Background: an optimization exercise with open tools, aiming at small area and a short achievable clock period. Do not read the settings as production practice. Only simulation tests tie the RTL to the original design; equivalence was not proved. Some runs may be left out. An edit can pass the tests and still lose a function that they never use.

### flow/config.mk
export PLATFORM = sky130hd
export DESIGN_NAME = riscv_core
export DESIGN_NICKNAME = riscv_core
export VERILOG_FILES = /design/flow/design.v
export SDC_FILE = /design/flow/constraint.sdc
export NUM_CORES = 4
export LEC_CHECK = 0
export CAP_MARGIN = 20
export CORE_MARGIN = 2
export CORE_UTILIZATION = 35
export GPL_ROUTABILITY_DRIVEN = 1
export PLACE_DENSITY = 0.45
export SLEW_MARGIN = 20
### flow/constraint.sdc
create_clock -name core_clock -period 13.0 [get_ports {clk}]
set_input_delay 2.6000 -clock core_clock [delete_from_list [all_inputs] [get_ports {clk}]]
set_output_delay 2.6000 -clock core_clock [all_outputs]
set_load 0.01 [all_outputs]
### flow/design.v
`timescale 1ns / 1ps
module riscv_core(clk,restart,imem_addr,imem_rdata,dmem_addr,dmem_wdata,dmem_we,dmem_rdata);
input clk,restart;
output [31:0]imem_addr;
input  [31:0]imem_rdata;
output [31:0]dmem_addr;
output [31:0]dmem_wdata;
output dmem_we;
input  [31:0]dmem_rdata;
wire CLK=clk, RESTART=restart;
wire [31:0]INSTR,DATA_OUT,RD1,RD2,IMM_i,IMM_u,IMM_s,IMM_b,IMM_j,SHMT_i,WR_DATA;
wire [31:0]RESULT,JLR,A,B,PC_plus_4,PC_plus_IMM_u,REG_INPUT;
wire [3:0]ALUop;
wire [2:0]CTRL;
wire [1:0]CTR,SEL,X,ALU_src,MEM_ALU;
wire FLAG,MEM_EN,WR_RD,REG_WR,REG_RD,PC_R,ALU_DT;
wire  BT,PC_SRC,JT;
wire  [31:0]PC_OUT,PC_ADD;
assign      PC_ADD=RESTART?32'b0:PC_OUT;
PC_GEN      M1(PC_OUT,CLK,RESTART,IMM_j,IMM_b,PC_SRC,JLR,JT,BT);
memory      M2(PC_ADD,RD2,RESULT,PC_R,CLK,RESTART,MEM_EN,WR_RD,INSTR,DATA_OUT,
               imem_rdata,dmem_addr,dmem_wdata,dmem_we,dmem_rdata);
assign      imem_addr=PC_ADD;
assign      WR_DATA=ALU_DT?DATA_OUT:REG_INPUT;
reg_file    M4(INSTR,WR_DATA,REG_WR,REG_RD,CLK,RESTART,RD1,RD2);
assign      A=RD1;
assign      B=ALU_src[1]?(ALU_src[0]?SHMT_i:IMM_s):(ALU_src[0]?IMM_i:RD2);
ALU         M7(A,B,CLK,RESTART,CTRL,FLAG,SEL,X,CTR,BT,JLR,RESULT);
addition    M8(PC_OUT,32'd1,PC_plus_4);
addition    M9(PC_OUT,IMM_u,PC_plus_IMM_u);
assign      REG_INPUT=MEM_ALU[1]?(MEM_ALU[0]?RESULT:IMM_u):(MEM_ALU[0]?PC_plus_IMM_u:PC_plus_4);
CONTROLLER  M3(INSTR,CLK,RESTART,ALUop,PC_SRC,JT,REG_RD,REG_WR,WR_RD,MEM_EN,PC_R,ALU_DT,MEM_ALU,ALU_src);
ALU_ctrl    M5(ALUop,CLK,RESTART,CTRL,FLAG,CTR,SEL,X);
imm_gen     M6(INSTR,CLK,RESTART,IMM_i,IMM_u,IMM_s,IMM_b,IMM_j,SHMT_i);
endmodule
module CONTROLLER(instr,clock,rst,ALUop,PC_src,JT,reg_rd,reg_wr,wr_rd,mem_en,pc_r,alu_dt,mem_alu,alu_src);
input [31:0]instr;
input clock,rst;
output reg [3:0]ALUop;
output reg [1:0]mem_alu;
output reg [1:0]alu_src;
output reg mem_en,wr_rd,pc_r,reg_wr,reg_rd,alu_dt,PC_src,JT;
always@(posedge clock)
begin
if(rst) begin ALUop<=4'd0;PC_src<=1'b0;JT<=1'b0;reg_rd<=1'b0;reg_wr<=1'b0;wr_rd<=1'b0;pc_r<=1'b0;mem_alu<=2'd0;alu_src<=2'd0;alu_dt<=1'b0;mem_en<=1'b1; end
else begin
mem_en<=1'b1;
case(instr[6:0])
7'b0110011:begin  
           case({instr[30],instr[14:12]})
           4'b0000: begin ALUop<=4'd1;PC_src<=1'b0;JT<=1'b0;reg_rd<=1'b1;reg_wr<=1'b1;wr_rd<=1'b0;pc_r<=1'b0;mem_alu<=2'd3;alu_src<=2'd0;alu_dt<=1'b0; end   
           4'b1000: begin ALUop<=4'd2;PC_src<=1'b0;JT<=1'b0;reg_rd<=1'b1;reg_wr<=1'b1;wr_rd<=1'b0;pc_r<=1'b0;mem_alu<=2'd3;alu_src<=2'd0;alu_dt<=1'b0; end   
           4'b0001: begin ALUop<=4'd6;PC_src<=1'b0;JT<=1'b0;reg_rd<=1'b1;reg_wr<=1'b1;wr_rd<=1'b0;pc_r<=1'b0;mem_alu<=2'd3;alu_src<=2'd0;alu_dt<=1'b0; end   
           4'b0010: begin ALUop<=4'd9;PC_src<=1'b0;JT<=1'b0;reg_rd<=1'b1;reg_wr<=1'b1;wr_rd<=1'b0;pc_r<=1'b0;mem_alu<=2'd3;alu_src<=2'd0;alu_dt<=1'b0; end   
           4'b0100: begin ALUop<=4'd5;PC_src<=1'b0;JT<=1'b0;reg_rd<=1'b1;reg_wr<=1'b1;wr_rd<=1'b0;pc_r<=1'b0;mem_alu<=2'd3;alu_src<=2'd0;alu_dt<=1'b0; end   
           4'b0101: begin ALUop<=4'd7;PC_src<=1'b0;JT<=1'b0;reg_rd<=1'b1;reg_wr<=1'b1;wr_rd<=1'b0;pc_r<=1'b0;mem_alu<=2'd3;alu_src<=2'd0;alu_dt<=1'b0; end   
           4'b1101: begin ALUop<=4'd8;PC_src<=1'b0;JT<=1'b0;reg_rd<=1'b1;reg_wr<=1'b1;wr_rd<=1'b0;pc_r<=1'b0;mem_alu<=2'd3;alu_src<=2'd0;alu_dt<=1'b0; end   
           4'b0110: begin ALUop<=4'd3;PC_src<=1'b0;JT<=1'b0;reg_rd<=1'b1;reg_wr<=1'b1;wr_rd<=1'b0;pc_r<=1'b0;mem_alu<=2'd3;alu_src<=2'd0;alu_dt<=1'b0; end   
           4'b0111: begin ALUop<=4'd4;PC_src<=1'b0;JT<=1'b0;reg_rd<=1'b1;reg_wr<=1'b1;wr_rd<=1'b0;pc_r<=1'b0;mem_alu<=2'd3;alu_src<=2'd0;alu_dt<=1'b0; end   
           default  : begin ALUop<=4'd0;PC_src<=1'b0;JT<=1'b0;reg_rd<=1'b0;reg_wr<=1'b0;wr_rd<=1'b0;pc_r<=1'b0;mem_alu<=2'd0;alu_src<=2'd0;alu_dt<=1'b0; end
           endcase
           end
7'b0010011:begin  
           case({instr[30],instr[14:12]})
           4'b000: begin ALUop<=4'd1;PC_src<=1'b0;JT<=1'b0;reg_rd<=1'b1;reg_wr<=1'b1;wr_rd<=1'b0;pc_r<=1'b0;mem_alu<=2'd3;alu_src<=2'd1;alu_dt<=1'b0; end   
           4'b010: begin ALUop<=4'd9;PC_src<=1'b0;JT<=1'b0;reg_rd<=1'b1;reg_wr<=1'b1;wr_rd<=1'b0;pc_r<=1'b0;mem_alu<=2'd3;alu_src<=2'd1;alu_dt<=1'b0; end   
           4'b100: begin ALUop<=4'd5;PC_src<=1'b0;JT<=1'b0;reg_rd<=1'b1;reg_wr<=1'b1;wr_rd<=1'b0;pc_r<=1'b0;mem_alu<=2'd3;alu_src<=2'd1;alu_dt<=1'b0; end   
           4'b110: begin ALUop<=4'd3;PC_src<=1'b0;JT<=1'b0;reg_rd<=1'b1;reg_wr<=1'b1;wr_rd<=1'b0;pc_r<=1'b0;mem_alu<=2'd3;alu_src<=2'd1;alu_dt<=1'b0; end   
           4'b111: begin ALUop<=4'd4;PC_src<=1'b0;JT<=1'b0;reg_rd<=1'b1;reg_wr<=1'b1;wr_rd<=1'b0;pc_r<=1'b0;mem_alu<=2'd3;alu_src<=2'd1;alu_dt<=1'b0; end   
           4'b0001: begin ALUop<=4'd6;PC_src<=1'b0;JT<=1'b0;reg_rd<=1'b1;reg_wr<=1'b1;wr_rd<=1'b0;pc_r<=1'b0;mem_alu<=2'd3;alu_src<=2'd1;alu_dt<=1'b0; end    
           4'b0101: begin ALUop<=4'd7;PC_src<=1'b0;JT<=1'b0;reg_rd<=1'b1;reg_wr<=1'b1;wr_rd<=1'b0;pc_r<=1'b0;mem_alu<=2'd3;alu_src<=2'd1;alu_dt<=1'b0; end    
           4'b1101: begin ALUop<=4'd8;PC_src<=1'b0;JT<=1'b0;reg_rd<=1'b1;reg_wr<=1'b1;wr_rd<=1'b0;pc_r<=1'b0;mem_alu<=2'd3;alu_src<=2'd1;alu_dt<=1'b0; end    
           default  : begin ALUop<=4'd0;PC_src<=1'b0;JT<=1'b0;reg_rd<=1'b0;reg_wr<=1'b0;wr_rd<=1'b0;pc_r<=1'b0;mem_alu<=2'd0;alu_src<=2'd0;alu_dt<=1'b0; end
           endcase
           end
7'b0000011:begin  
           if(instr[14:12]==3'b010)
           begin ALUop<=4'd1;PC_src<=1'b0;JT<=1'b0;reg_rd<=1'b1;reg_wr<=1'b1;wr_rd<=1'b0;pc_r<=1'b1;mem_alu<=2'd0;alu_src<=2'd1;alu_dt<=1'b1; end  
           end
7'b1100111:begin  
           if(instr[14:12]==3'b000)
           begin ALUop<=4'd14;PC_src<=1'b0;JT<=1'b1;reg_rd<=1'b1;reg_wr<=1'b1;wr_rd<=1'b0;pc_r<=1'b0;mem_alu<=2'd0;alu_src<=2'd1;alu_dt<=1'b0; end  
           end
7'b0100011:begin  
           if(instr[14:12]==3'b010)
           begin ALUop<=4'd1;PC_src<=1'b0;JT<=1'b0;reg_rd<=1'b1;reg_wr<=1'b0;wr_rd<=1'b1;pc_r<=1'b1;mem_alu<=2'd0;alu_src<=2'd2;alu_dt<=1'b0; end  
           end
7'b1100011:begin  
           case(instr[14:12])
           3'b000: begin ALUop<=4'd10;PC_src<=1'b0;JT<=1'b0;reg_rd<=1'b1;reg_wr<=1'b0;wr_rd<=1'b0;pc_r<=1'b0;mem_alu<=2'd0;alu_src<=2'd0;alu_dt<=1'b0; end  
           3'b001: begin ALUop<=4'd11;PC_src<=1'b0;JT<=1'b0;reg_rd<=1'b1;reg_wr<=1'b0;wr_rd<=1'b0;pc_r<=1'b0;mem_alu<=2'd0;alu_src<=2'd0;alu_dt<=1'b0; end  
           3'b100: begin ALUop<=4'd12;PC_src<=1'b0;JT<=1'b0;reg_rd<=1'b1;reg_wr<=1'b0;wr_rd<=1'b0;pc_r<=1'b0;mem_alu<=2'd0;alu_src<=2'd0;alu_dt<=1'b0; end  
           3'b101: begin ALUop<=4'd13;PC_src<=1'b0;JT<=1'b0;reg_rd<=1'b1;reg_wr<=1'b0;wr_rd<=1'b0;pc_r<=1'b0;mem_alu<=2'd0;alu_src<=2'd0;alu_dt<=1'b0; end  
           default : begin ALUop<=4'd0;PC_src<=1'b0;JT<=1'b0;reg_rd<=1'b0;reg_wr<=1'b0;wr_rd<=1'b0;pc_r<=1'b0;mem_alu<=2'd0;alu_src<=2'd0;alu_dt<=1'b0; end
           endcase
           end
7'b1101111:begin  
           ALUop<=4'd0;PC_src<=1'b1;JT<=1'b0;reg_rd<=1'b0;reg_wr<=1'b1;wr_rd<=1'b0;pc_r<=1'b0;mem_alu<=2'd0;alu_src<=2'd0;alu_dt<=1'b0;    
           end
7'b0110111:begin  
           ALUop<=4'd0;PC_src<=1'b0;JT<=1'b0;reg_rd<=1'b0;reg_wr<=1'b1;wr_rd<=1'b0;pc_r<=1'b0;mem_alu<=2'd2;alu_src<=2'd0;alu_dt<=1'b0;    
           end
7'b0010111:begin  
           ALUop<=4'd1;PC_src<=1'b0;JT<=1'b0;reg_rd<=1'b0;reg_wr<=1'b1;wr_rd<=1'b0;pc_r<=1'b0;mem_alu<=2'd1;alu_src<=2'd0;alu_dt<=1'b0;  
           end
default   :begin ALUop<=4'd0;PC_src<=1'b0;JT<=1'b0;reg_rd<=1'b0;reg_wr<=1'b0;wr_rd<=1'b0;pc_r<=1'b0;mem_alu<=2'd0;alu_src<=2'd0;alu_dt<=1'b0; end
endcase
end
end
endmodule
module ALU_ctrl(ALUop,clk,rst,ctrl,flag,ctr,sel,x);
input [3:0]ALUop;
input clk,rst;
output reg[2:0]ctrl;
output reg[1:0]ctr,sel,x;
output reg flag;
always @(posedge clk)
begin
     if(rst)          begin ctrl<=3'b000; flag<=1'b0; sel<=2'd0;x<=2'd0;ctr<=2'd0;end
else if(ALUop==4'd1)  begin ctrl<=3'b000; flag<=1'b0; sel<=2'd0;x<=2'd0;ctr<=2'd0;end       
else if(ALUop==4'd2)  begin ctrl<=3'b000; flag<=1'b1; sel<=2'd0;x<=2'd0;ctr<=2'd0;end       
else if(ALUop==4'd3)  begin ctrl<=3'b001; sel<=2'd1; flag<=1'b0;x<=2'd0;ctr<=2'd0;end       
else if(ALUop==4'd4)  begin ctrl<=3'b001; sel<=2'd0; flag<=1'b0;x<=2'd0;ctr<=2'd0;end       
else if(ALUop==4'd5)  begin ctrl<=3'b001; sel<=2'd2; flag<=1'b0;x<=2'd0;ctr<=2'd0;end       
else if(ALUop==4'd6)  begin ctrl<=3'b010; x<=2'd0; flag<=1'b0;sel<=2'd0;ctr<=2'd0;end       
else if(ALUop==4'd7)  begin ctrl<=3'b010; x<=2'd1; flag<=1'b0;sel<=2'd0;ctr<=2'd0;end       
else if(ALUop==4'd8)  begin ctrl<=3'b010; x<=2'd2; flag<=1'b0;sel<=2'd0;ctr<=2'd0;end       
else if(ALUop==4'd9)  begin ctrl<=3'b011; flag<=1'b0;sel<=2'd0;x<=2'd0;ctr<=2'd0; end       
else if(ALUop==4'd10) begin ctrl<=3'b100; ctr<=2'd0; flag<=1'b0;sel<=2'd0;x<=2'd0;end       
else if(ALUop==4'd11) begin ctrl<=3'b100; ctr<=2'd1; flag<=1'b0;sel<=2'd0;x<=2'd0;end       
else if(ALUop==4'd12) begin ctrl<=3'b100; ctr<=2'd2; flag<=1'b0;sel<=2'd0;x<=2'd0;end       
else if(ALUop==4'd13) begin ctrl<=3'b100; ctr<=2'd3; flag<=1'b0;sel<=2'd0;x<=2'd0;end       
else if(ALUop==4'd14) begin ctrl<=3'b101; flag<=1'b0; sel<=2'd0;x<=2'd0;ctr<=2'd0;end       
else                  begin ctrl<=3'd0;flag<=1'b0;sel<=2'd0;x<=2'd0;ctr<=2'd0;    end
end
endmodule
module memory(add,data_in,ALU_res,i_r,clk,rst,rd_i,wr_rd,instr,data_out,
              imem_rdata,dmem_addr,dmem_wdata,dmem_we,dmem_rdata);
input [31:0]add,data_in,ALU_res;
input clk,rst,rd_i,wr_rd,i_r;
output reg[31:0]instr;
output [31:0]data_out;
input  [31:0]imem_rdata;
output [31:0]dmem_addr;
output [31:0]dmem_wdata;
output dmem_we;
input  [31:0]dmem_rdata;
wire [31:0]add1;
assign add1=i_r?ALU_res:add;
always@(posedge clk)
begin
if(rst)
instr<=32'd0;
else if(rd_i)
instr<=imem_rdata;
end
assign dmem_addr=add1;
assign dmem_wdata=data_in;
assign dmem_we=wr_rd;
assign data_out=wr_rd?32'b0:dmem_rdata;
endmodule
module reg_file(instr,wr_data,reg_wr,reg_rd,clk,rst,rd1,rd2);
input [31:0]instr,wr_data;
input reg_wr,reg_rd,clk,rst;
output reg[31:0]rd1,rd2;
reg [31:0]R[0:31];
wire [4:0]rs1,rs2,rd;
integer k;
assign rd =instr[11:7];
assign rs1=instr[19:15];
assign rs2=instr[24:20];
always@(negedge clk)
begin
if(rst)
begin
for(k=0;k<32;k=k+1) R[k]<=32'd0;
R[1]<=32'h00000007;
R[2]<=32'h0000000a;
end
else if(reg_wr)
R[rd]<=wr_data;
end
always@(posedge clk)
begin
if(rst)
begin
rd1<=32'd0; rd2<=32'd0;
end
else if(reg_rd)
begin
rd1<=R[rs1];
rd2<=R[rs2];
end
end
endmodule
module PC_GEN(pc_out,clock,i_pc,imm_j,imm_b,pc_src,jlr,jt,bt);
input [31:0]jlr,imm_j,imm_b;
input jt,bt,clock,pc_src,i_pc;
output reg[31:0]pc_out;
wire [31:0]i1,i2,i3,pc,out;
assign i1=bt?imm_b:32'd1;
assign i2=pc_src?imm_j:i1;
assign pc=i_pc?32'b0:pc_out;
addition m1(pc,i2,i3);
assign out=jt?jlr:i3;
always @(posedge clock)
begin
if(i_pc)
pc_out<=32'd0;
else
pc_out<=out;
end
endmodule
module addition(a,b,res);
input [31:0]a,b;
output [31:0]res;
wire c1,c2,c3;
wire [31:16]out1,out2;
wire [32:0]out;
adder A1(1'b0,a[15:0],b[15:0],out[15:0],c1);
adder A2(1'b0,a[31:16],b[31:16],out1[31:16],c2);
adder A3(1'b1,a[31:16],b[31:16],out2[31:16],c3);
assign out[32:16]=c1?{c3,out2[31:16]}:{c2,out1[31:16]};
assign res = out[31:0];
endmodule
module imm_gen(instr,clock,rst,imm_i,imm_u,imm_s,imm_b,imm_j,shmt_i);
input [31:0]instr;
input clock,rst;
output reg[31:0]imm_i,imm_u,imm_s,imm_b,imm_j,shmt_i;
always @(posedge clock)
begin
if(rst) begin imm_i<=32'b0;imm_u<=32'b0;imm_s<=32'b0;imm_b<=32'b0;imm_j<=32'b0;shmt_i<=32'b0;end
else if(instr[6:0]==7'b0000011) imm_i<= {{20{instr[31]}},instr[31:20]};        
else if(instr[6:0]==7'b0010011) begin
            if((instr[14:12]==3'd1)||(instr[14:12]==3'd5))
            shmt_i<= {27'b0,instr[24:20]};        
            else
            imm_i<= {{20{instr[31]}},instr[31:20]};        
            end
else if(instr[6:0]==7'b1100111) imm_i<= {{20{instr[31]}},instr[31:20]};        
else if(instr[6:0]==7'b0100011) imm_s<= {{20{instr[31]}},instr[31:25],instr[11:7]};        
else if(instr[6:0]==7'b1100011) imm_b<= {{18{instr[31]}},instr[31],instr[7],instr[30:25],instr[11:8],1'b0};        
else if(instr[6:0]==7'b1101111) imm_j<= {{11{instr[31]}},instr[31],instr[19:12],instr[21],instr[30:22],1'b0};        
else if(instr[6:0]==7'b0110111) imm_u<= {instr[31:12],12'b0} ;        
else if(instr[6:0]==7'b0010111) imm_u<= {instr[31:12],12'b0} ;        
else begin imm_i<=32'b0;imm_u<=32'b0;imm_s<=32'b0;imm_b<=32'b0;imm_j<=32'b0;shmt_i<=32'b0;end
end
endmodule
module ALU(A,B,clock,rst,ctrl,flag,sel,x,ctr,BT,JLR,result);
input [31:0]A,B;
input [2:0]ctrl;
input [1:0]sel,x,ctr;
input clock,rst,flag;
output reg[31:0]result,JLR;
output reg BT;
wire [32:0]i0;
wire [31:0]i1,i2;
wire i8,i3;
sub_add m1(A,B,flag,i0);           
logical m3(A,B,clock,rst,sel,i1);     
shift   m6(A,B,clock,rst,x,i2);      
comp    m9(A,B,2'd2,clock,rst,i8);     
comp    m10(A,B,ctr,clock,rst,i3);    
always@(posedge clock)
begin
if(rst) begin result <= 32'd0; BT<=1'b0; JLR<=32'b0; end
else
case (ctrl)
3'd0: begin result <= i0[31:0]; BT<=1'b0; JLR<=32'b0; end                            
3'd1: begin result <= i1; BT<=1'b0; JLR<=32'b0; end                                  
3'd2: begin result <= i2; BT<=1'b0; JLR<=32'b0; end                                  
3'd3: begin result <=(i8)?(32'd1):(32'd0); BT<=1'b0; JLR<=32'b0; end                 
3'd4:begin  BT<=i3; JLR<=32'b0; result <= 32'd0; end                                 
3'd5:begin JLR<=i0[31:0]; result <= 32'd0; BT<=1'b0; end                             
default:begin result <= 32'd0; BT<=1'b0; JLR<=32'b0; end
endcase
end
endmodule
module shift(rs,s_value,clk,rst,x,out);
input [31:0]rs,s_value;
input [1:0]x;
input clk,rst;
output reg[31:0]out;
always@(posedge clk)
begin
if(rst) out<=32'd0;
else
case(x)
2'd0:out<=rs<<s_value;
2'd1:out<=rs>>s_value;
2'd2:out<=rs>>>s_value;
default:out<=32'd0;
endcase
end
endmodule
module logical(x,y,clk,rst,sel,out);
input [31:0]x,y;
input [1:0]sel;
input clk,rst;
output reg[31:0]out;
always@(posedge clk)
begin
if(rst) out<=32'd0;
else
case (sel)
2'd0: out<=(x&y);
2'd1: out<=(x|y);
2'd2: out<=(x^y);
default: out<=32'b0;
endcase
end
endmodule
module comp(x,y,ctrl,clk,rst,bt);
input [31:0]x,y;
input clk,rst;
input [1:0]ctrl;
output reg bt;
wire [32:0]tempo;
sub_add m1(x,y,1'b1,tempo);
always@ (posedge clk)
begin
if(rst) bt<=1'b0;
else
case(ctrl)
2'd0: bt<=(x==y)?1'b1:1'b0;
2'd1: bt<=(x!=y)?1'b1:1'b0;
2'd2: bt<=(tempo[32]==1'b1)?1'b1:1'b0;
2'd3: bt<=(tempo[32]==1'b0)?1'b1:1'b0;
endcase
end
endmodule
module sub_add(a,B,flag,res);
input [31:0]a,B;
input flag;
output [32:0]res;
wire [31:0]b;
wire c1,c2,c3,cin;
wire [31:16]out1,out2;
wire [32:0]out;
assign cin = flag?1'b1:1'b0;
assign b = cin?(~B):B;
adder A1(cin,a[15:0],b[15:0],out[15:0],c1);
adder A2(1'b0,a[31:16],b[31:16],out1[31:16],c2);
adder A3(1'b1,a[31:16],b[31:16],out2[31:16],c3);
assign out[32:16]=c1?{c3,out2[31:16]}:{c2,out1[31:16]};
assign res = {out[31],out[31:0]};
endmodule
module adder(carryin,x,y,s,carryout);
output [15:0]s;
output carryout;
input [15:0]x,y;
input carryin;
 wire [15:1]w;
full_adder fa0(s[0],w[1],x[0],y[0],carryin);
full_adder fa1(s[1],w[2],x[1],y[1],w[1]);
full_adder fa2(s[2],w[3],x[2],y[2],w[2]);
full_adder fa3(s[3],w[4],x[3],y[3],w[3]);
full_adder fa4(s[4],w[5],x[4],y[4],w[4]);
full_adder fa5(s[5],w[6],x[5],y[5],w[5]);
full_adder fa6(s[6],w[7],x[6],y[6],w[6]);
full_adder fa7(s[7],w[8],x[7],y[7],w[7]);
full_adder fa8(s[8],w[9],x[8],y[8],w[8]);
full_adder fa9(s[9],w[10],x[9],y[9],w[9]);
full_adder fa10(s[10],w[11],x[10],y[10],w[10]);
full_adder fa11(s[11],w[12],x[11],y[11],w[11]);
full_adder fa12(s[12],w[13],x[12],y[12],w[12]);
full_adder fa13(s[13],w[14],x[13],y[13],w[13]);
full_adder fa14(s[14],w[15],x[14],y[14],w[14]);
full_adder fa15(s[15],carryout,x[15],y[15],w[15]);
endmodule
module full_adder(sum,cout,a,b,cin);
output sum,cout;
input a,b,cin;
assign sum = a^b^cin;
assign cout = (a&b)|(b&cin)|(a&cin);
endmodule
### flow/run.sh
#!/bin/bash
# synth_recipe.tcl (not shown) runs the flow's synth.tcl, then flattens the netlist and writes it again
# the make line also repeats each setting of config.mk as NAME=value (left out here)
make -C /OpenROAD-flow-scripts/flow DESIGN_CONFIG=/design/flow/config.mk WORK_HOME=/design/flow/orfs CLKGATE_MAP_FILE= SYNTH_SCRIPT=/design/flow/synth_recipe.tcl finish
==> run_results.csv, run 1 <==
group,metric,value,unit
setup_path,worstReg2RegStart,"M1.pc_out[0]$_SDFF_PP0_",
clock_network,cts_num_sinks,1394,
finish,dominant_cells,"registers",
sta,slew_headroom,0.0944,
clock_network,htreeDepth,4,
logic_synthesis,yosys_most_used_dff,"edfxtp_1",
clock_network,clk_pin_slew,60,ps
setup_path,worstSetupPathType,"flip-flop to flip-flop",
finish,multi_input_area_share,0.391,
placed_design,place_area,81300,um2
placed_design,post-place-ws,916,ps
logic_synthesis,synth_edf_count,1024,
finish,diodes,6,
logic_synthesis,synth_area_leaders,"edfxtp_1 (40%), mux4_2 (19%), dfxtp_1 (9.7%), nor2_1 (7.0%), mux2i_1 (3.5%)",
die,die_y,470,um
global_routing,grtUsageTotal,0.295,
setup_path,reg2reg_depth,23,
finish,multiInputGateArea,35400,um2
logic_synthesis,yosysMostFrequentCell,"nor2_1",
placed_design,numPortBuffers,162,
finish,seq_cell_count,1394,
finish,clock_area_frac,0.101,
die,start_util,0.351,
logic_synthesis,ys_seq_area_frac,0.501,
logic_synthesis,syn_area_per_cell,12.2,um2
flow_run,drv_cap,0,
setup_path,cp_num_buf_inv,2,
min_path,hold_class,"flip-flop to flip-flop",
finish,final-nonclk-buf-share,0.0401,
die,rows,171,
setup_path,cp_cell_sequence,"ha_1 -> ha_1 -> ha_1 -> ha_1 -> ha_1 -> ha_1 -> ha_1 -> ha_1 -> ha_1 -> ha_1 -> ha_1 -> and2_1 -> ha_1 -> ha_1 -> ha_1 -> buf_4 -> a211oi_1 -> a21oi_1 -> o21ai_0 -> o21ai_0 -> nand2_1 -> buf_4 -> nor2_1",
logic_synthesis,syn-num-nets,6504,
clock_network,hold_buffers,0,
setup_path,crit_top_cell,"ha_1",
route,route.met3.wl,25300,um
global_routing,grt_max_degree,126,
placed_design,hpwl,209000,um
route,highest-signal-layer,"met5",
global_routing,gr-total-overflow,0,
clock_network,postCtsSetupBuffers,0,
sta,maxSlewViolCount,0,
finish,signal_buffers,384,
setup_path,r2r_slack,870,ps
global_routing,antenna_found_initial,14,
route,vias_per_cell,5.82,
logic_synthesis,synth_simple_gate_area_frac,0.116,
setup_path,crit_slowest_cell,"buf_4",
logic_synthesis,netlist_area,76200,um2
finish,mostFrequentLayoutCells,"nor2_1 (1412), inv_1 (1173), edfxtp_1 (1024)",
clock_network,clockBufferDepth,3,
sta,worstMarginPinSlew,1360,ps
logic_synthesis,yosysTopAreaCell,"edfxtp_1",
run_status,status,"timing/DRC/antenna clean",
setup_path,critPathCaptureType,"flip-flop",
logic_synthesis,synth-xor-area-share,0.00943,
sta,rsz0062_at_grt,"no",
finish,drive_above_1_share,0.181,
setup_path,cp_top_family,"adder cells",
clock_network,cts_buffers,168,
global_routing,grt_pass1_wl,458000,um
logic_synthesis,yosys-top-cells-count,"nor2_1 (1413), edfxtp_1 (1024), mux4_2 (644)",
finish,comb.multi_input.count,4101,
route,antenna_left,0,
logic_synthesis,yosysTopAreaCellShare,0.404,
setup_path,critPathLaunch,"M1.pc_out[0]$_SDFF_PP0_",
finish,syn_to_final_growth,18.8,%
sta,hold_viol_final,0,
route,drc,0,
min_path,worstHoldStart,"M6.imm_i[4]$_SDFFE_PP0P_",
die,io_pins,163,
setup_path,worstPathRequired,7010,ps
setup_path,worstSetupEndpoint,"M4.R[29][20]$_SDFFCE_NN0P_",
die,dieArea,221000,um2
route,drt_iter0_markers,6518,
route,post_drt_wl_per_cell,32.5,um
global_routing,grt_pass1_vias,60400,
die,nWellTaps,2854,
logic_synthesis,synth_compound_area_frac,0.0651,
logic_synthesis,synth_top_family_by_area,"multiplexers",
finish,final_common_cell,"nor2_1",
sta,setup_tns,0,ps
sta,fin_ws,867,ps
setup_path,arrival,6140,ps
setup_path,critical-path-max-stage-delay,390,ps
clock_network,cts_resized,0,
setup_path,r2r-end,"M4.R[29][20]$_SDFFCE_NN0P_",
placed_design,place_congestion,0.905,
logic_synthesis,synthDistinctLibCells,103,
min_path,hold-path-endpoint,"M6.imm_i[4]$_SDFFE_PP0P_",
logic_synthesis,synthArstFlopShare,0,
finish,regArea,38200,um2
setup_path,start_kind,"flip-flop",
clock_network,cts_tree,"yes",
logic_synthesis,ys_ff_latch,1394,
setup_path,crit_cells,23,
die,die_w,470,um
logic_synthesis,synthMuxAreaShare,0.232,
clock_network,clk_latency,860,ps
min_path,worstHoldPathCells,2,
clock_network,root_buffer,"clkbuf_16",
sta,report.final.setup_viol,0,
logic_synthesis,ys_warn_count,10,
logic_synthesis,synthAdderAreaFrac,0.0379,
sta,clock_skew,66.8,ps
route,firstDrtPassIters,7,
logic_synthesis,netlist_instances,6227,
finish,layout.nets,7475,
setup_path,path_max_fanout,32,
finish,nonClockInverterCount,125,
route,drt-total-wl,332000,um
finish,clkbuf_count,185,
finish,stdcell_area,90500,um2
==> run 1: per-layer routing <==
layer | vias up | GRT usage
li1 | 25100 | -
met1 | 30700 | 0.364
met3 | 623 | 0.0684
met2 | 2962 | 0.486
met4 | 4 | 0.142
met5 | - | 0
==> run 1: flip-flops by register name (all words and copies together), names as in the netlist, 19 cells and up, named ones only <==
signal and cells:
M1.pc_out 32, M2.instr 32, M4.R 1024, M4.rd1 32, M4.rd2 32, M6.imm_j 19
M6.imm_u 20, M7.JLR 32, M7.m3.out 32, M7.m6.out 32, M7.result 32
==> run 1: stage by stage <==
stage	utilization	hold WS, ps	std cells
after floorplan	-	413	6227
after global placement	0.375	438	8858
after detailed placement	0.375	447	8858
after CTS	0.417	455	10200
after global routing	0.417	473	10200
final	0.417	453	10200
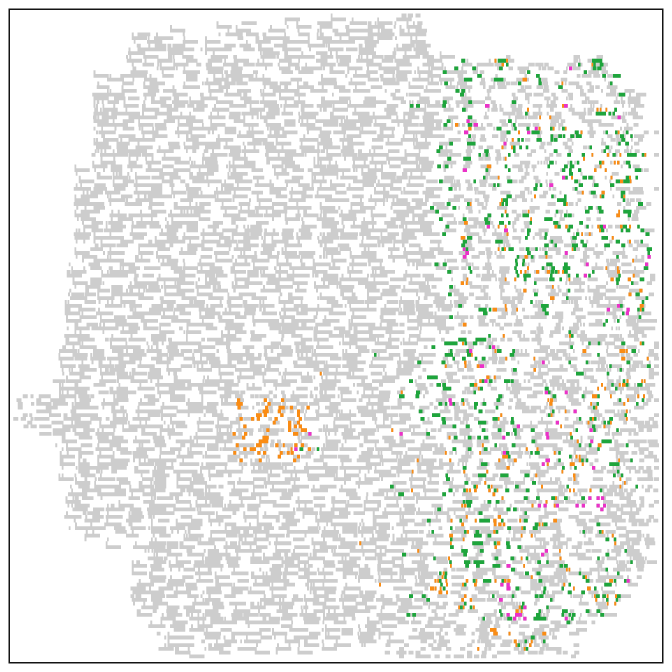
Figure 1: run 1, gate-type map.
| family | colour | cells |
|---|---|---|
| and/or cells | magenta | 78 |
| nand cells | orange | 391 |
| aoi and oai cells | green | 649 |

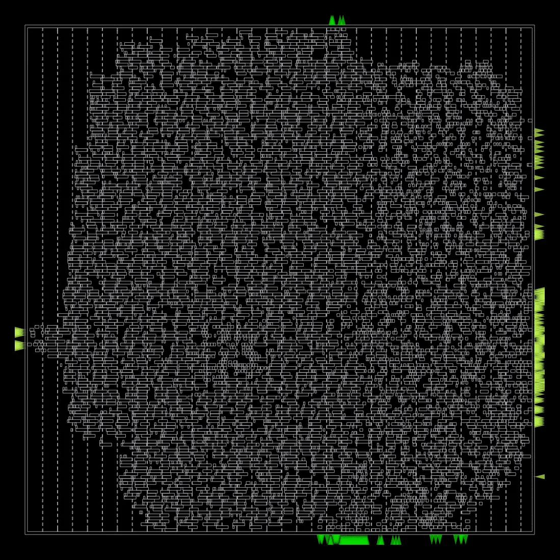
Figure 2: run 1, cell placement.
FILL cells: 20700
core area: 217000 um2
Finished Core Util: 0.417
Seq area share: 0.422

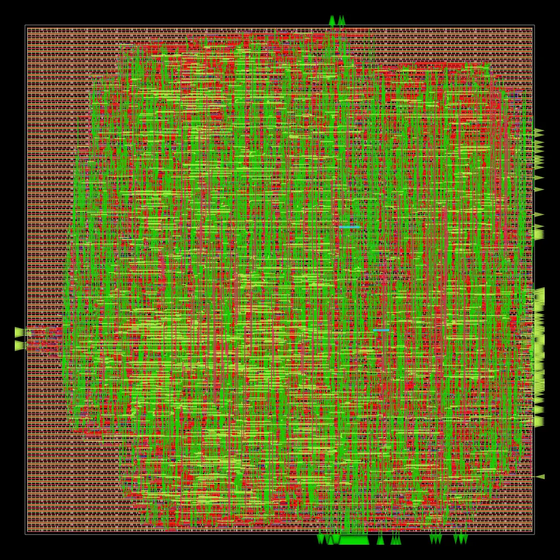
Figure 3: run 1, wires after detailed routing.
Metal-1 WL: 130000 um
routed wl met2: 161000 um
via count: 59300

Figure 4. Signal wires on met1 (run 1).
Supply wires on this layer in grey. Cells faint in the background.
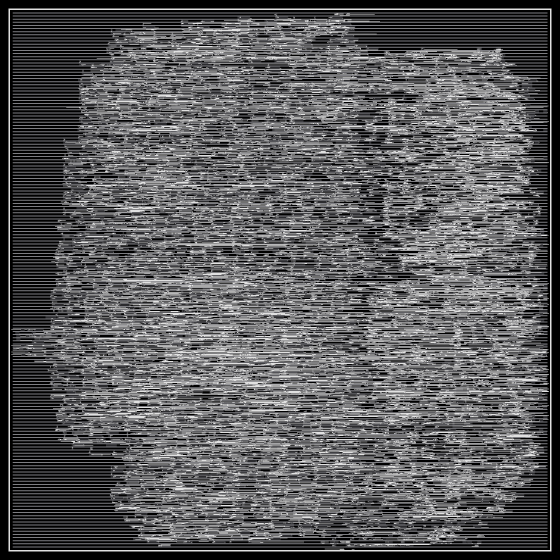

## Run 2: files that changed since run 1, shown whole
==> flow/design.v <==
`timescale 1ns / 1ps
module riscv_core(clk,restart,imem_addr,imem_rdata,dmem_addr,dmem_wdata,dmem_we,dmem_rdata);
input clk,restart;
output [31:0]imem_addr;
input  [31:0]imem_rdata;
output [31:0]dmem_addr;
output [31:0]dmem_wdata;
output dmem_we;
input  [31:0]dmem_rdata;
localparam [3:0] K_ADD  = 4'b0000,
                 K_SUB  = 4'b0001,
                 K_SLL  = 4'b0010,
                 K_SRL  = 4'b0011,
                 K_AND  = 4'b0100,
                 K_OR   = 4'b0101,
                 K_XOR  = 4'b0110,
                 K_SLT  = 4'b0111,
                 K_BEQ  = 4'b1000,
                 K_BNE  = 4'b1001,
                 K_BLT  = 4'b1010,
                 K_BGE  = 4'b1011,
                 K_JALR = 4'b1100;
reg [31:0] pc;
reg [31:0] ir;           
reg        rst_q;        
reg [3:0]  aluop;
reg        pc_src, jt, reg_rd, reg_wr, wr_rd, pc_r, alu_dt;
reg [1:0]  mem_alu, alu_src;
reg [3:0]  op2;
reg [11:0] imm_i_r;      
reg [11:0] imm_s_r;      
reg [11:0] imm_b_r;      
reg [19:0] imm_uj_r;     
reg [31:0] rd1, rd2;
reg [31:0] alu_y;        
reg        r_en, j_en;   
reg [31:0] alu_p;        
reg        bt;
reg [31:0] rf [0:31];
reg [31:0] rf_v;
wire [6:0] opc = rst_q ? 7'd0 : ir[6:0];
wire [2:0] f3  = ir[14:12];
wire       f30 = ir[30];
wire op_r    = opc == 7'b0110011;
wire op_i    = opc == 7'b0010011;
wire op_lw   = opc == 7'b0000011;
wire op_jalr = opc == 7'b1100111;
wire op_sw   = opc == 7'b0100011;
wire op_br   = opc == 7'b1100011;
wire op_jal  = opc == 7'b1101111;
wire op_lui  = opc == 7'b0110111;
wire op_aui  = opc == 7'b0010111;
wire op_unk  = !(op_r | op_i | op_lw | op_jalr | op_sw | op_br | op_jal | op_lui | op_aui);
reg        c_hold;
reg [3:0]  n_aluop;
reg        n_pc_src, n_jt, n_reg_rd, n_reg_wr, n_wr_rd, n_pc_r, n_alu_dt;
reg [1:0]  n_mem_alu, n_alu_src;
always @* begin
  c_hold = 1'b0;
  n_aluop = K_ADD; n_pc_src = 1'b0; n_jt = 1'b0; n_reg_rd = 1'b0; n_reg_wr = 1'b0;
  n_wr_rd = 1'b0; n_pc_r = 1'b0; n_alu_dt = 1'b0; n_mem_alu = 2'd0; n_alu_src = 2'd0;
  if (op_r) begin
    n_reg_rd = 1'b1; n_reg_wr = 1'b1; n_mem_alu = 2'd3;
    case ({f30,f3})
      4'b0000: n_aluop = K_ADD;
      4'b1000: n_aluop = K_SUB;
      4'b0001: n_aluop = K_SLL;
      4'b0010: n_aluop = K_SLT;
      4'b0100: n_aluop = K_XOR;
      4'b0101: n_aluop = K_SRL;
      4'b1101: n_aluop = K_SRL;
      4'b0110: n_aluop = K_OR;
      4'b0111: n_aluop = K_AND;
      default: begin n_reg_rd = 1'b0; n_reg_wr = 1'b0; n_mem_alu = 2'd0; end
    endcase
  end
  else if (op_i) begin
    n_reg_rd = 1'b1; n_reg_wr = 1'b1; n_mem_alu = 2'd3; n_alu_src = 2'd1;
    case ({f30,f3})
      4'b0000: n_aluop = K_ADD;
      4'b0010: n_aluop = K_SLT;
      4'b0100: n_aluop = K_XOR;
      4'b0110: n_aluop = K_OR;
      4'b0111: n_aluop = K_AND;
      4'b0001: n_aluop = K_SLL;
      4'b0101: n_aluop = K_SRL;
      4'b1101: n_aluop = K_SRL;
      default: begin n_reg_rd = 1'b0; n_reg_wr = 1'b0; n_mem_alu = 2'd0; n_alu_src = 2'd0; end
    endcase
  end
  else if (op_lw) begin
    c_hold = f3 != 3'b010;
    n_reg_rd = 1'b1; n_reg_wr = 1'b1; n_pc_r = 1'b1; n_alu_src = 2'd1; n_alu_dt = 1'b1;
  end
  else if (op_jalr) begin
    c_hold = f3 != 3'b000;
    n_aluop = K_JALR; n_jt = 1'b1; n_reg_rd = 1'b1; n_reg_wr = 1'b1; n_alu_src = 2'd1;
  end
  else if (op_sw) begin
    c_hold = f3 != 3'b010;
    n_reg_rd = 1'b1; n_wr_rd = 1'b1; n_pc_r = 1'b1; n_alu_src = 2'd2;
  end
  else if (op_br) begin
    n_reg_rd = 1'b1;
    case (f3)
      3'b000: n_aluop = K_BEQ;
      3'b001: n_aluop = K_BNE;
      3'b100: n_aluop = K_BLT;
      3'b101: n_aluop = K_BGE;
      default: n_reg_rd = 1'b0;
    endcase
  end
  else if (op_jal) begin
    n_pc_src = 1'b1; n_reg_wr = 1'b1;
  end
  else if (op_lui) begin
    n_reg_wr = 1'b1; n_mem_alu = 2'd2;
  end
  else if (op_aui) begin
    n_reg_wr = 1'b1; n_mem_alu = 2'd1;
  end
end
always @(posedge clk) begin
  if (restart) begin
    aluop <= K_ADD; pc_src <= 1'b0; jt <= 1'b0; reg_rd <= 1'b0; reg_wr <= 1'b0;
    wr_rd <= 1'b0; pc_r <= 1'b0; alu_dt <= 1'b0; mem_alu <= 2'd0; alu_src <= 2'd0;
  end
  else if (!c_hold) begin
    aluop <= n_aluop; pc_src <= n_pc_src; jt <= n_jt; reg_rd <= n_reg_rd; reg_wr <= n_reg_wr;
    wr_rd <= n_wr_rd; pc_r <= n_pc_r; alu_dt <= n_alu_dt; mem_alu <= n_mem_alu; alu_src <= n_alu_src;
  end
end
wire imm_clr = op_unk | op_r;
always @(posedge clk) begin
  if (imm_clr) imm_i_r <= 12'd0;
  else if (op_lw || op_jalr || (op_i && f3 != 3'd1 && f3 != 3'd5)) imm_i_r <= ir[31:20];
  if (op_sw) imm_s_r <= {ir[31:25], ir[11:7]};
  if (imm_clr) imm_b_r <= 12'd0;
  else if (op_br) imm_b_r <= {ir[31], ir[7], ir[30:25], ir[11:8]};
  if (op_jal || op_lui || op_aui) imm_uj_r <= ir[31:12];
end
wire [31:0] imm_i = {{20{imm_i_r[11]}}, imm_i_r};
wire [31:0] imm_s = {{20{imm_s_r[11]}}, imm_s_r};
wire [31:0] imm_b = {1'b0, {19{imm_b_r[11]}}, imm_b_r[10:0], 1'b0};
wire [31:0] imm_j = {1'b0, {11{imm_uj_r[19]}}, imm_uj_r[19], imm_uj_r[7:0], imm_uj_r[9], imm_uj_r[18:10], 1'b0};
wire [31:0] imm_u = {imm_uj_r, 12'd0};
wire [31:0] A = rd1;
wire [31:0] B = alu_src[1] ? imm_s : (alu_src[0] ? imm_i : rd2);
wire        flag = op2 == K_SUB;
wire [31:0] addsub = A + (flag ? ~B : B) + {31'd0, flag};
wire [31:0] diff = A - B;
wire [31:0] logic_o = (op2 == K_OR) ? (A | B) : (op2 == K_XOR) ? (A ^ B) : (A & B);
wire        sh_right = op2 == K_SRL;
wire [31:0] sh_in;
wire [31:0] sh_out;
wire [31:0] sh_r = (|B[31:5]) ? 32'd0 : (sh_in >> B[4:0]);
genvar gi;
generate
  for (gi = 0; gi < 32; gi = gi + 1) begin : g_rev
    assign sh_in[gi]  = sh_right ? A[gi] : A[31-gi];
    assign sh_out[gi] = sh_right ? sh_r[gi] : sh_r[31-gi];
  end
endgenerate
wire cmp_o = (op2 == K_BNE) ? (A != B) :
             (op2 == K_BLT) ? diff[31] :
             (op2 == K_BGE) ? !diff[31] : (A == B);
wire nx_shift = aluop[3:1] == 3'b001;
wire nx_slt   = aluop == K_SLT;
wire nx_br    = aluop[3:2] == 2'b10;
wire cu_p     = (op2[3:2] == 2'b01) || (op2[3:1] == 3'b001);    
wire cu_br    = op2[3:2] == 2'b10;
wire cu_jalr  = op2 == K_JALR;
always @(posedge clk) begin
  alu_p <= nx_shift ? sh_out :
           nx_slt   ? {31'd0, diff[31]} :
           nx_br    ? {31'd0, cmp_o} : logic_o;
  alu_y <= cu_p ? alu_p : addsub;
  if (restart) begin
    op2 <= K_ADD; r_en <= 1'b0; j_en <= 1'b0; bt <= 1'b0;
  end
  else begin
    op2 <= aluop; r_en <= !cu_br && !cu_jalr; j_en <= cu_jalr; bt <= cu_br && alu_p[0];
  end
end
wire [31:0] result = r_en ? alu_y : 32'd0;
wire [31:0] jlr    = j_en ? alu_y : 32'd0;
wire [31:0] pc_inc = pc_src ? imm_j : (bt ? imm_b : 32'd1);
wire [31:0] pc_sum = pc + pc_inc;
always @(posedge clk) begin
  if (restart) pc <= 32'd0;
  else         pc <= jt ? jlr : pc_sum;
  ir    <= imem_rdata;
  rst_q <= restart;
end
assign imem_addr = restart ? 32'd0 : pc;
assign dmem_addr  = pc_r ? result : imem_addr;
assign dmem_wdata = rd2;
assign dmem_we    = wr_rd;
wire [31:0] pc_usum = pc + (mem_alu[0] ? imm_u : 32'd1);
wire [31:0] reg_in  = mem_alu[1] ? (mem_alu[0] ? result : imm_u) : pc_usum;
wire [31:0] wd      = alu_dt ? dmem_rdata : reg_in;
wire [4:0]  a_rd  = ir[11:7];
wire [4:0]  a_rs1 = ir[19:15];
wire [4:0]  a_rs2 = ir[24:20];
wire [31:0] dec_rd  = 32'd1 << a_rd;
wire [31:0] dec_rs1 = 32'd1 << a_rs1;
wire [31:0] dec_rs2 = 32'd1 << a_rs2;
generate
  for (gi = 0; gi < 32; gi = gi + 1) begin : g_rf
    always @(posedge clk)
      if (reg_wr && dec_rd[gi]) rf[gi] <= wd;
  end
endgenerate
always @(posedge clk)
  if (restart)     rf_v <= 32'd0;
  else if (reg_wr) rf_v <= rf_v | dec_rd;
wire [31:0] s1 = dec_rs1 & rf_v;
wire [31:0] s2 = dec_rs2 & rf_v;
wire        i1_7  = dec_rs1[1] & !rf_v[1], i1_10 = dec_rs1[2] & !rf_v[2];
wire        i2_7  = dec_rs2[1] & !rf_v[1], i2_10 = dec_rs2[2] & !rf_v[2];
reg [31:0] q1, q2;
integer k;
always @* begin
  q1 = {28'd0, i1_10, i1_7, i1_7 | i1_10, i1_7};
  q2 = {28'd0, i2_10, i2_7, i2_7 | i2_10, i2_7};
  for (k = 0; k < 32; k = k + 1) begin
    q1 = q1 | ({32{s1[k]}} & rf[k]);
    q2 = q2 | ({32{s2[k]}} & rf[k]);
  end
end
wire byp1 = reg_wr && (a_rd == a_rs1);
wire byp2 = reg_wr && (a_rd == a_rs2);
always @(posedge clk) begin
  if (restart) begin
    rd1 <= 32'd0; rd2 <= 32'd0;
  end
  else if (reg_rd) begin
    rd1 <= byp1 ? wd : q1;
    rd2 <= byp2 ? wd : q2;
  end
end
endmodule
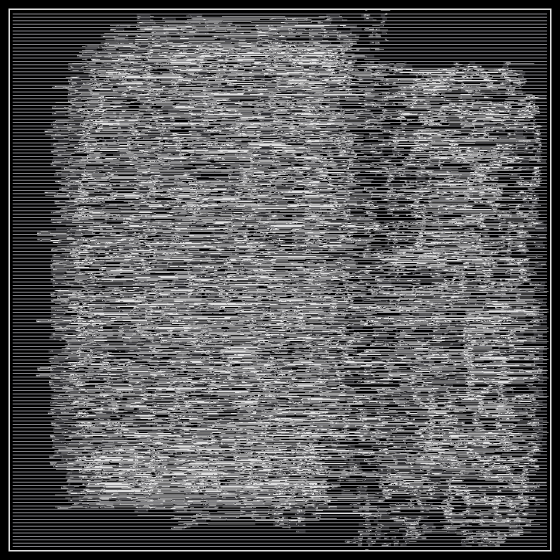
Figure 5: run 2, signal wires on met1.
Supply wires on this layer in grey. Cells faint in the background.
wire length on this layer: 130 mm
nets with wire on the layer: 5504
share of all routed wire: 37%
longest straight run: 137 um

==> run 2 against run 1 <==
Flip-flop and latch count decreased by 62. Synthesized area decreased by 15%. Final cell count decreased by 19%. Routed wire length increased by 7.0%. Worst setup slack improved by 4900 ps. Critical path type is now input pin to output port. Critical endpoint is now dmem_addr[11].
==> run_results.csv, run 2 <==
group,metric,value,unit
run_status,status,"timing/DRC/antenna clean",
sta,setup_tns,0,ps
finish,signal_buffers,353,
global_routing,grt_max_degree,73,
logic_synthesis,ys_ff_latch,1332,
logic_synthesis,netlist_area,64400,um2
logic_synthesis,syn-num-nets,5823,
finish,final_common_cell,"edfxtp_1",
clock_network,clk_pin_slew,60,ps
route,vias_per_cell,6.87,
sta,maxSlewViolCount,0,
logic_synthesis,ys_seq_area_frac,0.578,
route,drt_iter0_markers,10800,
min_path,worstHoldPathCells,2,
finish,multi_input_area_share,0.344,
logic_synthesis,ys_warn_count,2,
finish,regArea,37200,um2
setup_path,crit_slowest_cell,"buf_4",
route,firstDrtPassIters,9,
clock_network,cts_num_sinks,1332,
min_path,worstHoldStart,"alu_p[14]$_DFF_P_",
setup_path,cp_top_family,"buffers and inverters",
logic_synthesis,synth_edf_count,1056,
logic_synthesis,synth-xor-area-share,0.0159,
finish,clock_area_frac,0.0657,
sta,report.final.setup_viol,0,
die,die_y,433,um
placed_design,place_area,69500,um2
sta,slew_headroom,0.134,
global_routing,grt_use_met2,0.558,
sta,holdWs,416,ps
clock_network,postCtsSetupBuffers,0,
logic_synthesis,synthArstFlopShare,0,
setup_path,worstPathRequired,10400,ps
finish,largest_register_ffs,1024,
finish,fillers,17300,
finish,nonClockInverterCount,132,
placed_design,numPortBuffers,162,
setup_path,arrival,4610,ps
finish,syn_to_final_growth,15.6,%
placed_design,hpwl,211000,um
logic_synthesis,synthDistinctLibCells,86,
logic_synthesis,synth_compound_area_frac,0.199,
clock_network,cts_tree,"yes",
logic_synthesis,synthMuxAreaShare,0.0251,
die,start_util,0.352,
sta,fin_ws,5790,ps
finish,dominant_cells,"registers",
logic_synthesis,yosysTopAreaCell,"edfxtp_1",
placed_design,post-place-ws,5780,ps
finish,mostFrequentLayoutCells,"edfxtp_1 (1056), a22oi_1 (560), nand2_1 (351)",
clock_network,clockBufferDepth,3,
setup_path,critical-path-max-stage-delay,580,ps
logic_synthesis,netlist_instances,5544,
route,vias,56400,
setup_path,reg2reg_depth,14,
logic_synthesis,syn_area_per_cell,11.6,um2
route,highest-signal-layer,"met5",
logic_synthesis,yosys_most_used_dff,"edfxtp_1",
clock_network,hold_buffers,0,
finish,multiInputGateArea,25600,um2
clock_network,cts_resized,0,
finish,final_core_util,0.407,
global_routing,grtUsageTotal,0.368,
route,drt-total-wl,355000,um
finish,comb.multi_input.count,3650,
finish,final-nonclk-buf-share,0.0416,
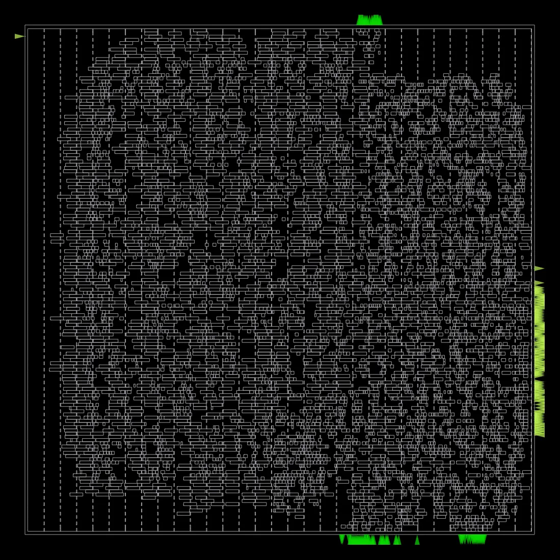
Figure 6: run 2, cell placement.
core area: 183000 um2
Seq area share: 0.500
n_taps: 2464
row cnt: 157
Seq cells: 1332

run 2: cell count changes in the layout (fill, tap and decap cells not counted), moves of 78 or more:
cell | before | now
mux2i_1 | 263 | 148
a22o_1 | 6 | 201
mux4_2 | 644 | 0
a221oi_1 | 17 | 209
nor2_1 | 1412 | 341
nand2_1 | 249 | 351
inv_1 | 1173 | 125
dfxtp_1 | 351 | 273
a21oi_1 | 155 | 274
nand4_1 | 4 | 199
nor3_1 | 146 | 57
nand3_1 | 35 | 126
a22oi_1 | 84 | 560
run 2: how the worst max path moves through the flow:
stage             from            end  slack (ps)  depth (start not counted)
2_1_floorplan  restart  dmem_addr[10]        6900                          4
3_3_place_gp   restart  dmem_addr[11]        5800                          5
3_5_place_dp   restart  dmem_addr[11]        5780                          5
4_1_cts        restart  dmem_addr[11]        5770                          5
5_1_grt        restart  dmem_addr[14]        5640                          6
6_report       restart  dmem_addr[11]        5790                          5
Figure 7. Gate-type map (run 2).
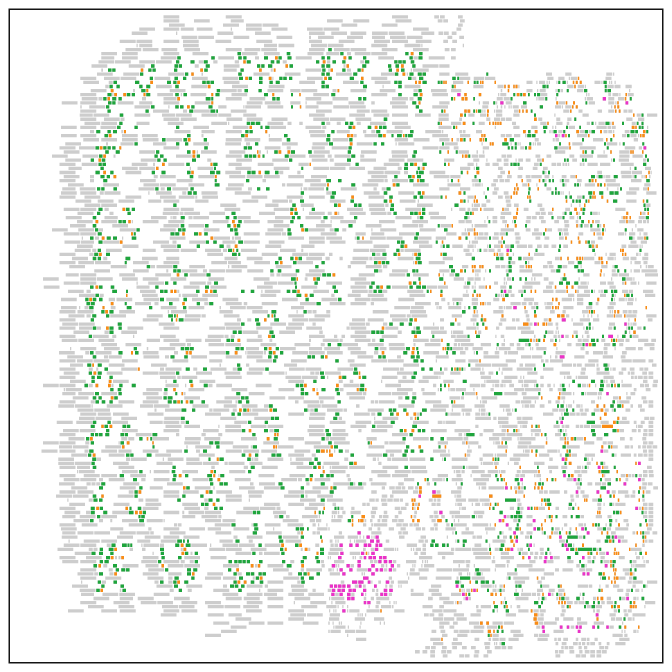

==> inputs of run 3 (changes only) <==
--- a/flow/design.v
+++ b/flow/design.v
@@ -34,2 +34,5 @@
 reg [31:0] rd1, rd2;
+reg        rd_z;
+wire [31:0] rd1_e = rd_z ? 32'd0 : rd1;
+wire [31:0] rd2_e = rd_z ? 32'd0 : rd2;
 reg [31:0] alu_y;        
@@ -146,4 +149,4 @@
 wire [31:0] imm_u = {imm_uj_r, 12'd0};
-wire [31:0] A = rd1;
-wire [31:0] B = alu_src[1] ? imm_s : (alu_src[0] ? imm_i : rd2);
+wire [31:0] A = rd1_e;
+wire [31:0] B = alu_src[1] ? imm_s : (alu_src[0] ? imm_i : rd2_e);
 wire        flag = op2 == K_SUB;
@@ -186,7 +189,7 @@
 wire [31:0] jlr    = j_en ? alu_y : 32'd0;
+wire [31:0] pc_e   = rst_q ? 32'd0 : pc;
 wire [31:0] pc_inc = pc_src ? imm_j : (bt ? imm_b : 32'd1);
-wire [31:0] pc_sum = pc + pc_inc;
-always @(posedge clk) begin
-  if (restart) pc <= 32'd0;
-  else         pc <= jt ? jlr : pc_sum;
+wire [31:0] pc_sum = pc_e + pc_inc;
+always @(posedge clk) begin
+  pc    <= jt ? jlr : pc_sum;
   ir    <= imem_rdata;
@@ -194,7 +197,7 @@
 end
-assign imem_addr = restart ? 32'd0 : pc;
+assign imem_addr = restart ? 32'd0 : pc_e;
 assign dmem_addr  = pc_r ? result : imem_addr;
-assign dmem_wdata = rd2;
+assign dmem_wdata = rd2_e;
 assign dmem_we    = wr_rd;
-wire [31:0] pc_usum = pc + (mem_alu[0] ? imm_u : 32'd1);
+wire [31:0] pc_usum = pc_e + (mem_alu[0] ? imm_u : 32'd1);
 wire [31:0] reg_in  = mem_alu[1] ? (mem_alu[0] ? result : imm_u) : pc_usum;
@@ -213,9 +216,9 @@
 endgenerate
+wire [31:0] rf_ve = rst_q ? 32'd0 : rf_v;
 always @(posedge clk)
-  if (restart)     rf_v <= 32'd0;
-  else if (reg_wr) rf_v <= rf_v | dec_rd;
-wire [31:0] s1 = dec_rs1 & rf_v;
-wire [31:0] s2 = dec_rs2 & rf_v;
-wire        i1_7  = dec_rs1[1] & !rf_v[1], i1_10 = dec_rs1[2] & !rf_v[2];
-wire        i2_7  = dec_rs2[1] & !rf_v[1], i2_10 = dec_rs2[2] & !rf_v[2];
+  rf_v <= reg_wr ? (rf_ve | dec_rd) : rf_ve;
+wire [31:0] s1 = dec_rs1 & rf_ve;
+wire [31:0] s2 = dec_rs2 & rf_ve;
+wire        i1_7  = dec_rs1[1] & !rf_ve[1], i1_10 = dec_rs1[2] & !rf_ve[2];
+wire        i2_7  = dec_rs2[1] & !rf_ve[1], i2_10 = dec_rs2[2] & !rf_ve[2];
 reg [31:0] q1, q2;
@@ -233,6 +236,3 @@
 always @(posedge clk) begin
-  if (restart) begin
-    rd1 <= 32'd0; rd2 <= 32'd0;
-  end
-  else if (reg_rd) begin
+  if (reg_rd) begin
     rd1 <= byp1 ? wd : q1;
@@ -240,2 +240,4 @@
   end
+  if (restart)     rd_z <= 1'b1;
+  else if (reg_rd) rd_z <= 1'b0;
 end
==> flow/flow/run.sh (new file) <==
#!/bin/bash
set -uo pipefail
bash standard.sh SETUP_SLACK_MARGIN=7.5 finish > run_standard.log 2>&1
==> flow/standard.sh (new file) <==
#!/bin/bash
# synth_recipe.tcl (not shown) runs the flow's synth.tcl, then flattens the netlist and writes it again
# the make line also repeats each setting of config.mk as NAME=value (left out here)
make -C /OpenROAD-flow-scripts/flow DESIGN_CONFIG=/design/flow/config.mk WORK_HOME=/design/flow/orfs CLKGATE_MAP_FILE= SYNTH_SCRIPT=/design/flow/synth_recipe.tcl "${@:-finish}"
removed: flow/run.sh
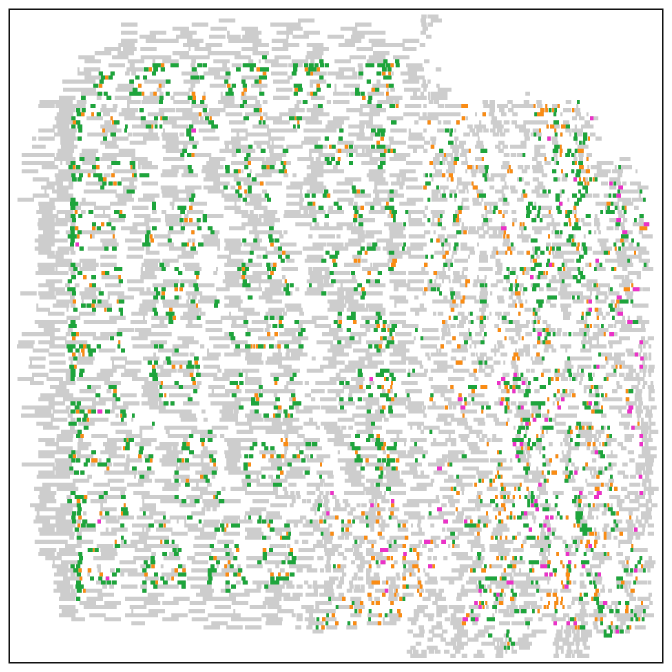
Figure 8: run 3, gate-type map.
| family | colour | cells |
|---|---|---|
| aoi and oai cells | green | 1411 |
| nand cells | orange | 696 |
| and/or cells | magenta | 114 |

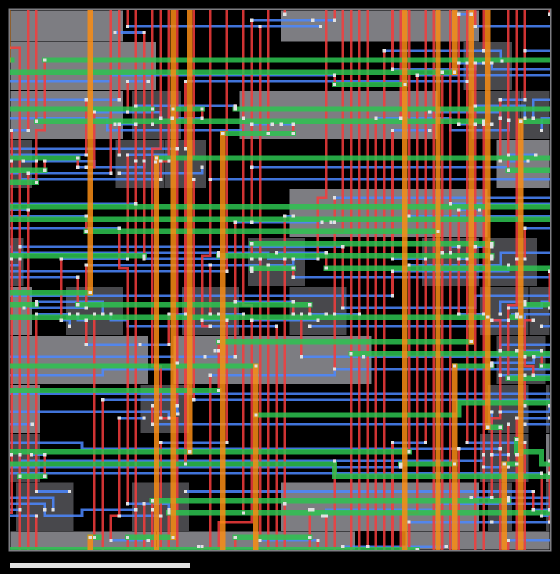
Figure 9: run 3, close-up of the layout.
Scale bar: 10 um. Window x 203 to 233, y 290 to 320 um. Cells in grey, sequential cells in the stronger grey; small squares are vias.
| layer | colour |
|---|---|
| metal 4 | orange |
| metal 2 | red |
| metal 3 | green |
| metal 1 | blue |
netlist names of flops here include: rf (9)
sequential cells in the window: 9
cells with their middle in the window: 31
most frequent: a22oi_1 (9), edfxtp_1 (9), a22o_1 (4)

==> run 3 against run 2 <==
Critical path depth grew 1. Highest routed layer unchanged. Via count shrank 0.27%. Critical path type unchanged. Non-clock buffer count grew 71. Routed wire length shrank 0.68%.
==> run_results.csv, run 3 <==
group,metric,value,unit
placed_design,place_congestion,0.945,
placed_design,dp_cells,7970,
route,highest-signal-layer,"met5",
route,antenna_left,0,
setup_path,r2r-end,"rf[23][30]$_DFFE_PP_",
logic_synthesis,synthArstFlopShare,0,
route,wl_met1,130000,um
finish,nonClockInverterCount,145,
sta,maxSlewViolCount,0,
min_path,hold-path-endpoint,"alu_y[20]$_DFF_P_",
global_routing,gr-total-overflow,0,
sta,holdWs,397,ps
logic_synthesis,yosys-top-cells-count,"edfxtp_1 (1120), a22oi_1 (507), nand2_1 (306)",
finish,largest-register,"rf",
sta,worstMarginPinSlew,1340,ps
die,core,185000,um2
die,die_y,435,um
finish,stdcell_area,76700,um2
placed_design,numPortBuffers,162,
global_routing,grt_pass1_wl,468000,um
global_routing,antenna_found_initial,16,
logic_synthesis,yosys_most_used_dff,"edfxtp_1",
clock_network,clockBufferDepth,3,
clock_network,root_buffer,"clkbuf_16",
global_routing,grtUsageTotal,0.358,
setup_path,reg2reg_depth,12,
finish,multiInputGateArea,26200,um2
finish,final-nonclk-buf-share,0.0484,
clock_network,htreeDepth,4,
route,firstDrtPassIters,7,
route,wl_met2,155000,um
sta,slew_headroom,0.0981,
logic_synthesis,yosysTopAreaCell,"edfxtp_1",
logic_synthesis,netlist_instances,5472,
setup_path,worstSetupPathType,"input pin to output port",
finish,mostFrequentLayoutCells,"edfxtp_1 (1120), a22oi_1 (507), nand2_1 (304)",
clock_network,clk_pin_slew,50,ps
logic_synthesis,ys_seq_area_frac,0.582,
setup_path,worstReg2RegStart,"rst_q$_DFF_P_",
finish,final_core_util,0.414,
finish,regArea,37900,um2
finish,fillers,17500,
die,start_util,0.352,
finish,multi_input_area_share,0.342,
setup_path,worstPathRequired,10400,ps
finish,layoutNonFillerInstCount,8298,
global_routing,grt_use_met1,0.450,
global_routing,grt_use_met2,0.552,
finish,seq_cell_count,1333,
placed_design,post-place-ws,5830,ps
setup_path,start_kind,"input pin",
logic_synthesis,synthDistinctLibCells,92,
min_path,worstHoldStart,"alu_p[20]$_DFF_P_",
sta,fin_ws,7010,ps
route,vias_per_cell,6.78,
finish,layout.nets,5959,
clock_network,clk_latency,860,ps
clock_network,cts_buffers,154,
route,drt_iter0_markers,10400,
route,drt-total-wl,352000,um
finish,dominant_cells,"registers",
sta,clock_skew,108,ps
logic_synthesis,syn-num-nets,5751,
finish,drive_above_1_share,0.136,
die,rows,158,
global_routing,globalRoute.busiestLayer,"met2",
global_routing,grt_pass1_vias,52900,
setup_path,arrival,3390,ps
logic_synthesis,netlist_area,65100,um2
finish,final_common_cell,"edfxtp_1",
logic_synthesis,ys_warn_count,2,
logic_synthesis,yosysMostFrequentCell,"edfxtp_1",
setup_path,r2r_slack,7840,ps
clock_network,hold_buffers,0,
sta,report.final.setup_viol,0,
sta,setup_tns,0,ps
min_path,worstHoldPathCells,2,
global_routing,grt_max_degree,69,
logic_synthesis,yosysTopAreaCellShare,0.516,
logic_synthesis,synth_edf_count,1120,
die,nWellTaps,2480,
min_path,hold_class,"flip-flop to flip-flop",
die,dieArea,190000,um2
die,die_w,435,um
finish,clkbuf_count,188,
sta,timing.final.crit_share,0.461,
route,route.met3.wl,42000,um
sta,hold_viol_final,0,
placed_design,place_area,71100,um2
finish,comb.multi_input.count,3622,
finish,signal_buffers,424,
logic_synthesis,syn_area_per_cell,11.9,um2
logic_synthesis,ys_ff_latch,1333,
run_status,status,"timing/DRC/antenna clean",
flow_run,drv_cap,0,
finish,clock_area_frac,0.0676,
route,vias,56300,
finish,diodes,12,
finish,largest_register_ffs,1024,
finish,syn_to_final_growth,17.7,%
route,drc,0,
route,post_drt_wl_per_cell,42.5,um
sta,clock.fmax,167,MHz
die,io_pins,163,
clock_network,cts_tree,"yes",
setup_path,critPathCaptureType,"output port",
sta,min_period,5990,ps
sta,rsz0062_at_grt,"yes",
logic_synthesis,synth_area_leaders,"edfxtp_1 (52%), dfxtp_1 (6.5%), a22oi_1 (5.8%), ha_1 (4.1%), a221oi_1 (3.2%)",
global_routing,grtUsageMet3,0.102,
clock_network,cts_num_sinks,1333,
placed_design,hpwl,213000,um
finish,seq-cell-share,0.494,
setup_path,path_max_fanout,8,
==> run 3: critical path: stages <==
cell and delay [ps]:
buf_16 120, buf_16 140, buf_12 150, nor2b_4 120, a21o_1 130, buf_2 130
==> run 3: logic make-up after synthesis <==
kind of cell / count (synthesis) / share of synthesized area
muxes: 146 / 0.0235
buffers and inverters: 517 / 0.0312
xor gates and xnor gates: 112 / 0.0151
adders and majority gates: 213 / 0.0411
DFF: 1333 / 0.582
and+or+nand+nor: 1395 / 0.109
AOI/OAI and AO/OA: 1756 / 0.198
==> run 3: worst max-delay path by stage <==
stage                       start       endpoint
after global routing      restart   dmem_addr[2]
after CTS                 restart  dmem_addr[25]
after floorplan           restart  dmem_addr[10]
final                     restart  dmem_addr[22]
after detailed placement  restart   dmem_addr[3]
after global placement    restart   dmem_addr[3]
==> run 3: what timing repair did <==
item	4_1_cts	5_1_grt
gates resized for setup	294	32
buffers inserted	13	16
cloned	4	1
setup endpoints to repair	161	132
pin swaps	3	4
Figure 10. Cell placement (run 3).
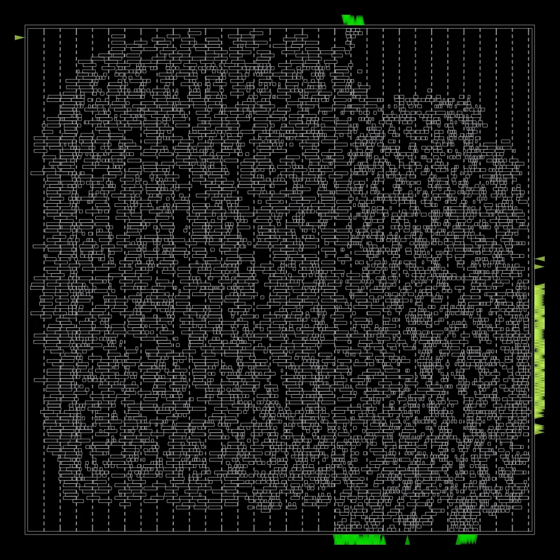

==> inputs of run 4 (changes only) <==
--- a/flow/design.v
+++ b/flow/design.v
@@ -34,5 +34,2 @@
 reg [31:0] rd1, rd2;
-reg        rd_z;
-wire [31:0] rd1_e = rd_z ? 32'd0 : rd1;
-wire [31:0] rd2_e = rd_z ? 32'd0 : rd2;
 reg [31:0] alu_y;        
@@ -149,7 +146,8 @@
 wire [31:0] imm_u = {imm_uj_r, 12'd0};
-wire [31:0] A = rd1_e;
-wire [31:0] B = alu_src[1] ? imm_s : (alu_src[0] ? imm_i : rd2_e);
+wire [31:0] A = rd1;
+wire [31:0] B = alu_src[1] ? imm_s : (alu_src[0] ? imm_i : rd2);
 wire        flag = op2 == K_SUB;
-wire [31:0] addsub = A + (flag ? ~B : B) + {31'd0, flag};
-wire [31:0] diff = A - B;
+wire [31:0] addsub, diff;
+bk_add32 u_addsub(.a(A), .b(flag ? ~B : B), .cin(flag), .s(addsub));
+bk_add32 u_diff  (.a(A), .b(~B),            .cin(1'b1), .s(diff));
 wire [31:0] logic_o = (op2 == K_OR) ? (A | B) : (op2 == K_XOR) ? (A ^ B) : (A & B);
@@ -189,7 +187,8 @@
 wire [31:0] jlr    = j_en ? alu_y : 32'd0;
-wire [31:0] pc_e   = rst_q ? 32'd0 : pc;
 wire [31:0] pc_inc = pc_src ? imm_j : (bt ? imm_b : 32'd1);
-wire [31:0] pc_sum = pc_e + pc_inc;
-always @(posedge clk) begin
-  pc    <= jt ? jlr : pc_sum;
+wire [31:0] pc_sum;
+bk_add32 u_pc_sum(.a(pc), .b(pc_inc), .cin(1'b0), .s(pc_sum));
+always @(posedge clk) begin
+  if (restart) pc <= 32'd0;
+  else         pc <= jt ? jlr : pc_sum;
   ir    <= imem_rdata;
@@ -197,7 +196,8 @@
 end
-assign imem_addr = restart ? 32'd0 : pc_e;
+assign imem_addr = restart ? 32'd0 : pc;
 assign dmem_addr  = pc_r ? result : imem_addr;
-assign dmem_wdata = rd2_e;
+assign dmem_wdata = rd2;
 assign dmem_we    = wr_rd;
-wire [31:0] pc_usum = pc_e + (mem_alu[0] ? imm_u : 32'd1);
+wire [31:0] pc_usum;
+bk_add32 u_pc_usum(.a(pc), .b(mem_alu[0] ? imm_u : 32'd0), .cin(!mem_alu[0]), .s(pc_usum));
 wire [31:0] reg_in  = mem_alu[1] ? (mem_alu[0] ? result : imm_u) : pc_usum;
@@ -216,9 +216,9 @@
 endgenerate
-wire [31:0] rf_ve = rst_q ? 32'd0 : rf_v;
 always @(posedge clk)
-  rf_v <= reg_wr ? (rf_ve | dec_rd) : rf_ve;
-wire [31:0] s1 = dec_rs1 & rf_ve;
-wire [31:0] s2 = dec_rs2 & rf_ve;
-wire        i1_7  = dec_rs1[1] & !rf_ve[1], i1_10 = dec_rs1[2] & !rf_ve[2];
-wire        i2_7  = dec_rs2[1] & !rf_ve[1], i2_10 = dec_rs2[2] & !rf_ve[2];
+  if (restart)     rf_v <= 32'd0;
+  else if (reg_wr) rf_v <= rf_v | dec_rd;
+wire [31:0] s1 = dec_rs1 & rf_v;
+wire [31:0] s2 = dec_rs2 & rf_v;
+wire        i1_7  = dec_rs1[1] & !rf_v[1], i1_10 = dec_rs1[2] & !rf_v[2];
+wire        i2_7  = dec_rs2[1] & !rf_v[1], i2_10 = dec_rs2[2] & !rf_v[2];
 reg [31:0] q1, q2;
@@ -236,3 +236,6 @@
 always @(posedge clk) begin
-  if (reg_rd) begin
+  if (restart) begin
+    rd1 <= 32'd0; rd2 <= 32'd0;
+  end
+  else if (reg_rd) begin
     rd1 <= byp1 ? wd : q1;
@@ -240,5 +243,31 @@
   end
-  if (restart)     rd_z <= 1'b1;
-  else if (reg_rd) rd_z <= 1'b0;
 end
 endmodule
+module bk_add32(a, b, cin, s);
+input  [31:0] a, b;
+input         cin;
+output [31:0] s;
+reg [31:0] g, p, x;
+reg [31:0] c;
+integer l, i;
+always @* begin
+  x = a ^ b;
+  g = a & b;
+  p = x;
+  g[0] = g[0] | (p[0] & cin);
+  for (l = 0; l < 5; l = l + 1)
+    for (i = 0; i < 32; i = i + 1)
+      if (((i + 1) % (2 << l)) == 0) begin
+        g[i] = g[i] | (p[i] & g[i - (1 << l)]);
+        p[i] = p[i] & p[i - (1 << l)];
+      end
+  for (l = 3; l >= 0; l = l - 1)
+    for (i = 0; i < 32; i = i + 1)
+      if (((i + 1) % (2 << l)) == (1 << l) && (i + 1) > (2 << l)) begin
+        g[i] = g[i] | (p[i] & g[i - (1 << l)]);
+        p[i] = p[i] & p[i - (1 << l)];
+      end
+  c = {g[30:0], cin};
+end
+assign s = x ^ c;
+endmodule
==> flow/flow/run.sh (replaced) <==
#!/bin/bash
set -uo pipefail
bash standard.sh SETUP_SLACK_MARGIN=7.5 IO_CONSTRAINTS="$PWD/flow/io.tcl" finish > run_standard.log 2>&1
==> flow/flow/io.tcl (new file) <==
# Keep restart next to the address outputs it gates combinationally.
set_io_pin_constraint -group -order -region right:* -pin_names {imem_addr[31] dmem_addr[31] imem_addr[30] dmem_addr[30] imem_addr[29] dmem_addr[29] imem_addr[28] dmem_addr[28] imem_addr[27] dmem_addr[27] imem_addr[26] dmem_addr[26] imem_addr[25] dmem_addr[25] imem_addr[24] dmem_addr[24] imem_addr[23] dmem_addr[23] imem_addr[22] dmem_addr[22] imem_addr[21] dmem_addr[21] imem_addr[20] dmem_addr[20] imem_addr[19] dmem_addr[19] imem_addr[18] dmem_addr[18] imem_addr[17] dmem_addr[17] imem_addr[16] dmem_addr[16] restart imem_addr[15] dmem_addr[15] imem_addr[14] dmem_addr[14] imem_addr[13] dmem_addr[13] imem_addr[12] dmem_addr[12] imem_addr[11] dmem_addr[11] imem_addr[10] dmem_addr[10] imem_addr[9] dmem_addr[9] imem_addr[8] dmem_addr[8] imem_addr[7] dmem_addr[7] imem_addr[6] dmem_addr[6] imem_addr[5] dmem_addr[5] imem_addr[4] dmem_addr[4] imem_addr[3] dmem_addr[3] imem_addr[2] dmem_addr[2] imem_addr[1] dmem_addr[1] imem_addr[0] dmem_addr[0]}
--- a/flow/config.mk
+++ b/flow/config.mk
@@ -9,5 +9,7 @@
 export CORE_MARGIN = 2
-export CORE_UTILIZATION = 35
+export CORE_UTILIZATION = 45
+export CTS_CLUSTER_DIAMETER = 60
+export CTS_CLUSTER_SIZE = 16
 export GPL_ROUTABILITY_DRIVEN = 1
-export PLACE_DENSITY = 0.45
+export PLACE_DENSITY = 0.55
 export SLEW_MARGIN = 20
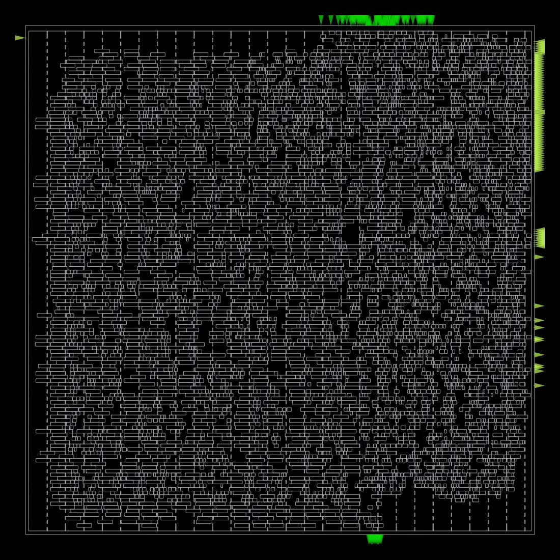
Figure 11: run 4, cell placement.
FILL cells: 12300
core area: 142000 um2

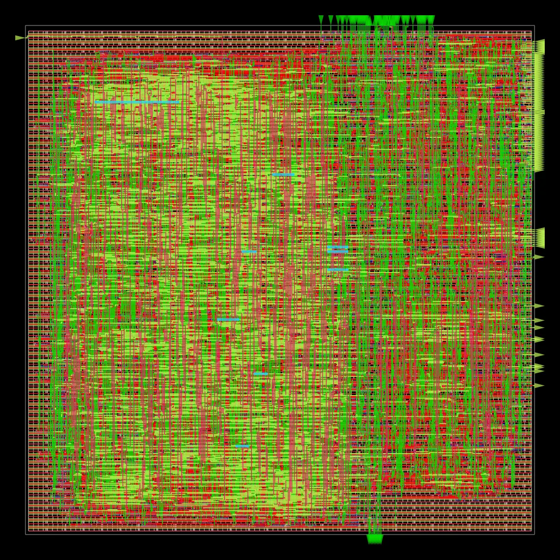
Figure 12: run 4, wires after detailed routing.
Routed WL: 317000 um
max layer used: met5
routed wl met2: 134000 um
Metal-1 WL: 108000 um

==> run 4 against run 3 <==
Utilization is 10 points higher. Synthesized area is 1.2% lower. Die area is 23% lower. Highest routed layer unchanged.
==> run_results.csv, run 4 <==
group,metric,value,unit
setup_path,start_kind,"input pin",
route,post_drt_wl_per_cell,42.8,um
setup_path,critPathCaptureType,"output port",
clock_network,clk_latency,790,ps
setup_path,critical-path-max-stage-delay,170,ps
clock_network,hold_buffers,0,
sta,clock_skew,48.7,ps
logic_synthesis,ys_warn_count,3,
route,firstDrtPassIters,10,
die,die_y,382,um
sta,maxSlewViolCount,0,
finish,drive_above_1_share,0.119,
logic_synthesis,yosysMostFrequentCell,"edfxtp_1",
route,vias,54800,
sta,setup_tns,0,ps
clock_network,root_buffer,"clkbuf_16",
route,drc,0,
setup_path,path_max_fanout,8,
global_routing,grtUsageTotal,0.421,
setup_path,crit_slowest_cell,"buf_2",
logic_synthesis,ys_ff_latch,1332,
sta,timing.final.crit_share,0.449,
logic_synthesis,yosys-top-cells-count,"edfxtp_1 (1056), a22oi_1 (654), clkbuf_1 (386)",
setup_path,arrival,3230,ps
finish,layoutNonFillerInstCount,7409,
logic_synthesis,synthAdderAreaFrac,0.0541,
die,io_pins,163,
finish,final_core_util,0.515,
logic_synthesis,synth_top_family_by_area,"compound AO/OA/AOI/OAI gates",
logic_synthesis,synth_area_leaders,"edfxtp_1 (49%), dfxtp_1 (8.6%), a22oi_1 (7.6%), ha_1 (4.1%), mux2i_1 (2.4%)",
logic_synthesis,yosysTopAreaCell,"edfxtp_1",
sta,rsz0062_at_grt,"yes",
logic_synthesis,synth_edf_count,1056,
finish,final_common_cell,"edfxtp_1",
clock_network,cts_buffers,116,
logic_synthesis,synthMuxAreaShare,0.0278,
logic_synthesis,syn-num-nets,5727,
run_status,status,"timing/DRC/antenna clean",
logic_synthesis,netlist_area,64400,um2
placed_design,numPortBuffers,162,
die,start_util,0.454,
global_routing,grt_pass1_wl,424000,um
global_routing,antenna_found_initial,16,
finish,largest_register_ffs,1024,
placed_design,place_area,68700,um2
logic_synthesis,netlist_instances,5408,
min_path,hold_class,"flip-flop to flip-flop",
clock_network,clk_pin_slew,70,ps
sta,fin_ws,7170,ps
setup_path,cp_cell_sequence,"buf_16 -> buf_16 -> o31ai_4 -> buf_2",
route,drt_iter0_markers,11200,
setup_path,worstPathRequired,10400,ps
sta,min_period,5830,ps
logic_synthesis,ys_seq_area_frac,0.578,
clock_network,htreeDepth,3,
global_routing,gr-total-overflow,0,
setup_path,cp_top_family,"buffers and inverters",
finish,syn_to_final_growth,13.3,%
route,antenna_left,0,
clock_network,cts_num_sinks,1332,
route,vias_per_cell,7.40,
placed_design,post-place-ws,5560,ps
finish,largest-register,"rf",
sta,report.final.setup_viol,0,
logic_synthesis,synthArstFlopShare,0,
finish,layout.nets,5751,
finish,mostFrequentLayoutCells,"edfxtp_1 (1056), a22oi_1 (654), nor2_1 (331)",
logic_synthesis,yosysTopAreaCellShare,0.492,
sta,worstMarginPinSlew,1260,ps
placed_design,place_congestion,0.959,
die,rows,138,
clock_network,cts_tree,"yes",
logic_synthesis,synth-xor-area-share,0.0121,
die,die_w,382,um
logic_synthesis,yosys_most_used_dff,"edfxtp_1",
setup_path,r2r_slack,7920,ps
placed_design,hpwl,175000,um
logic_synthesis,syn_area_per_cell,11.9,um2
logic_synthesis,synth_simple_gate_area_frac,0.108,
sta,hold_viol_final,0,
setup_path,crit_top_cell,"buf_16",
logic_synthesis,synthDistinctLibCells,88,
global_routing,grt_pass1_vias,50900,
sta,clock.fmax,171,MHz
finish,stdcell_area,73000,um2
clock_network,clockBufferDepth,3,
placed_design,dp_cells,7173,
setup_path,cp_num_buf_inv,3,
sta,slew_headroom,0.148,
logic_synthesis,synth_compound_area_frac,0.185,
setup_path,worstSetupPathType,"input pin to output port",
sta,holdWs,469,ps
die,dieArea,146000,um2
global_routing,grt_max_degree,73,
flow_run,drv_cap,0,
-- run 4: final cells by class --
class	instances	area [um2]	area share
Sequential cell	1332	37200	0.510
Multi-Input combinational cell	3491	25900	0.355
Timing Repair Buffer	344	3120	0.0427
Clock buffer	137	3070	0.0420
Tap cell	1890	2360	0.0324
Clock inverter	64	717	0.00982
Inverter	147	556	0.00761
Antenna cell	4	10.0	0.000137
-- run 4: routing by layer --
layer | track usage | vias up | part of all wire
li1 | - | 21400 | -
met2 | 0.623 | 5246 | 0.42
met1 | 0.515 | 26600 | 0.34
met5 | 0 | - | 0.00050
met4 | 0.305 | 18 | 0.092
met3 | 0.140 | 1595 | 0.15
-- run 4: timing repair --
item | in CTS | in global routing
gates resized for setup | 289 | 38
setup endpoints to repair | 66 | 68
pin swaps | 4 | 3
buffers inserted | 5 | 18
gates cloned | 7 | 0
-- run 4: final timing paths --
path	start	to	depth (start not counted)
min reg2reg	alu_p[29]$_DFF_P_	alu_y[29]$_DFF_P_	2
max reg2reg	mem_alu[0]$_SDFFE_PP0N_	rd2[20]$_SDFFE_PP0P_	17
min	alu_p[29]$_DFF_P_	alu_y[29]$_DFF_P_	2
max	restart	dmem_addr[16]	4
Figure 13. Close-up of the layout (run 4).
Scale bar: 10 um. Window x 176 to 206, y 253 to 283 um. Cells in grey, sequential cells in the stronger grey; small squares are vias.
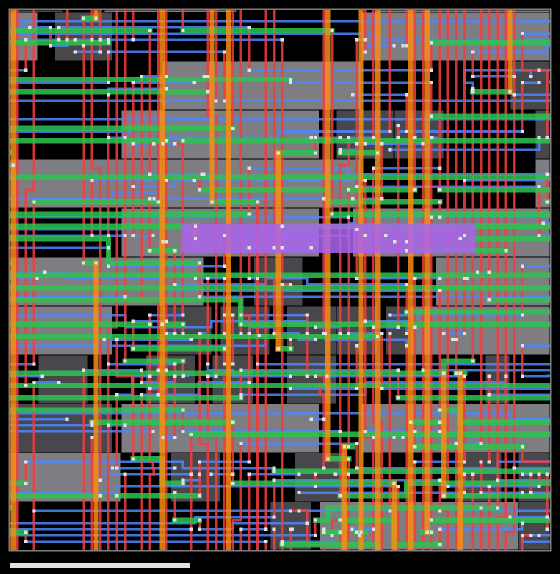

==> inputs of run 5 (changes only) <==
--- a/flow/config.mk
+++ b/flow/config.mk
@@ -10,4 +10,4 @@
 export CORE_UTILIZATION = 45
-export CTS_CLUSTER_DIAMETER = 60
-export CTS_CLUSTER_SIZE = 16
+export CTS_CLUSTER_DIAMETER = 70
+export CTS_CLUSTER_SIZE = 20
 export GPL_ROUTABILITY_DRIVEN = 1
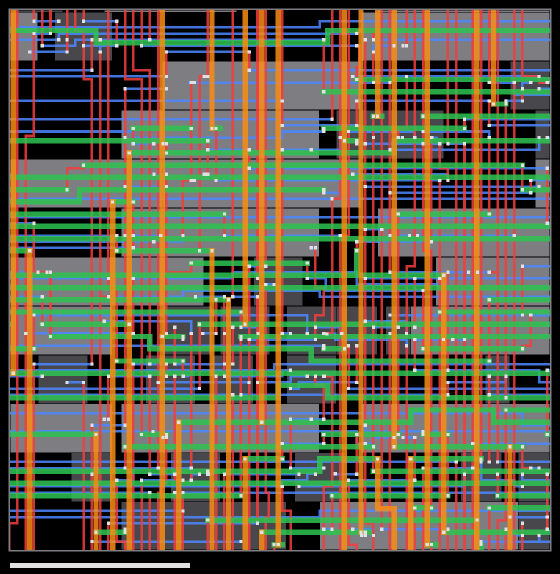
Figure 14: run 5, close-up of the layout.
Scale bar: 10 um. Window x 176 to 206, y 253 to 283 um. Cells in grey, sequential cells in the stronger grey; small squares are vias.
| layer | colour |
|---|---|
| metal 3 | green |
| metal 4 | orange |
| metal 2 | red |
| metal 1 | blue |
most frequent: edfxtp_1 (15), a22oi_1 (11), nand4_1 (3)
sequential cells in the window: 15
cells with their middle in the window: 37
netlist names of flops here include: rf (15)

==> run 5 against run 4 <==
Non-clock buffer count shrank 1. Die area is the same. Clock skew grew 17 ps. First-iteration DRC count shrank 0.90%. Routed wire length grew 0.24%. Still clean on timing, DRC and antenna. Clock-buffer cell count shrank 22. Cell area shrank 0.84%.
==> run_results.csv, run 5 <==
group,metric,value,unit
setup_path,r2r-end,"alu_y[31]$_DFF_P_",
placed_design,place_area,68700,um2
clock_network,hold_buffers,0,
global_routing,gr-total-overflow,0,
finish,mostFrequentLayoutCells,"edfxtp_1 (1056), a22oi_1 (654), nor2_1 (331)",
setup_path,worstReg2RegStart,"alu_src[0]$_SDFFE_PP0N_",
logic_synthesis,yosys-top-cells-count,"edfxtp_1 (1056), a22oi_1 (654), clkbuf_1 (386)",
setup_path,critPathCaptureType,"output port",
min_path,hold_class,"flip-flop to flip-flop",
finish,seq_cell_count,1332,
finish,signal_buffers,343,
logic_synthesis,yosysMostFrequentCell,"edfxtp_1",
clock_network,cts_num_sinks,1332,
logic_synthesis,synthArstFlopShare,0,
clock_network,htreeDepth,3,
die,start_util,0.454,
clock_network,cts_resized,288,
die,nWellTaps,1890,
finish,regArea,37200,um2
sta,timing.final.crit_share,0.449,
setup_path,worstPathRequired,10400,ps
setup_path,reg2reg_depth,17,
logic_synthesis,ys_warn_count,3,
clock_network,root_buffer,"clkbuf_16",
die,die_w,382,um
logic_synthesis,syn_area_per_cell,11.9,um2
min_path,hold-path-endpoint,"alu_y[29]$_DFF_P_",
sta,worstMarginPinSlew,1270,ps
min_path,worstHoldPathCells,2,
sta,maxSlewViolCount,0,
setup_path,path_max_fanout,8,
finish,dominant_cells,"registers",
route,post_drt_wl_per_cell,43.1,um
route,vias_per_cell,7.47,
setup_path,start_kind,"input pin",
sta,holdWs,452,ps
logic_synthesis,synth_area_leaders,"edfxtp_1 (49%), dfxtp_1 (8.6%), a22oi_1 (7.6%), ha_1 (4.1%), mux2i_1 (2.4%)",
finish,comb.multi_input.count,3491,
finish,clkbuf_count,115,
sta,report.final.setup_viol,0,
logic_synthesis,synth_compound_area_frac,0.185,
sta,setup_tns,0,ps
logic_synthesis,yosysTopAreaCellShare,0.492,
finish,syn_to_final_growth,12.4,%
finish,largest-register,"rf",
global_routing,grt_max_degree,73,
route,antenna_left,0,
logic_synthesis,yosys_most_used_dff,"edfxtp_1",
route,firstDrtPassIters,10,
logic_synthesis,synthDistinctLibCells,88,
sta,slew_headroom,0.151,
global_routing,globalRoute.busiestLayer,"met2",
clock_network,clk_latency,780,ps
die,dieArea,146000,um2
setup_path,arrival,3240,ps
clock_network,cts_tree,"yes",
die,die_y,382,um
logic_synthesis,synthAdderAreaFrac,0.0541,
route,drt_iter0_markers,11100,
route,drc,0,
logic_synthesis,ys_ff_latch,1332,
finish,stdcell_area,72400,um2
logic_synthesis,synth_top_family_by_area,"compound AO/OA/AOI/OAI gates",
clock_network,cts_buffers,96,
finish,multi_input_area_share,0.358,
flow_run,drv_cap,0,
finish,layoutNonFillerInstCount,7383,
placed_design,post-place-ws,5560,ps
setup_path,r2r_slack,7860,ps
logic_synthesis,netlist_area,64400,um2
finish,nonClockInverterCount,147,
logic_synthesis,synthMuxAreaShare,0.0278,
global_routing,grt_pass1_wl,424000,um
global_routing,grtUsageMet3,0.139,
run_status,status,"timing/DRC/antenna clean",
sta,clock_skew,66.2,ps
placed_design,numPortBuffers,162,
sta,hold_viol_final,0,
placed_design,hpwl,175000,um
finish,final_core_util,0.510,
finish,final_common_cell,"edfxtp_1",
setup_path,worstSetupPathType,"input pin to output port",
logic_synthesis,ys_seq_area_frac,0.578,
die,core,142000,um2
route,drt-total-wl,318000,um
finish,layout.nets,5730,
logic_synthesis,synth-xor-area-share,0.0121,
finish,seq-cell-share,0.515,
sta,rsz0062_at_grt,"yes",
sta,min_period,5840,ps
finish,fillers,12400,
clock_network,clockBufferDepth,3,
global_routing,grt_pass1_vias,50700,
logic_synthesis,syn-num-nets,5727,
logic_synthesis,synth_edf_count,1056,
die,io_pins,163,
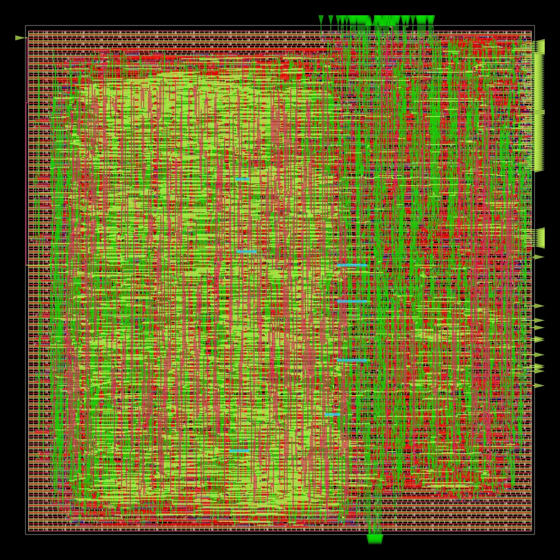
Figure 15: run 5, wires after detailed routing.
via count: 55200
routed wl met2: 134000 um
total track usage: 0.422
routed wl met3: 46500 um

run 5: cell count changes in the layout (fill, tap and decap cells not counted), moves of 4 or more:
cell / before / now
clkbuf_1: 17 / 12
clkbuf_16: 120 / 100
clkinv_1: 8 / 2
clkinv_2: 17 / 10
clkinv_4: 3 / 11
clkinv_8: 7 / 2
diode_2: 4 / 11
inv_12: 0 / 4
inv_4: 1 / 5
inv_8: 10 / 6
run 5: how the worst max path moves through the flow:
stage | slack, ps | cells after the start | end | from
floorplan | 7090 | 4 | dmem_addr[22] | restart
global placement | 5580 | 4 | dmem_addr[16] | restart
detailed placement | 5560 | 4 | dmem_addr[16] | restart
CTS | 7170 | 4 | dmem_addr[16] | restart
global route | 7160 | 4 | dmem_addr[16] | restart
finish | 7160 | 4 | dmem_addr[16] | restart
run 5: kinds of logic (layout without fill, tap and decap cells):
logic type	count (synthesis)	count (layout)
simple gates	1362	1362
mux	174	174
xor+xnor	89	89
fa+ha+maj	253	253
flops	1332	1332
other cells	0	11
compound gates	1613	1613
buf+inv	585	659
run 5: worst max-delay path, cell delays in order:
cell and delay [ps]:
buf_16 140, buf_16 140, o31ai_4 160, buf_2 180
Figure 16. Cell placement (run 5).
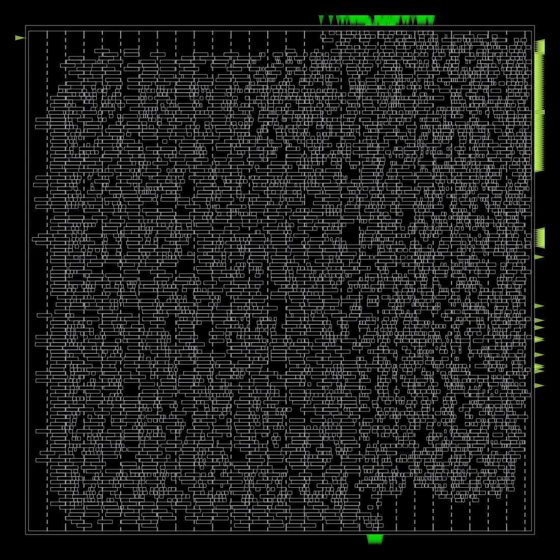

==> inputs of run 6 (changes only) <==
==> flow/flow/run.sh (replaced) <==
#!/bin/bash
set -uo pipefail
bash standard.sh SETUP_SLACK_MARGIN=7.5 IO_CONSTRAINTS="$PWD/flow/io.tcl" \
  BUFFER_PORTS_ARGS="-buffer_cell sky130_fd_sc_hd__buf_1" finish > run_standard.log 2>&1
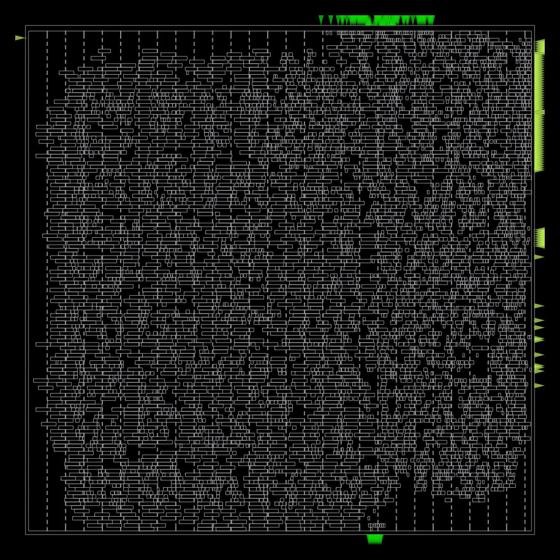
Figure 17: run 6, cell placement.
Finished Core Util: 0.507
Seq area share: 0.518
FILL cells: 12500

==> run 6 against run 5 <==
Still clean. Flip-flop and latch count did not move. Fmax fell by 1.4%. Synthesized cell count did not move. Sequential share of layout area rose by 0.37 points. Cell area fell by 0.71%.
==> run_results.csv, run 6 <==
group,metric,value,unit
run_status,status,"timing/DRC/antenna clean",
setup_path,reg2reg_depth,13,
setup_path,cp_top_family,"buffers and inverters",
sta,min_period,5920,ps
logic_synthesis,yosysMostFrequentCell,"edfxtp_1",
finish,drive_above_1_share,0.117,
min_path,worstHoldPathCells,2,
die,die_w,382,um
logic_synthesis,yosys-top-cells-count,"edfxtp_1 (1056), a22oi_1 (654), clkbuf_1 (386)",
route,drt-total-wl,318000,um
logic_synthesis,synth-xor-area-share,0.0121,
placed_design,numPortBuffers,162,
sta,holdWs,424,ps
min_path,hold-path-endpoint,"alu_y[26]$_DFF_P_",
logic_synthesis,netlist_area,64400,um2
setup_path,path_max_fanout,9,
die,core,142000,um2
placed_design,place_area,67700,um2
setup_path,r2r-end,"rd2[13]$_SDFFE_PP0P_",
clock_network,root_buffer,"clkbuf_16",
logic_synthesis,netlist_instances,5408,
global_routing,grt_max_degree,71,
finish,stdcell_area,71900,um2
logic_synthesis,ys_ff_latch,1332,
logic_synthesis,synth_compound_area_frac,0.185,
clock_network,clockBufferDepth,3,
setup_path,r2r_slack,7740,ps
logic_synthesis,synthMuxAreaShare,0.0278,
route,post_drt_wl_per_cell,43.0,um
global_routing,grt_pass1_wl,424000,um
finish,largest-register,"rf",
clock_network,clk_pin_slew,80,ps
logic_synthesis,ys_seq_area_frac,0.578,
sta,hold_viol_final,0,
die,io_pins,163,
finish,largest_register_ffs,1024,
logic_synthesis,synthArstFlopShare,0,
finish,mostFrequentLayoutCells,"edfxtp_1 (1056), a22oi_1 (654), nor2_1 (331)",
route,firstDrtPassIters,11,
min_path,hold_class,"flip-flop to flip-flop",
sta,rsz0062_at_grt,"yes",
route,vias_per_cell,7.50,
logic_synthesis,syn_area_per_cell,11.9,um2
finish,layout.nets,5730,
setup_path,arrival,3320,ps
placed_design,place_congestion,0.972,
logic_synthesis,synthAdderAreaFrac,0.0541,
finish,layoutNonFillerInstCount,7397,
route,drt_iter0_markers,11200,
logic_synthesis,synth_area_leaders,"edfxtp_1 (49%), dfxtp_1 (8.6%), a22oi_1 (7.6%), ha_1 (4.1%), mux2i_1 (2.4%)",
setup_path,worstSetupPathType,"input pin to output port",
global_routing,grtUsageTotal,0.420,
clock_network,cts_num_sinks,1332,
clock_network,clk_latency,780,ps
placed_design,hpwl,180000,um
clock_network,cts_buffers,100,
die,rows,138,
route,drc,0,
logic_synthesis,synth_top_family_by_area,"compound AO/OA/AOI/OAI gates",
logic_synthesis,synth_edf_count,1056,
setup_path,cp_num_buf_inv,3,
route,antenna_left,0,
sta,fin_ws,7080,ps
flow_run,drv_cap,0,
setup_path,critPathCaptureType,"output port",
logic_synthesis,yosys_most_used_dff,"edfxtp_1",
finish,syn_to_final_growth,11.6,%
logic_synthesis,ys_warn_count,3,
placed_design,dp_cells,7184,
clock_network,htreeDepth,3,
die,dieArea,146000,um2
global_routing,grt_pass1_vias,51000,
sta,slew_headroom,0.117,
setup_path,critical-path-max-stage-delay,220,ps
setup_path,worstPathRequired,10400,ps
sta,timing.final.crit_share,0.455,
die,die_y,382,um
placed_design,post-place-ws,5540,ps
sta,clock_skew,71.8,ps
global_routing,gr-total-overflow,0,
setup_path,cp_cell_sequence,"clkbuf_16 -> buf_16 -> nor2b_4 -> a22o_1 -> buf_2",
sta,report.final.setup_viol,0,
setup_path,start_kind,"input pin",
logic_synthesis,synthDistinctLibCells,88,
sta,setup_tns,0,ps
logic_synthesis,syn-num-nets,5727,
sta,maxSlewViolCount,0,
clock_network,hold_buffers,0,
logic_synthesis,yosysTopAreaCellShare,0.492,
setup_path,worstReg2RegStart,"mem_alu[0]$_SDFFE_PP0N_",
die,start_util,0.454,
finish,final_common_cell,"edfxtp_1",
clock_network,cts_tree,"yes",
setup_path,crit_slowest_cell,"a22o_1",
route,vias,55500,
sta,worstMarginPinSlew,1320,ps
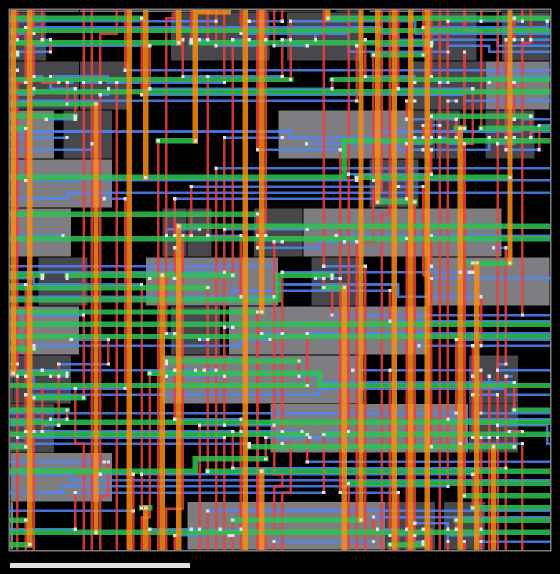
Figure 18: run 6, close-up of the layout.
Scale bar: 10 um. Window x 176 to 206, y 253 to 283 um. Cells in grey, sequential cells in the stronger grey; small squares are vias.
| layer | colour |
|---|---|
| metal 4 | orange |
| metal 1 | blue |
| metal 2 | red |
| metal 3 | green |
cells with their middle in the window: 38
sequential cells in the window: 10
most frequent: edfxtp_1 (8), nor2_1 (7), buf_4 (7)
netlist names of flops here include: rf (8), rf_v (2)

-- run 6: routing by layer --
metal / global-route usage / wire, um / vias to the layer above
li1: - / - / 21300
met2: 0.613 / 133000 / 5442
met3: 0.158 / 47900 / 1512
met5: 0.00992 / 301 / -
met1: 0.515 / 110000 / 27200
met4: 0.286 / 27400 / 18
-- run 6: timing repair --
item	in CTS	in global routing
gates resized for setup	88	31
endpoints found under the setup margin	66	69
pin swaps	3	2
buffers inserted	5	4
gates cloned	5	0
-- run 6: cell type report --
type | instances | area, um2 | area share
diodes | 10 | 25.0 | 0.000348
multi-input cells | 3491 | 25800 | 0.360
clock inverters | 67 | 863 | 0.0120
clock buffers | 121 | 2660 | 0.0371
flip-flops and latches | 1332 | 37300 | 0.518
inverters | 147 | 558 | 0.00777
well taps | 1890 | 2360 | 0.0329
repair buffers | 339 | 2290 | 0.0318
-- run 6: worst max-delay path by stage --
stage                        from       endpoint  slack [ps]  cells after the start
final                     restart  dmem_addr[11]        7080                      5
after global routing      restart  dmem_addr[11]        7060                      5
after CTS                 restart  dmem_addr[22]        7110                      4
after detailed placement  restart  dmem_addr[11]        5540                      5
after global placement    restart  dmem_addr[11]        5580                      5
after floorplan           restart  dmem_addr[22]        7090                      4
Figure 19. Cells by drive strength (run 6).
Scale bar: 100 um.
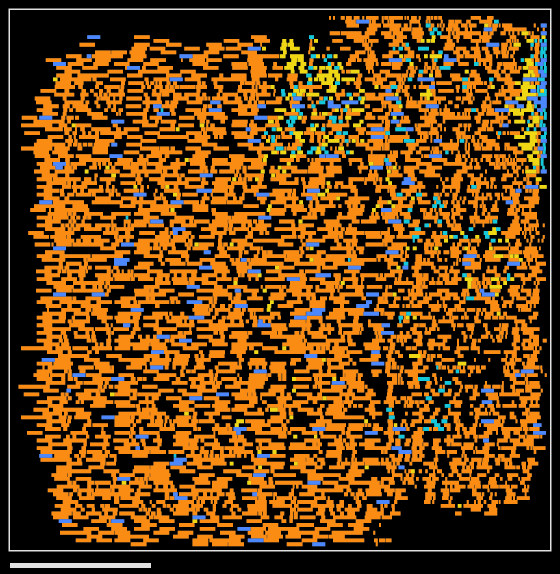

==> inputs of run 7 (changes only) <==
--- a/flow/config.mk
+++ b/flow/config.mk
@@ -15 +15,2 @@
 export SLEW_MARGIN = 20
+export TNS_END_PERCENT = 5
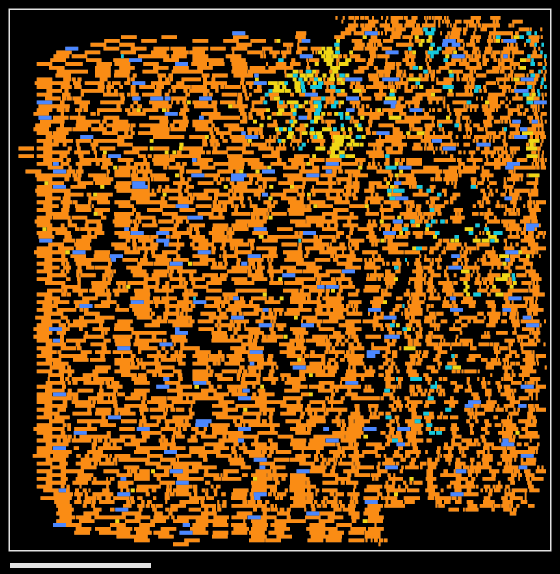
Figure 20: run 7, cells by drive strength.
Scale bar: 100 um.
| size | colour | cells | share | most used |
|---|---|---|---|---|
| _6 and larger | blue | 175 | 3.2% | clkbuf_16 |
| _3 and _4 cells | yellow | 255 | 4.6% | buf_4 |
| _0 and _1 cells | orange | 4933 | 90% | edfxtp_1 |
| _2 cells | cyan | 145 | 2.6% | and3_2 |

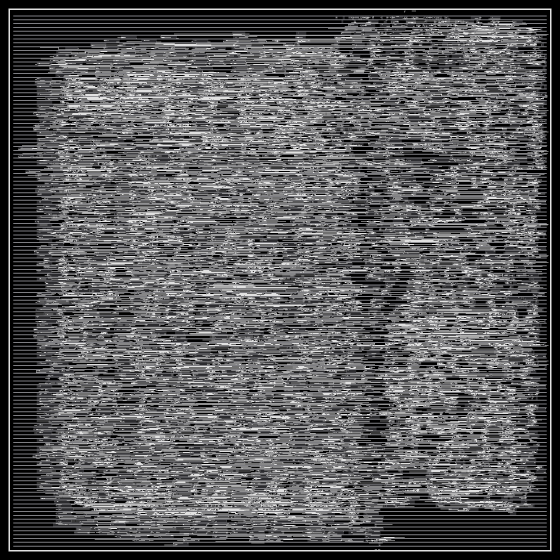
Figure 21: run 7, signal wires on met1.
Supply wires on this layer in grey. Cells faint in the background.
main direction: horizontal
nets with wire on the layer: 5347
wire length on this layer: 109 mm
share of all routed wire: 34%

==> run 7 against run 6 <==
Still clean. Non-clock buffer count is 3 higher. Routed wire length is essentially flat. Clock-buffer cell count rose by 9. Global-route usage up 0.059 points. Critical path type unchanged.
==> run_results.csv, run 7 <==
group,metric,value,unit
route,vias,55000,
placed_design,dp_cells,7189,
clock_network,clk_latency,790,ps
die,rows,138,
logic_synthesis,synthArstFlopShare,0,
clock_network,hold_buffers,0,
setup_path,start_kind,"input pin",
global_routing,gr-total-overflow,0,
die,die_y,382,um
setup_path,cp_cell_sequence,"clkbuf_16 -> buf_16 -> nor2b_4 -> nand2_1 -> o21ai_1 -> buf_2",
sta,fin_ws,7070,ps
setup_path,worstPathRequired,10400,ps
clock_network,cts_tree,"yes",
setup_path,critical-path-max-stage-delay,150,ps
placed_design,place_congestion,0.960,
clock_network,root_buffer,"clkbuf_16",
die,core,142000,um2
min_path,hold-path-endpoint,"alu_y[29]$_DFF_P_",
sta,timing.final.crit_share,0.456,
logic_synthesis,yosys-top-cells-count,"edfxtp_1 (1056), a22oi_1 (654), clkbuf_1 (386)",
sta,worstMarginPinSlew,1260,ps
sta,rsz0062_at_grt,"yes",
run_status,status,"timing/DRC/antenna clean",
setup_path,critPathCaptureType,"output port",
sta,clock.fmax,169,MHz
sta,hold_viol_final,0,
finish,largest-register,"rf",
logic_synthesis,yosys_most_used_dff,"edfxtp_1",
global_routing,grt_pass1_vias,51300,
global_routing,antenna_found_initial,19,
sta,maxSlewViolCount,0,
logic_synthesis,netlist_instances,5408,
die,die_w,382,um
sta,report.final.setup_viol,0,
min_path,worstHoldStart,"alu_p[29]$_DFF_P_",
sta,holdWs,448,ps
placed_design,place_area,67600,um2
min_path,worstHoldPathCells,2,
logic_synthesis,ys_warn_count,3,
die,start_util,0.454,
finish,layoutNonFillerInstCount,7408,
logic_synthesis,synth_edf_count,1056,
setup_path,worstSetupEndpoint,"dmem_addr[13]",
placed_design,post-place-ws,5820,ps
route,drt_iter0_markers,10800,
finish,largest_register_ffs,1024,
finish,regArea,37200,um2
finish,syn_to_final_growth,11.3,%
finish,mostFrequentLayoutCells,"edfxtp_1 (1056), a22oi_1 (654), nor2_1 (341)",
setup_path,worstSetupPathType,"input pin to output port",
logic_synthesis,synth_area_leaders,"edfxtp_1 (49%), dfxtp_1 (8.6%), a22oi_1 (7.6%), ha_1 (4.1%), mux2i_1 (2.4%)",
sta,clock_skew,67.7,ps
setup_path,critPathLaunch,"restart",
logic_synthesis,synthDistinctLibCells,88,
sta,slew_headroom,0.163,
logic_synthesis,syn_area_per_cell,11.9,um2
route,post_drt_wl_per_cell,43.0,um
sta,min_period,5930,ps
placed_design,hpwl,180000,um
placed_design,numPortBuffers,162,
global_routing,grt_pass1_wl,425000,um
clock_network,cts_num_sinks,1332,
finish,multiInputGateArea,25600,um2
logic_synthesis,yosysMostFrequentCell,"edfxtp_1",
clock_network,clk_pin_slew,70,ps
route,drc,0,
global_routing,grt_max_degree,67,
logic_synthesis,ys_seq_area_frac,0.578,
logic_synthesis,yosysTopAreaCellShare,0.492,
die,io_pins,163,
logic_synthesis,yosysTopAreaCell,"edfxtp_1",
clock_network,cts_buffers,105,
setup_path,worstReg2RegStart,"mem_alu[0]$_SDFFE_PP0N_",
logic_synthesis,syn-num-nets,5727,
finish,final_core_util,0.505,
global_routing,grtUsageTotal,0.420,
finish,drive_above_1_share,0.104,
finish,fillers,12500,
route,drt-total-wl,318000,um
finish,final_common_cell,"edfxtp_1",
setup_path,arrival,3330,ps
min_path,hold_class,"flip-flop to flip-flop",
logic_synthesis,netlist_area,64400,um2
route,vias_per_cell,7.43,
setup_path,path_max_fanout,8,
sta,setup_tns,0,ps
logic_synthesis,ys_ff_latch,1332,
finish,layout.nets,5738,
flow_run,drv_cap,0,
setup_path,reg2reg_depth,13,
setup_path,r2r_slack,7510,ps
route,firstDrtPassIters,10,
clock_network,htreeDepth,3,
die,dieArea,146000,um2
finish,stdcell_area,71600,um2
clock_network,clockBufferDepth,3,
setup_path,crit_slowest_cell,"clkbuf_16",
setup_path,r2r-end,"rd1[13]$_SDFFE_PP0P_",
route,antenna_left,0,
run 7: cell counts after synthesis:
No cell type changed its count.
run 7: cell families (layout without fill, tap and decap cells):
group           Yosys count  count (layout)  synth area share
mux                     174             174            0.0278
simple gates           1362            1362             0.108
other cells               0              10                 0
compound gates         1613            1613             0.185
xor+xnor                 89              89            0.0121
buf+inv                 585             685            0.0355
flops                  1332            1332             0.578
fa+ha+maj               253             253            0.0541
run 7: what timing repair did:
action	CTS	global route
setup buffers	1	4
pin swaps	0	1
endpoints found under the setup margin	65	72
gates resized for setup	34	2
gates cloned	5	2
run 7: critical path: cells and delay by family:
kind	cells	cell delay, ps
compound gates	1	100
buf+inv	3	450
simple gates	2	170
run 7: final cells by class:
cell class              instances  share of cell area
multi-input cells            3491               0.358
diodes                         10            0.000349
repair buffers                342              0.0296
inverters                     147             0.00770
clock buffers                 130              0.0394
flip-flops and latches       1332               0.520
clock inverters                66              0.0122
well taps                    1890              0.0330
run 7: per-layer routing:
layer  track usage  share of wire  vias up  routed length, um
li1              -              -    21400                  -
met1         0.508           0.34    26900             109000
met2         0.623           0.42     5170             134000
met3         0.156           0.15     1562              46600
met4         0.291          0.088       24              28000
met5       0.00430        0.00072        -                230
Figure 22. Wires after detailed routing (run 7).
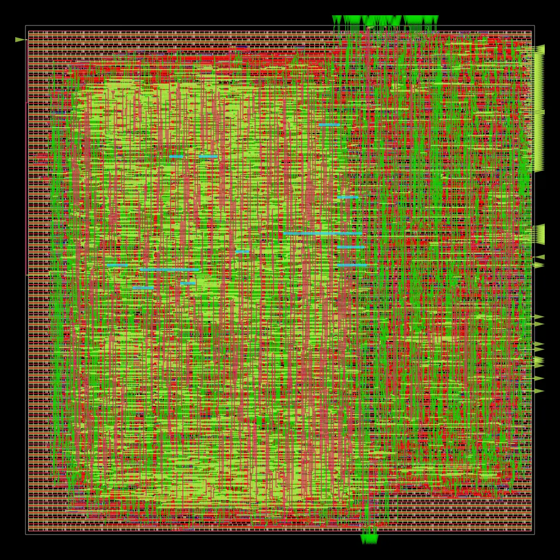

==> inputs of run 8 (changes only) <==
==> flow/flow/run.sh (replaced) <==
#!/bin/bash
set -uo pipefail
bash standard.sh SETUP_SLACK_MARGIN=7.2 IO_CONSTRAINTS="$PWD/flow/io.tcl" \
  BUFFER_PORTS_ARGS="-buffer_cell sky130_fd_sc_hd__buf_1" finish > run_standard.log 2>&1
--- a/flow/config.mk
+++ b/flow/config.mk
@@ -15,2 +15 @@
 export SLEW_MARGIN = 20
-export TNS_END_PERCENT = 5
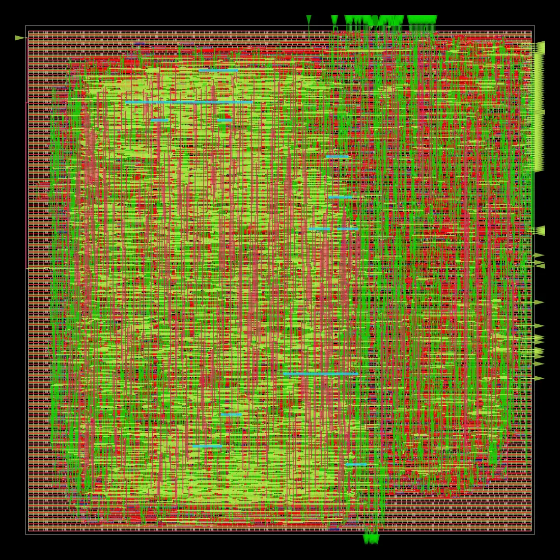
Figure 23: run 8, wires after detailed routing.
routed wl met2: 134000 um
via count: 55300
routed wl met3: 48100 um
Metal-1 WL: 110000 um

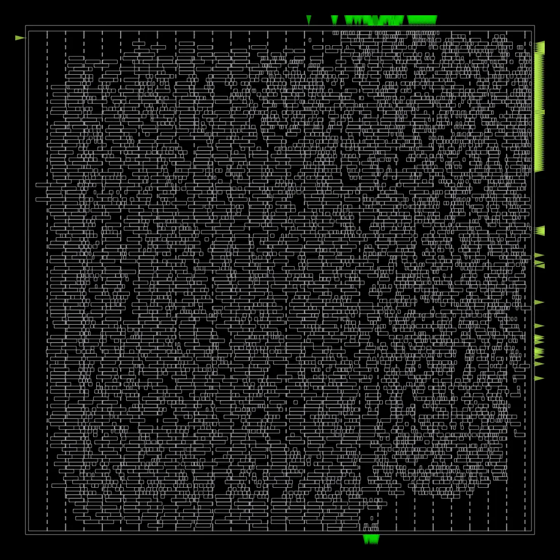
Figure 24: run 8, cell placement.
row cnt: 138
Seq area share: 0.521
final std cells w/o fill: 7396
Finished Core Util: 0.504

==> run 8 against run 7 <==
Still clean. Worst setup slack gained 17 ps. Clock-buffer cell count shrank 11. Largest cell class unchanged.
==> run_results.csv, run 8 <==
group,metric,value,unit
run_status,status,"timing/DRC/antenna clean",
finish,layout.nets,5734,
finish,multiInputGateArea,25700,um2
logic_synthesis,synth-xor-area-share,0.0121,
global_routing,grt_use_met2,0.620,
route,drt-total-wl,319000,um
placed_design,place_area,67700,um2
finish,largest_register_ffs,1024,
global_routing,gr-total-overflow,0,
setup_path,arrival,3310,ps
logic_synthesis,syn_area_per_cell,11.9,um2
die,start_util,0.454,
die,die_w,382,um
finish,syn_to_final_growth,11.0,%
clock_network,cts_num_sinks,1332,
route,vias_per_cell,7.47,
placed_design,hpwl,184000,um
setup_path,path_max_fanout,5,
clock_network,htreeDepth,3,
route,post_drt_wl_per_cell,43.2,um
placed_design,numPortBuffers,162,
logic_synthesis,netlist_instances,5408,
sta,slew_headroom,0.160,
die,dieArea,146000,um2
setup_path,critical-path-max-stage-delay,140,ps
route,antenna_left,0,
placed_design,post-place-ws,5730,ps
route,drc,0,
logic_synthesis,yosysMostFrequentCell,"edfxtp_1",
die,core,142000,um2
finish,final_common_cell,"edfxtp_1",
sta,fin_ws,7090,ps
min_path,hold_class,"flip-flop to flip-flop",
clock_network,cts_buffers,99,
logic_synthesis,synthAdderAreaFrac,0.0541,
route,drt_iter0_markers,11500,
logic_synthesis,yosys-top-cells-count,"edfxtp_1 (1056), a22oi_1 (654), clkbuf_1 (386)",
route,highest-signal-layer,"met5",
route,firstDrtPassIters,13,
setup_path,crit_slowest_cell,"clkbuf_16",
logic_synthesis,synthDistinctLibCells,88,
sta,clock.fmax,169,MHz
global_routing,grt_pass1_wl,427000,um
clock_network,clk_pin_slew,70,ps
logic_synthesis,ys_seq_area_frac,0.578,
clock_network,root_buffer,"clkbuf_16",
die,die_y,382,um
logic_synthesis,netlist_area,64400,um2
clock_network,cts_tree,"yes",
finish,drive_above_1_share,0.107,
setup_path,critPathCaptureType,"output port",
finish,regArea,37200,um2
finish,stdcell_area,71500,um2
logic_synthesis,ys_warn_count,3,
global_routing,antenna_found_initial,16,
logic_synthesis,synthArstFlopShare,0,
setup_path,worstSetupPathType,"input pin to output port",
clock_network,clk_latency,790,ps
logic_synthesis,ys_ff_latch,1332,
sta,report.final.setup_viol,0,
finish,largest-register,"rf",
setup_path,cp_cell_sequence,"clkbuf_16 -> buf_16 -> buf_12 -> buf_4 -> nor2_4 -> buf_6",
sta,hold_viol_final,0,
logic_synthesis,synth_compound_area_frac,0.185,
clock_network,clockBufferDepth,3,
flow_run,drv_cap,0,
sta,worstMarginPinSlew,1260,ps
sta,holdWs,472,ps
setup_path,cp_top_family,"buffers and inverters",
logic_synthesis,synth_simple_gate_area_frac,0.108,
sta,min_period,5910,ps
sta,clock_skew,42.2,ps
finish,fillers,12400,
die,io_pins,163,
setup_path,start_kind,"input pin",
sta,rsz0062_at_grt,"yes",
logic_synthesis,synth_top_family_by_area,"compound AO/OA/AOI/OAI gates",
logic_synthesis,synthMuxAreaShare,0.0278,
sta,maxSlewViolCount,0,
global_routing,grt_max_degree,72,
setup_path,worstPathRequired,10400,ps
global_routing,grt_use_met1,0.527,
logic_synthesis,yosys_most_used_dff,"edfxtp_1",
sta,timing.final.crit_share,0.455,
finish,mostFrequentLayoutCells,"edfxtp_1 (1056), a22oi_1 (654), nor2_1 (331)",
setup_path,cp_num_buf_inv,5,
logic_synthesis,yosysTopAreaCell,"edfxtp_1",
global_routing,globalRoute.busiestLayer,"met2",
placed_design,dp_cells,7191,
clock_network,hold_buffers,0,
global_routing,grtUsageMet3,0.148,
logic_synthesis,syn-num-nets,5727,
global_routing,grtUsageTotal,0.423,
global_routing,grt_pass1_vias,50900,
logic_synthesis,synth_edf_count,1056,
sta,setup_tns,0,ps
logic_synthesis,synth_area_leaders,"edfxtp_1 (49%), dfxtp_1 (8.6%), a22oi_1 (7.6%), ha_1 (4.1%), mux2i_1 (2.4%)",
logic_synthesis,yosysTopAreaCellShare,0.492,
placed_design,place_congestion,0.968,
## run 8: cell counts after synthesis
No cell type changed its count.
## run 8: cells by family after synthesis
kind of cell,after synthesis
xor gates and xnor gates,89
muxes,174
DFF,1332
and+or+nand+nor,1362
adders and majority gates,253
buffers and inverters,585
AOI/OAI and AO/OA,1613
## run 8: final cells by class
cell class | count | area share
Antenna cell | 9 | 0.000315
Inverter | 147 | 0.00772
Multi-Input combinational cell | 3491 | 0.360
Clock buffer | 119 | 0.0376
Timing Repair Buffer | 344 | 0.0304
Sequential cell | 1332 | 0.521
Clock inverter | 64 | 0.0102
Tap cell | 1890 | 0.0331
## run 8: what timing repair did
item | CTS | global route
setup buffers | 3 | 2
resized for setup | 14 | 22
endpoints found under the setup margin | 64 | 30
cloned | 6 | 0
## run 8: path summary, 6_finish.rpt
kind / start / to / slack, ps / depth (start not counted)
hold / removal: alu_p[11]$_DFF_P_ / alu_y[11]$_DFF_P_ / 470 / 2
setup reg to reg: alu_src[0]$_SDFFE_PP0N_ / alu_y[31]$_DFF_P_ / 7540 / 20
setup / recovery: restart / imem_addr[14] / 7090 / 6
hold reg to reg: alu_p[11]$_DFF_P_ / alu_y[11]$_DFF_P_ / 470 / 2
Figure 25. Gate-type map (run 8).
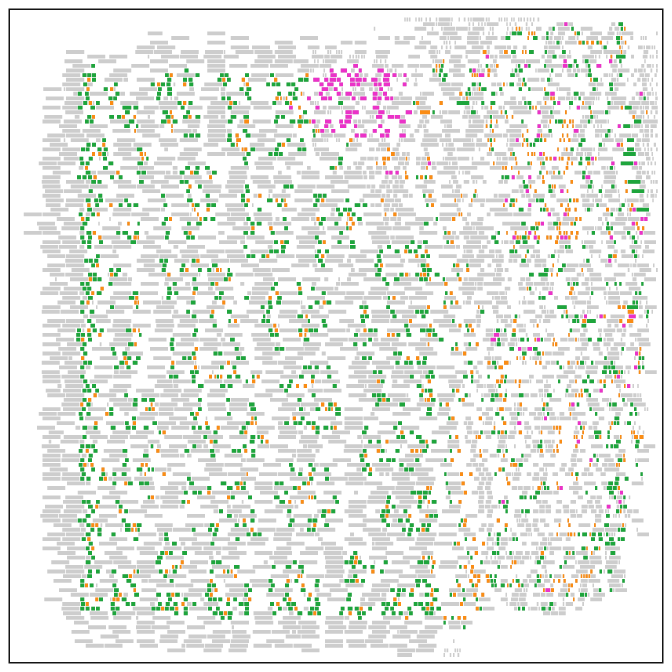

==> inputs of run 9 (changes only) <==
--- a/flow/config.mk
+++ b/flow/config.mk
@@ -9,3 +9,3 @@
 export CORE_MARGIN = 2
-export CORE_UTILIZATION = 45
+export CORE_UTILIZATION = 52
 export CTS_CLUSTER_DIAMETER = 70
@@ -13,3 +13,4 @@
 export GPL_ROUTABILITY_DRIVEN = 1
-export PLACE_DENSITY = 0.55
+export PLACE_DENSITY = 0.62
 export SLEW_MARGIN = 20
+export TNS_END_PERCENT = 5
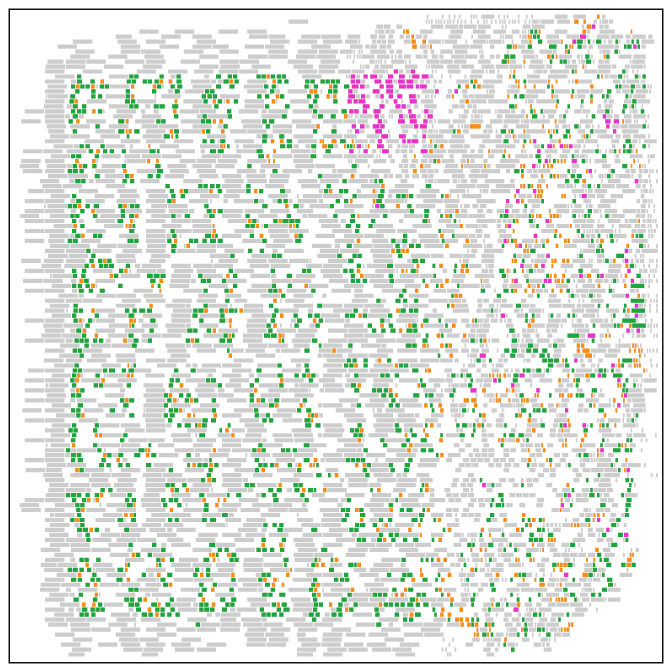
Figure 26: run 9, gate-type map.
| family | colour | cells |
|---|---|---|
| aoi and oai cells | green | 1413 |
| and/or cells | magenta | 153 |
| nand cells | orange | 718 |

==> run 9 against run 8 <==
Critical endpoint is now dmem_addr[16]. Routed wire length fell by 4.5%. Register-to-register slack worse by 90 ps. Critical path depth fell by 2. Final cell count shrank 3.9%. Largest cell class unchanged.
==> run_results.csv, run 9 <==
group,metric,value,unit
finish,drive_above_1_share,0.0925,
finish,diodes,10,
clock_network,cts_num_sinks,1332,
min_path,hold-path-endpoint,"alu_y[28]$_DFF_P_",
logic_synthesis,synthArstFlopShare,0,
finish,comb.multi_input.count,3491,
global_routing,grtUsageTotal,0.467,
setup_path,r2r_slack,7450,ps
sta,report.final.setup_viol,0,
logic_synthesis,synthDistinctLibCells,88,
global_routing,gr-total-overflow,0,
route,vias_per_cell,7.82,
flow_run,drv_cap,0,
route,vias,55600,
clock_network,cts_tree,"yes",
finish,largest_register_ffs,1024,
route,drc,0,
setup_path,cp_cell_sequence,"clkbuf_16 -> buf_16 -> o31ai_2 -> buf_2",
die,die_w,356,um
die,core,123000,um2
route,post_drt_wl_per_cell,42.9,um
finish,final_common_cell,"edfxtp_1",
finish,layout.nets,5710,
global_routing,grt_max_degree,67,
sta,clock.fmax,171,MHz
die,die_y,356,um
sta,maxSlewViolCount,0,
finish,fillers,10300,
finish,mostFrequentLayoutCells,"edfxtp_1 (1056), a22oi_1 (654), nor2_1 (341)",
logic_synthesis,ys_warn_count,3,
finish,regArea,37200,um2
global_routing,grt_pass1_wl,409000,um
placed_design,hpwl,171000,um
logic_synthesis,netlist_instances,5408,
logic_synthesis,yosysTopAreaCell,"edfxtp_1",
sta,clock_skew,37.6,ps
clock_network,cts_buffers,88,
finish,dominant_cells,"registers",
setup_path,crit_slowest_cell,"o31ai_2",
logic_synthesis,synth_compound_area_frac,0.185,
die,io_pins,163,
logic_synthesis,synth_top_family_by_area,"compound AO/OA/AOI/OAI gates",
logic_synthesis,synthAdderAreaFrac,0.0541,
run_status,status,"timing/DRC/antenna clean",
min_path,worstHoldPathCells,2,
finish,largest-register,"rf",
placed_design,post-place-ws,5950,ps
finish,syn_to_final_growth,9.16,%
logic_synthesis,yosysTopAreaCellShare,0.492,
finish,nonClockInverterCount,147,
finish,clkbuf_count,119,
clock_network,htreeDepth,3,
logic_synthesis,synth_simple_gate_area_frac,0.108,
placed_design,place_area,67200,um2
placed_design,numPortBuffers,162,
setup_path,reg2reg_depth,14,
setup_path,arrival,3230,ps
sta,timing.final.crit_share,0.449,
sta,min_period,5830,ps
finish,stdcell_area,70300,um2
clock_network,hold_buffers,0,
setup_path,worstPathRequired,10400,ps
finish,multiInputGateArea,25600,um2
sta,slew_headroom,0.144,
logic_synthesis,synth-xor-area-share,0.0121,
logic_synthesis,ys_ff_latch,1332,
setup_path,critPathCaptureType,"output port",
setup_path,critical-path-max-stage-delay,170,ps
route,firstDrtPassIters,10,
sta,worstMarginPinSlew,1280,ps
finish,final-nonclk-buf-share,0.0285,
clock_network,clockBufferDepth,3,
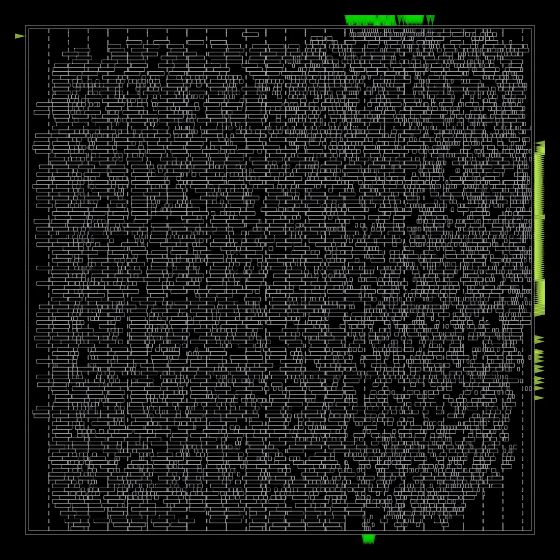
Figure 27: run 9, cell placement.
Seq area share: 0.530
row cnt: 129
final std cells w/o fill: 7108
n_taps: 1637

==> run 9: worst max-delay path by stage <==
| stage | slack, ps | depth (start not counted) | startpoint | to |
|---|---|---|---|---|
| 2_1_floorplan | 7090 | 4 | restart | dmem_addr[22] |
| 6_report | 7170 | 4 | restart | dmem_addr[16] |
| 4_1_cts | 7180 | 4 | restart | dmem_addr[16] |
| 3_5_place_dp | 5950 | 4 | restart | dmem_addr[16] |
| 3_3_place_gp | 5990 | 4 | restart | dmem_addr[16] |
| 5_1_grt | 7130 | 4 | restart | dmem_addr[16] |
==> run 9: worst max-delay path: cells and delay by family <==
family | cells | cell delay (ps)
compound gates | 1 | 170
buf+inv | 3 | 460
==> run 9: what timing repair did <==
| action | CTS | global route |
|---|---|---|
| setup endpoints to repair | 64 | 40 |
| buffers inserted | 1 | 4 |
| gates cloned | 5 | 0 |
| gates resized for setup | 14 | 6 |
| pin swaps | 0 | 1 |
==> run 9: layer usage <==
metal	share of wire	global-route usage	wire, um
met1	0.33	0.565	99900
met2	0.41	0.669	124000
met3	0.17	0.201	51200
met4	0.096	0.330	29200
met5	0.00079	0.00340	240
Figure 28. Signal wires on met1 (run 9).
Supply wires on this layer in grey. Cells faint in the background.
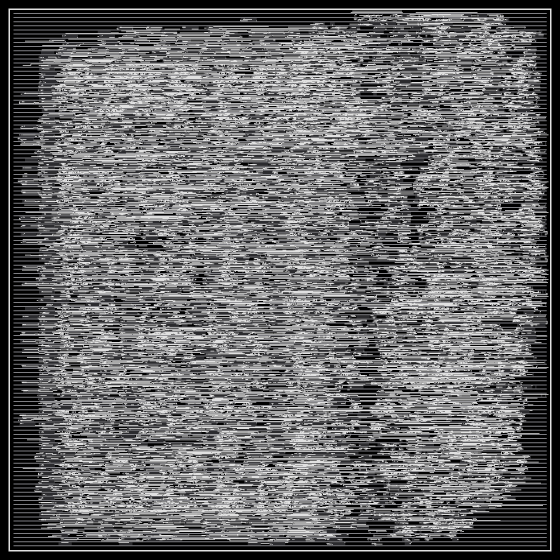

==> inputs of run 10 (changes only) <==
==> flow/flow/run.sh (replaced) <==
#!/bin/bash
set -uo pipefail
bash standard.sh SETUP_SLACK_MARGIN=7.5 IO_CONSTRAINTS="$PWD/flow/io.tcl" \
  BUFFER_PORTS_ARGS="-buffer_cell sky130_fd_sc_hd__buf_1" finish > run_standard.log 2>&1
--- a/flow/config.mk
+++ b/flow/config.mk
@@ -15,2 +15 @@
 export SLEW_MARGIN = 20
-export TNS_END_PERCENT = 5
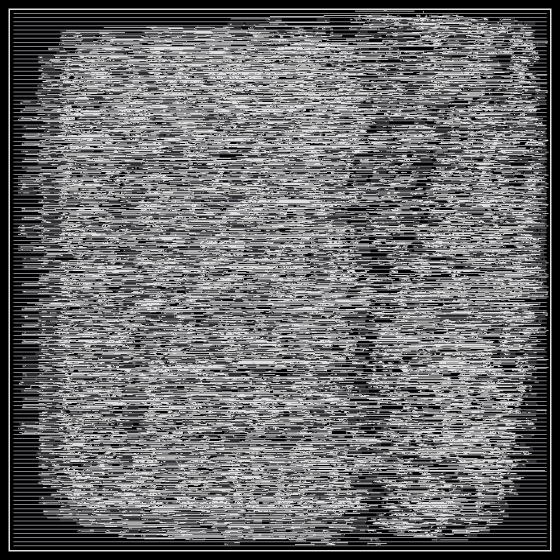
Figure 29: run 10, signal wires on met1.
Supply wires on this layer in grey. Cells faint in the background.
share of all routed wire: 33%
main direction: horizontal
nets with wire on the layer: 5330

==> run 10 against run 9 <==
Synthesized area unchanged. Non-clock buffer count up 10. Cell area up 1.1%. Global-route usage up 0.29 points. Clock-buffer cell count down 1. Die area unchanged. Synthesized cell count unchanged. Fmax down 1.4%.
==> run_results.csv, run 10 <==
group,metric,value,unit
run_status,status,"timing/DRC/antenna clean",
sta,worstMarginPinSlew,1260,ps
die,rows,129,
sta,min_period,5920,ps
flow_run,drv_cap,0,
placed_design,hpwl,170000,um
route,vias,56000,
sta,maxSlewViolCount,0,
die,die_y,356,um
placed_design,numPortBuffers,162,
finish,nonClockInverterCount,147,
global_routing,grt_max_degree,73,
finish,layout.nets,5721,
setup_path,critPathLaunch,"restart",
sta,report.final.setup_viol,0,
finish,final-nonclk-buf-share,0.0335,
logic_synthesis,synthDistinctLibCells,88,
setup_path,start_kind,"input pin",
route,firstDrtPassIters,13,
setup_path,reg2reg_depth,17,
setup_path,critical-path-max-stage-delay,160,ps
logic_synthesis,synthArstFlopShare,0,
min_path,worstHoldPathCells,2,
sta,timing.final.crit_share,0.455,
global_routing,grt_pass1_wl,412000,um
finish,dominant_cells,"registers",
logic_synthesis,ys_warn_count,3,
placed_design,post-place-ws,5860,ps
clock_network,htreeDepth,3,
sta,slew_headroom,0.159,
finish,fillers,10300,
placed_design,place_area,67400,um2
die,nWellTaps,1637,
die,io_pins,163,
finish,stdcell_area,71100,um2
setup_path,critPathCaptureType,"output port",
setup_path,worstPathRequired,10400,ps
setup_path,cp_num_buf_inv,3,
finish,largest-register,"rf",
setup_path,crit_slowest_cell,"clkbuf_16",
finish,diodes,11,
global_routing,antenna_found_initial,20,
route,drc,0,
route,post_drt_wl_per_cell,43.2,um
clock_network,postCtsSetupBuffers,6,
logic_synthesis,yosysTopAreaCellShare,0.492,
logic_synthesis,ys_ff_latch,1332,
global_routing,gr-total-overflow,0,
finish,syn_to_final_growth,10.4,%
die,die_w,356,um
route,vias_per_cell,7.86,
clock_network,cts_buffers,89,
sta,clock_skew,39.3,ps
setup_path,crit_cells,5,
setup_path,arrival,3320,ps
finish,mostFrequentLayoutCells,"edfxtp_1 (1056), a22oi_1 (654), nor2_1 (331)",
setup_path,r2r_slack,7800,ps
finish,regArea,37300,um2
clock_network,cts_tree,"yes",
sta,clock.fmax,169,MHz
setup_path,cp_top_family,"buffers and inverters",
logic_synthesis,netlist_instances,5408,
finish,comb.multi_input.count,3491,
logic_synthesis,ys_seq_area_frac,0.578,
setup_path,worstSetupEndpoint,"dmem_addr[19]",
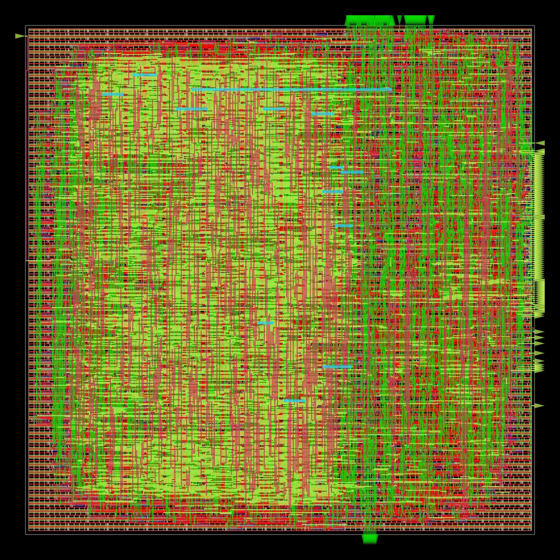
Figure 30: run 10, wires after detailed routing.
total track usage: 0.470
routed wl met3: 54100 um
Metal-1 WL: 101000 um
routed wl met2: 123000 um

-- run 10: per-layer routing --
| layer | GRT usage | routed length, um |
|---|---|---|
| met1 | 0.570 | 101000 |
| met2 | 0.661 | 123000 |
| met3 | 0.221 | 54100 |
| met4 | 0.322 | 29000 |
| met5 | 0.00981 | 297 |
-- run 10: metrics by stage --
| step | cells | hold WS [ps] |
|---|---|---|
| CTS | 7104 | 461 |
| finish | 7122 | 457 |
| detailed placement | 6927 | 459 |
| global route | 7112 | 500 |
| global placement | 6927 | 458 |
| floorplan | 5408 | 406 |
-- run 10: cell families (layout without fill, tap and decap cells) --
group | after synthesis | after routing | synth area share
flops | 1332 | 1332 | 0.578
simple gates | 1362 | 1362 | 0.108
xor+xnor | 89 | 89 | 0.0121
other cells | 0 | 11 | 0
buf+inv | 585 | 651 | 0.0355
compound gates | 1613 | 1613 | 0.185
mux | 174 | 174 | 0.0278
fa+ha+maj | 253 | 253 | 0.0541

==> separate check: timing with driven ports <==
No port has a modelled driver above. Below, the same layouts with a new extraction and two added sets of constraints.
Step 1 (the two cells are an assumption about what drives the block):
set clk [get_ports {clk}]
set_driving_cell -lib_cell sky130_fd_sc_hd__clkbuf_16 $clk
set_driving_cell -lib_cell sky130_fd_sc_hd__buf_2 [delete_from_list [all_inputs] $clk]
Step 2 also shifts input and output timing later by t, the mid clock arrival at the registers, as if the neighbouring blocks saw the same clock.
Three values: ideal, step 1, step 2; two values: the first two.
| run | shift t [ns] | setup WS [ns] | worst setup path after step 2 | worst register clock-pin slew, ns |
|---|---|---|---|---|
| run 2 | 0.902 | 5.787 / 5.734 / 5.734 | input to output | 0.07 / 0.07 |
| run 3 | 0.886 | 7.006 / 6.836 / 6.836 | input to output | 0.07 / 0.07 |
| run 4 | 0.840 | 7.166 / 6.764 / 6.764 | input to output | 0.08 / 0.08 |
| run 5 | 0.825 | 7.161 / 6.758 / 6.758 | input to output | 0.09 / 0.09 |
| run 6 | 0.826 | 7.081 / 6.900 / 6.900 | input to output | 0.09 / 0.09 |
| run 7 | 0.834 | 7.073 / 6.919 / 6.919 | input to output | 0.09 / 0.09 |
| run 8 | 0.848 | 7.089 / 6.910 / 6.910 | input to output | 0.09 / 0.09 |
| run 9 | 0.786 | 7.168 / 7.038 / 7.038 | input to output | 0.09 / 0.09 |
| run 10 | 0.798 | 7.085 / 6.911 / 6.911 | input to output | 0.09 / 0.09 |
After both steps setup and hold are still met in every run listed. The setup slack of run 5, which loses most, moves by -0.403 ns with the drivers and by -0.403 ns with both steps.
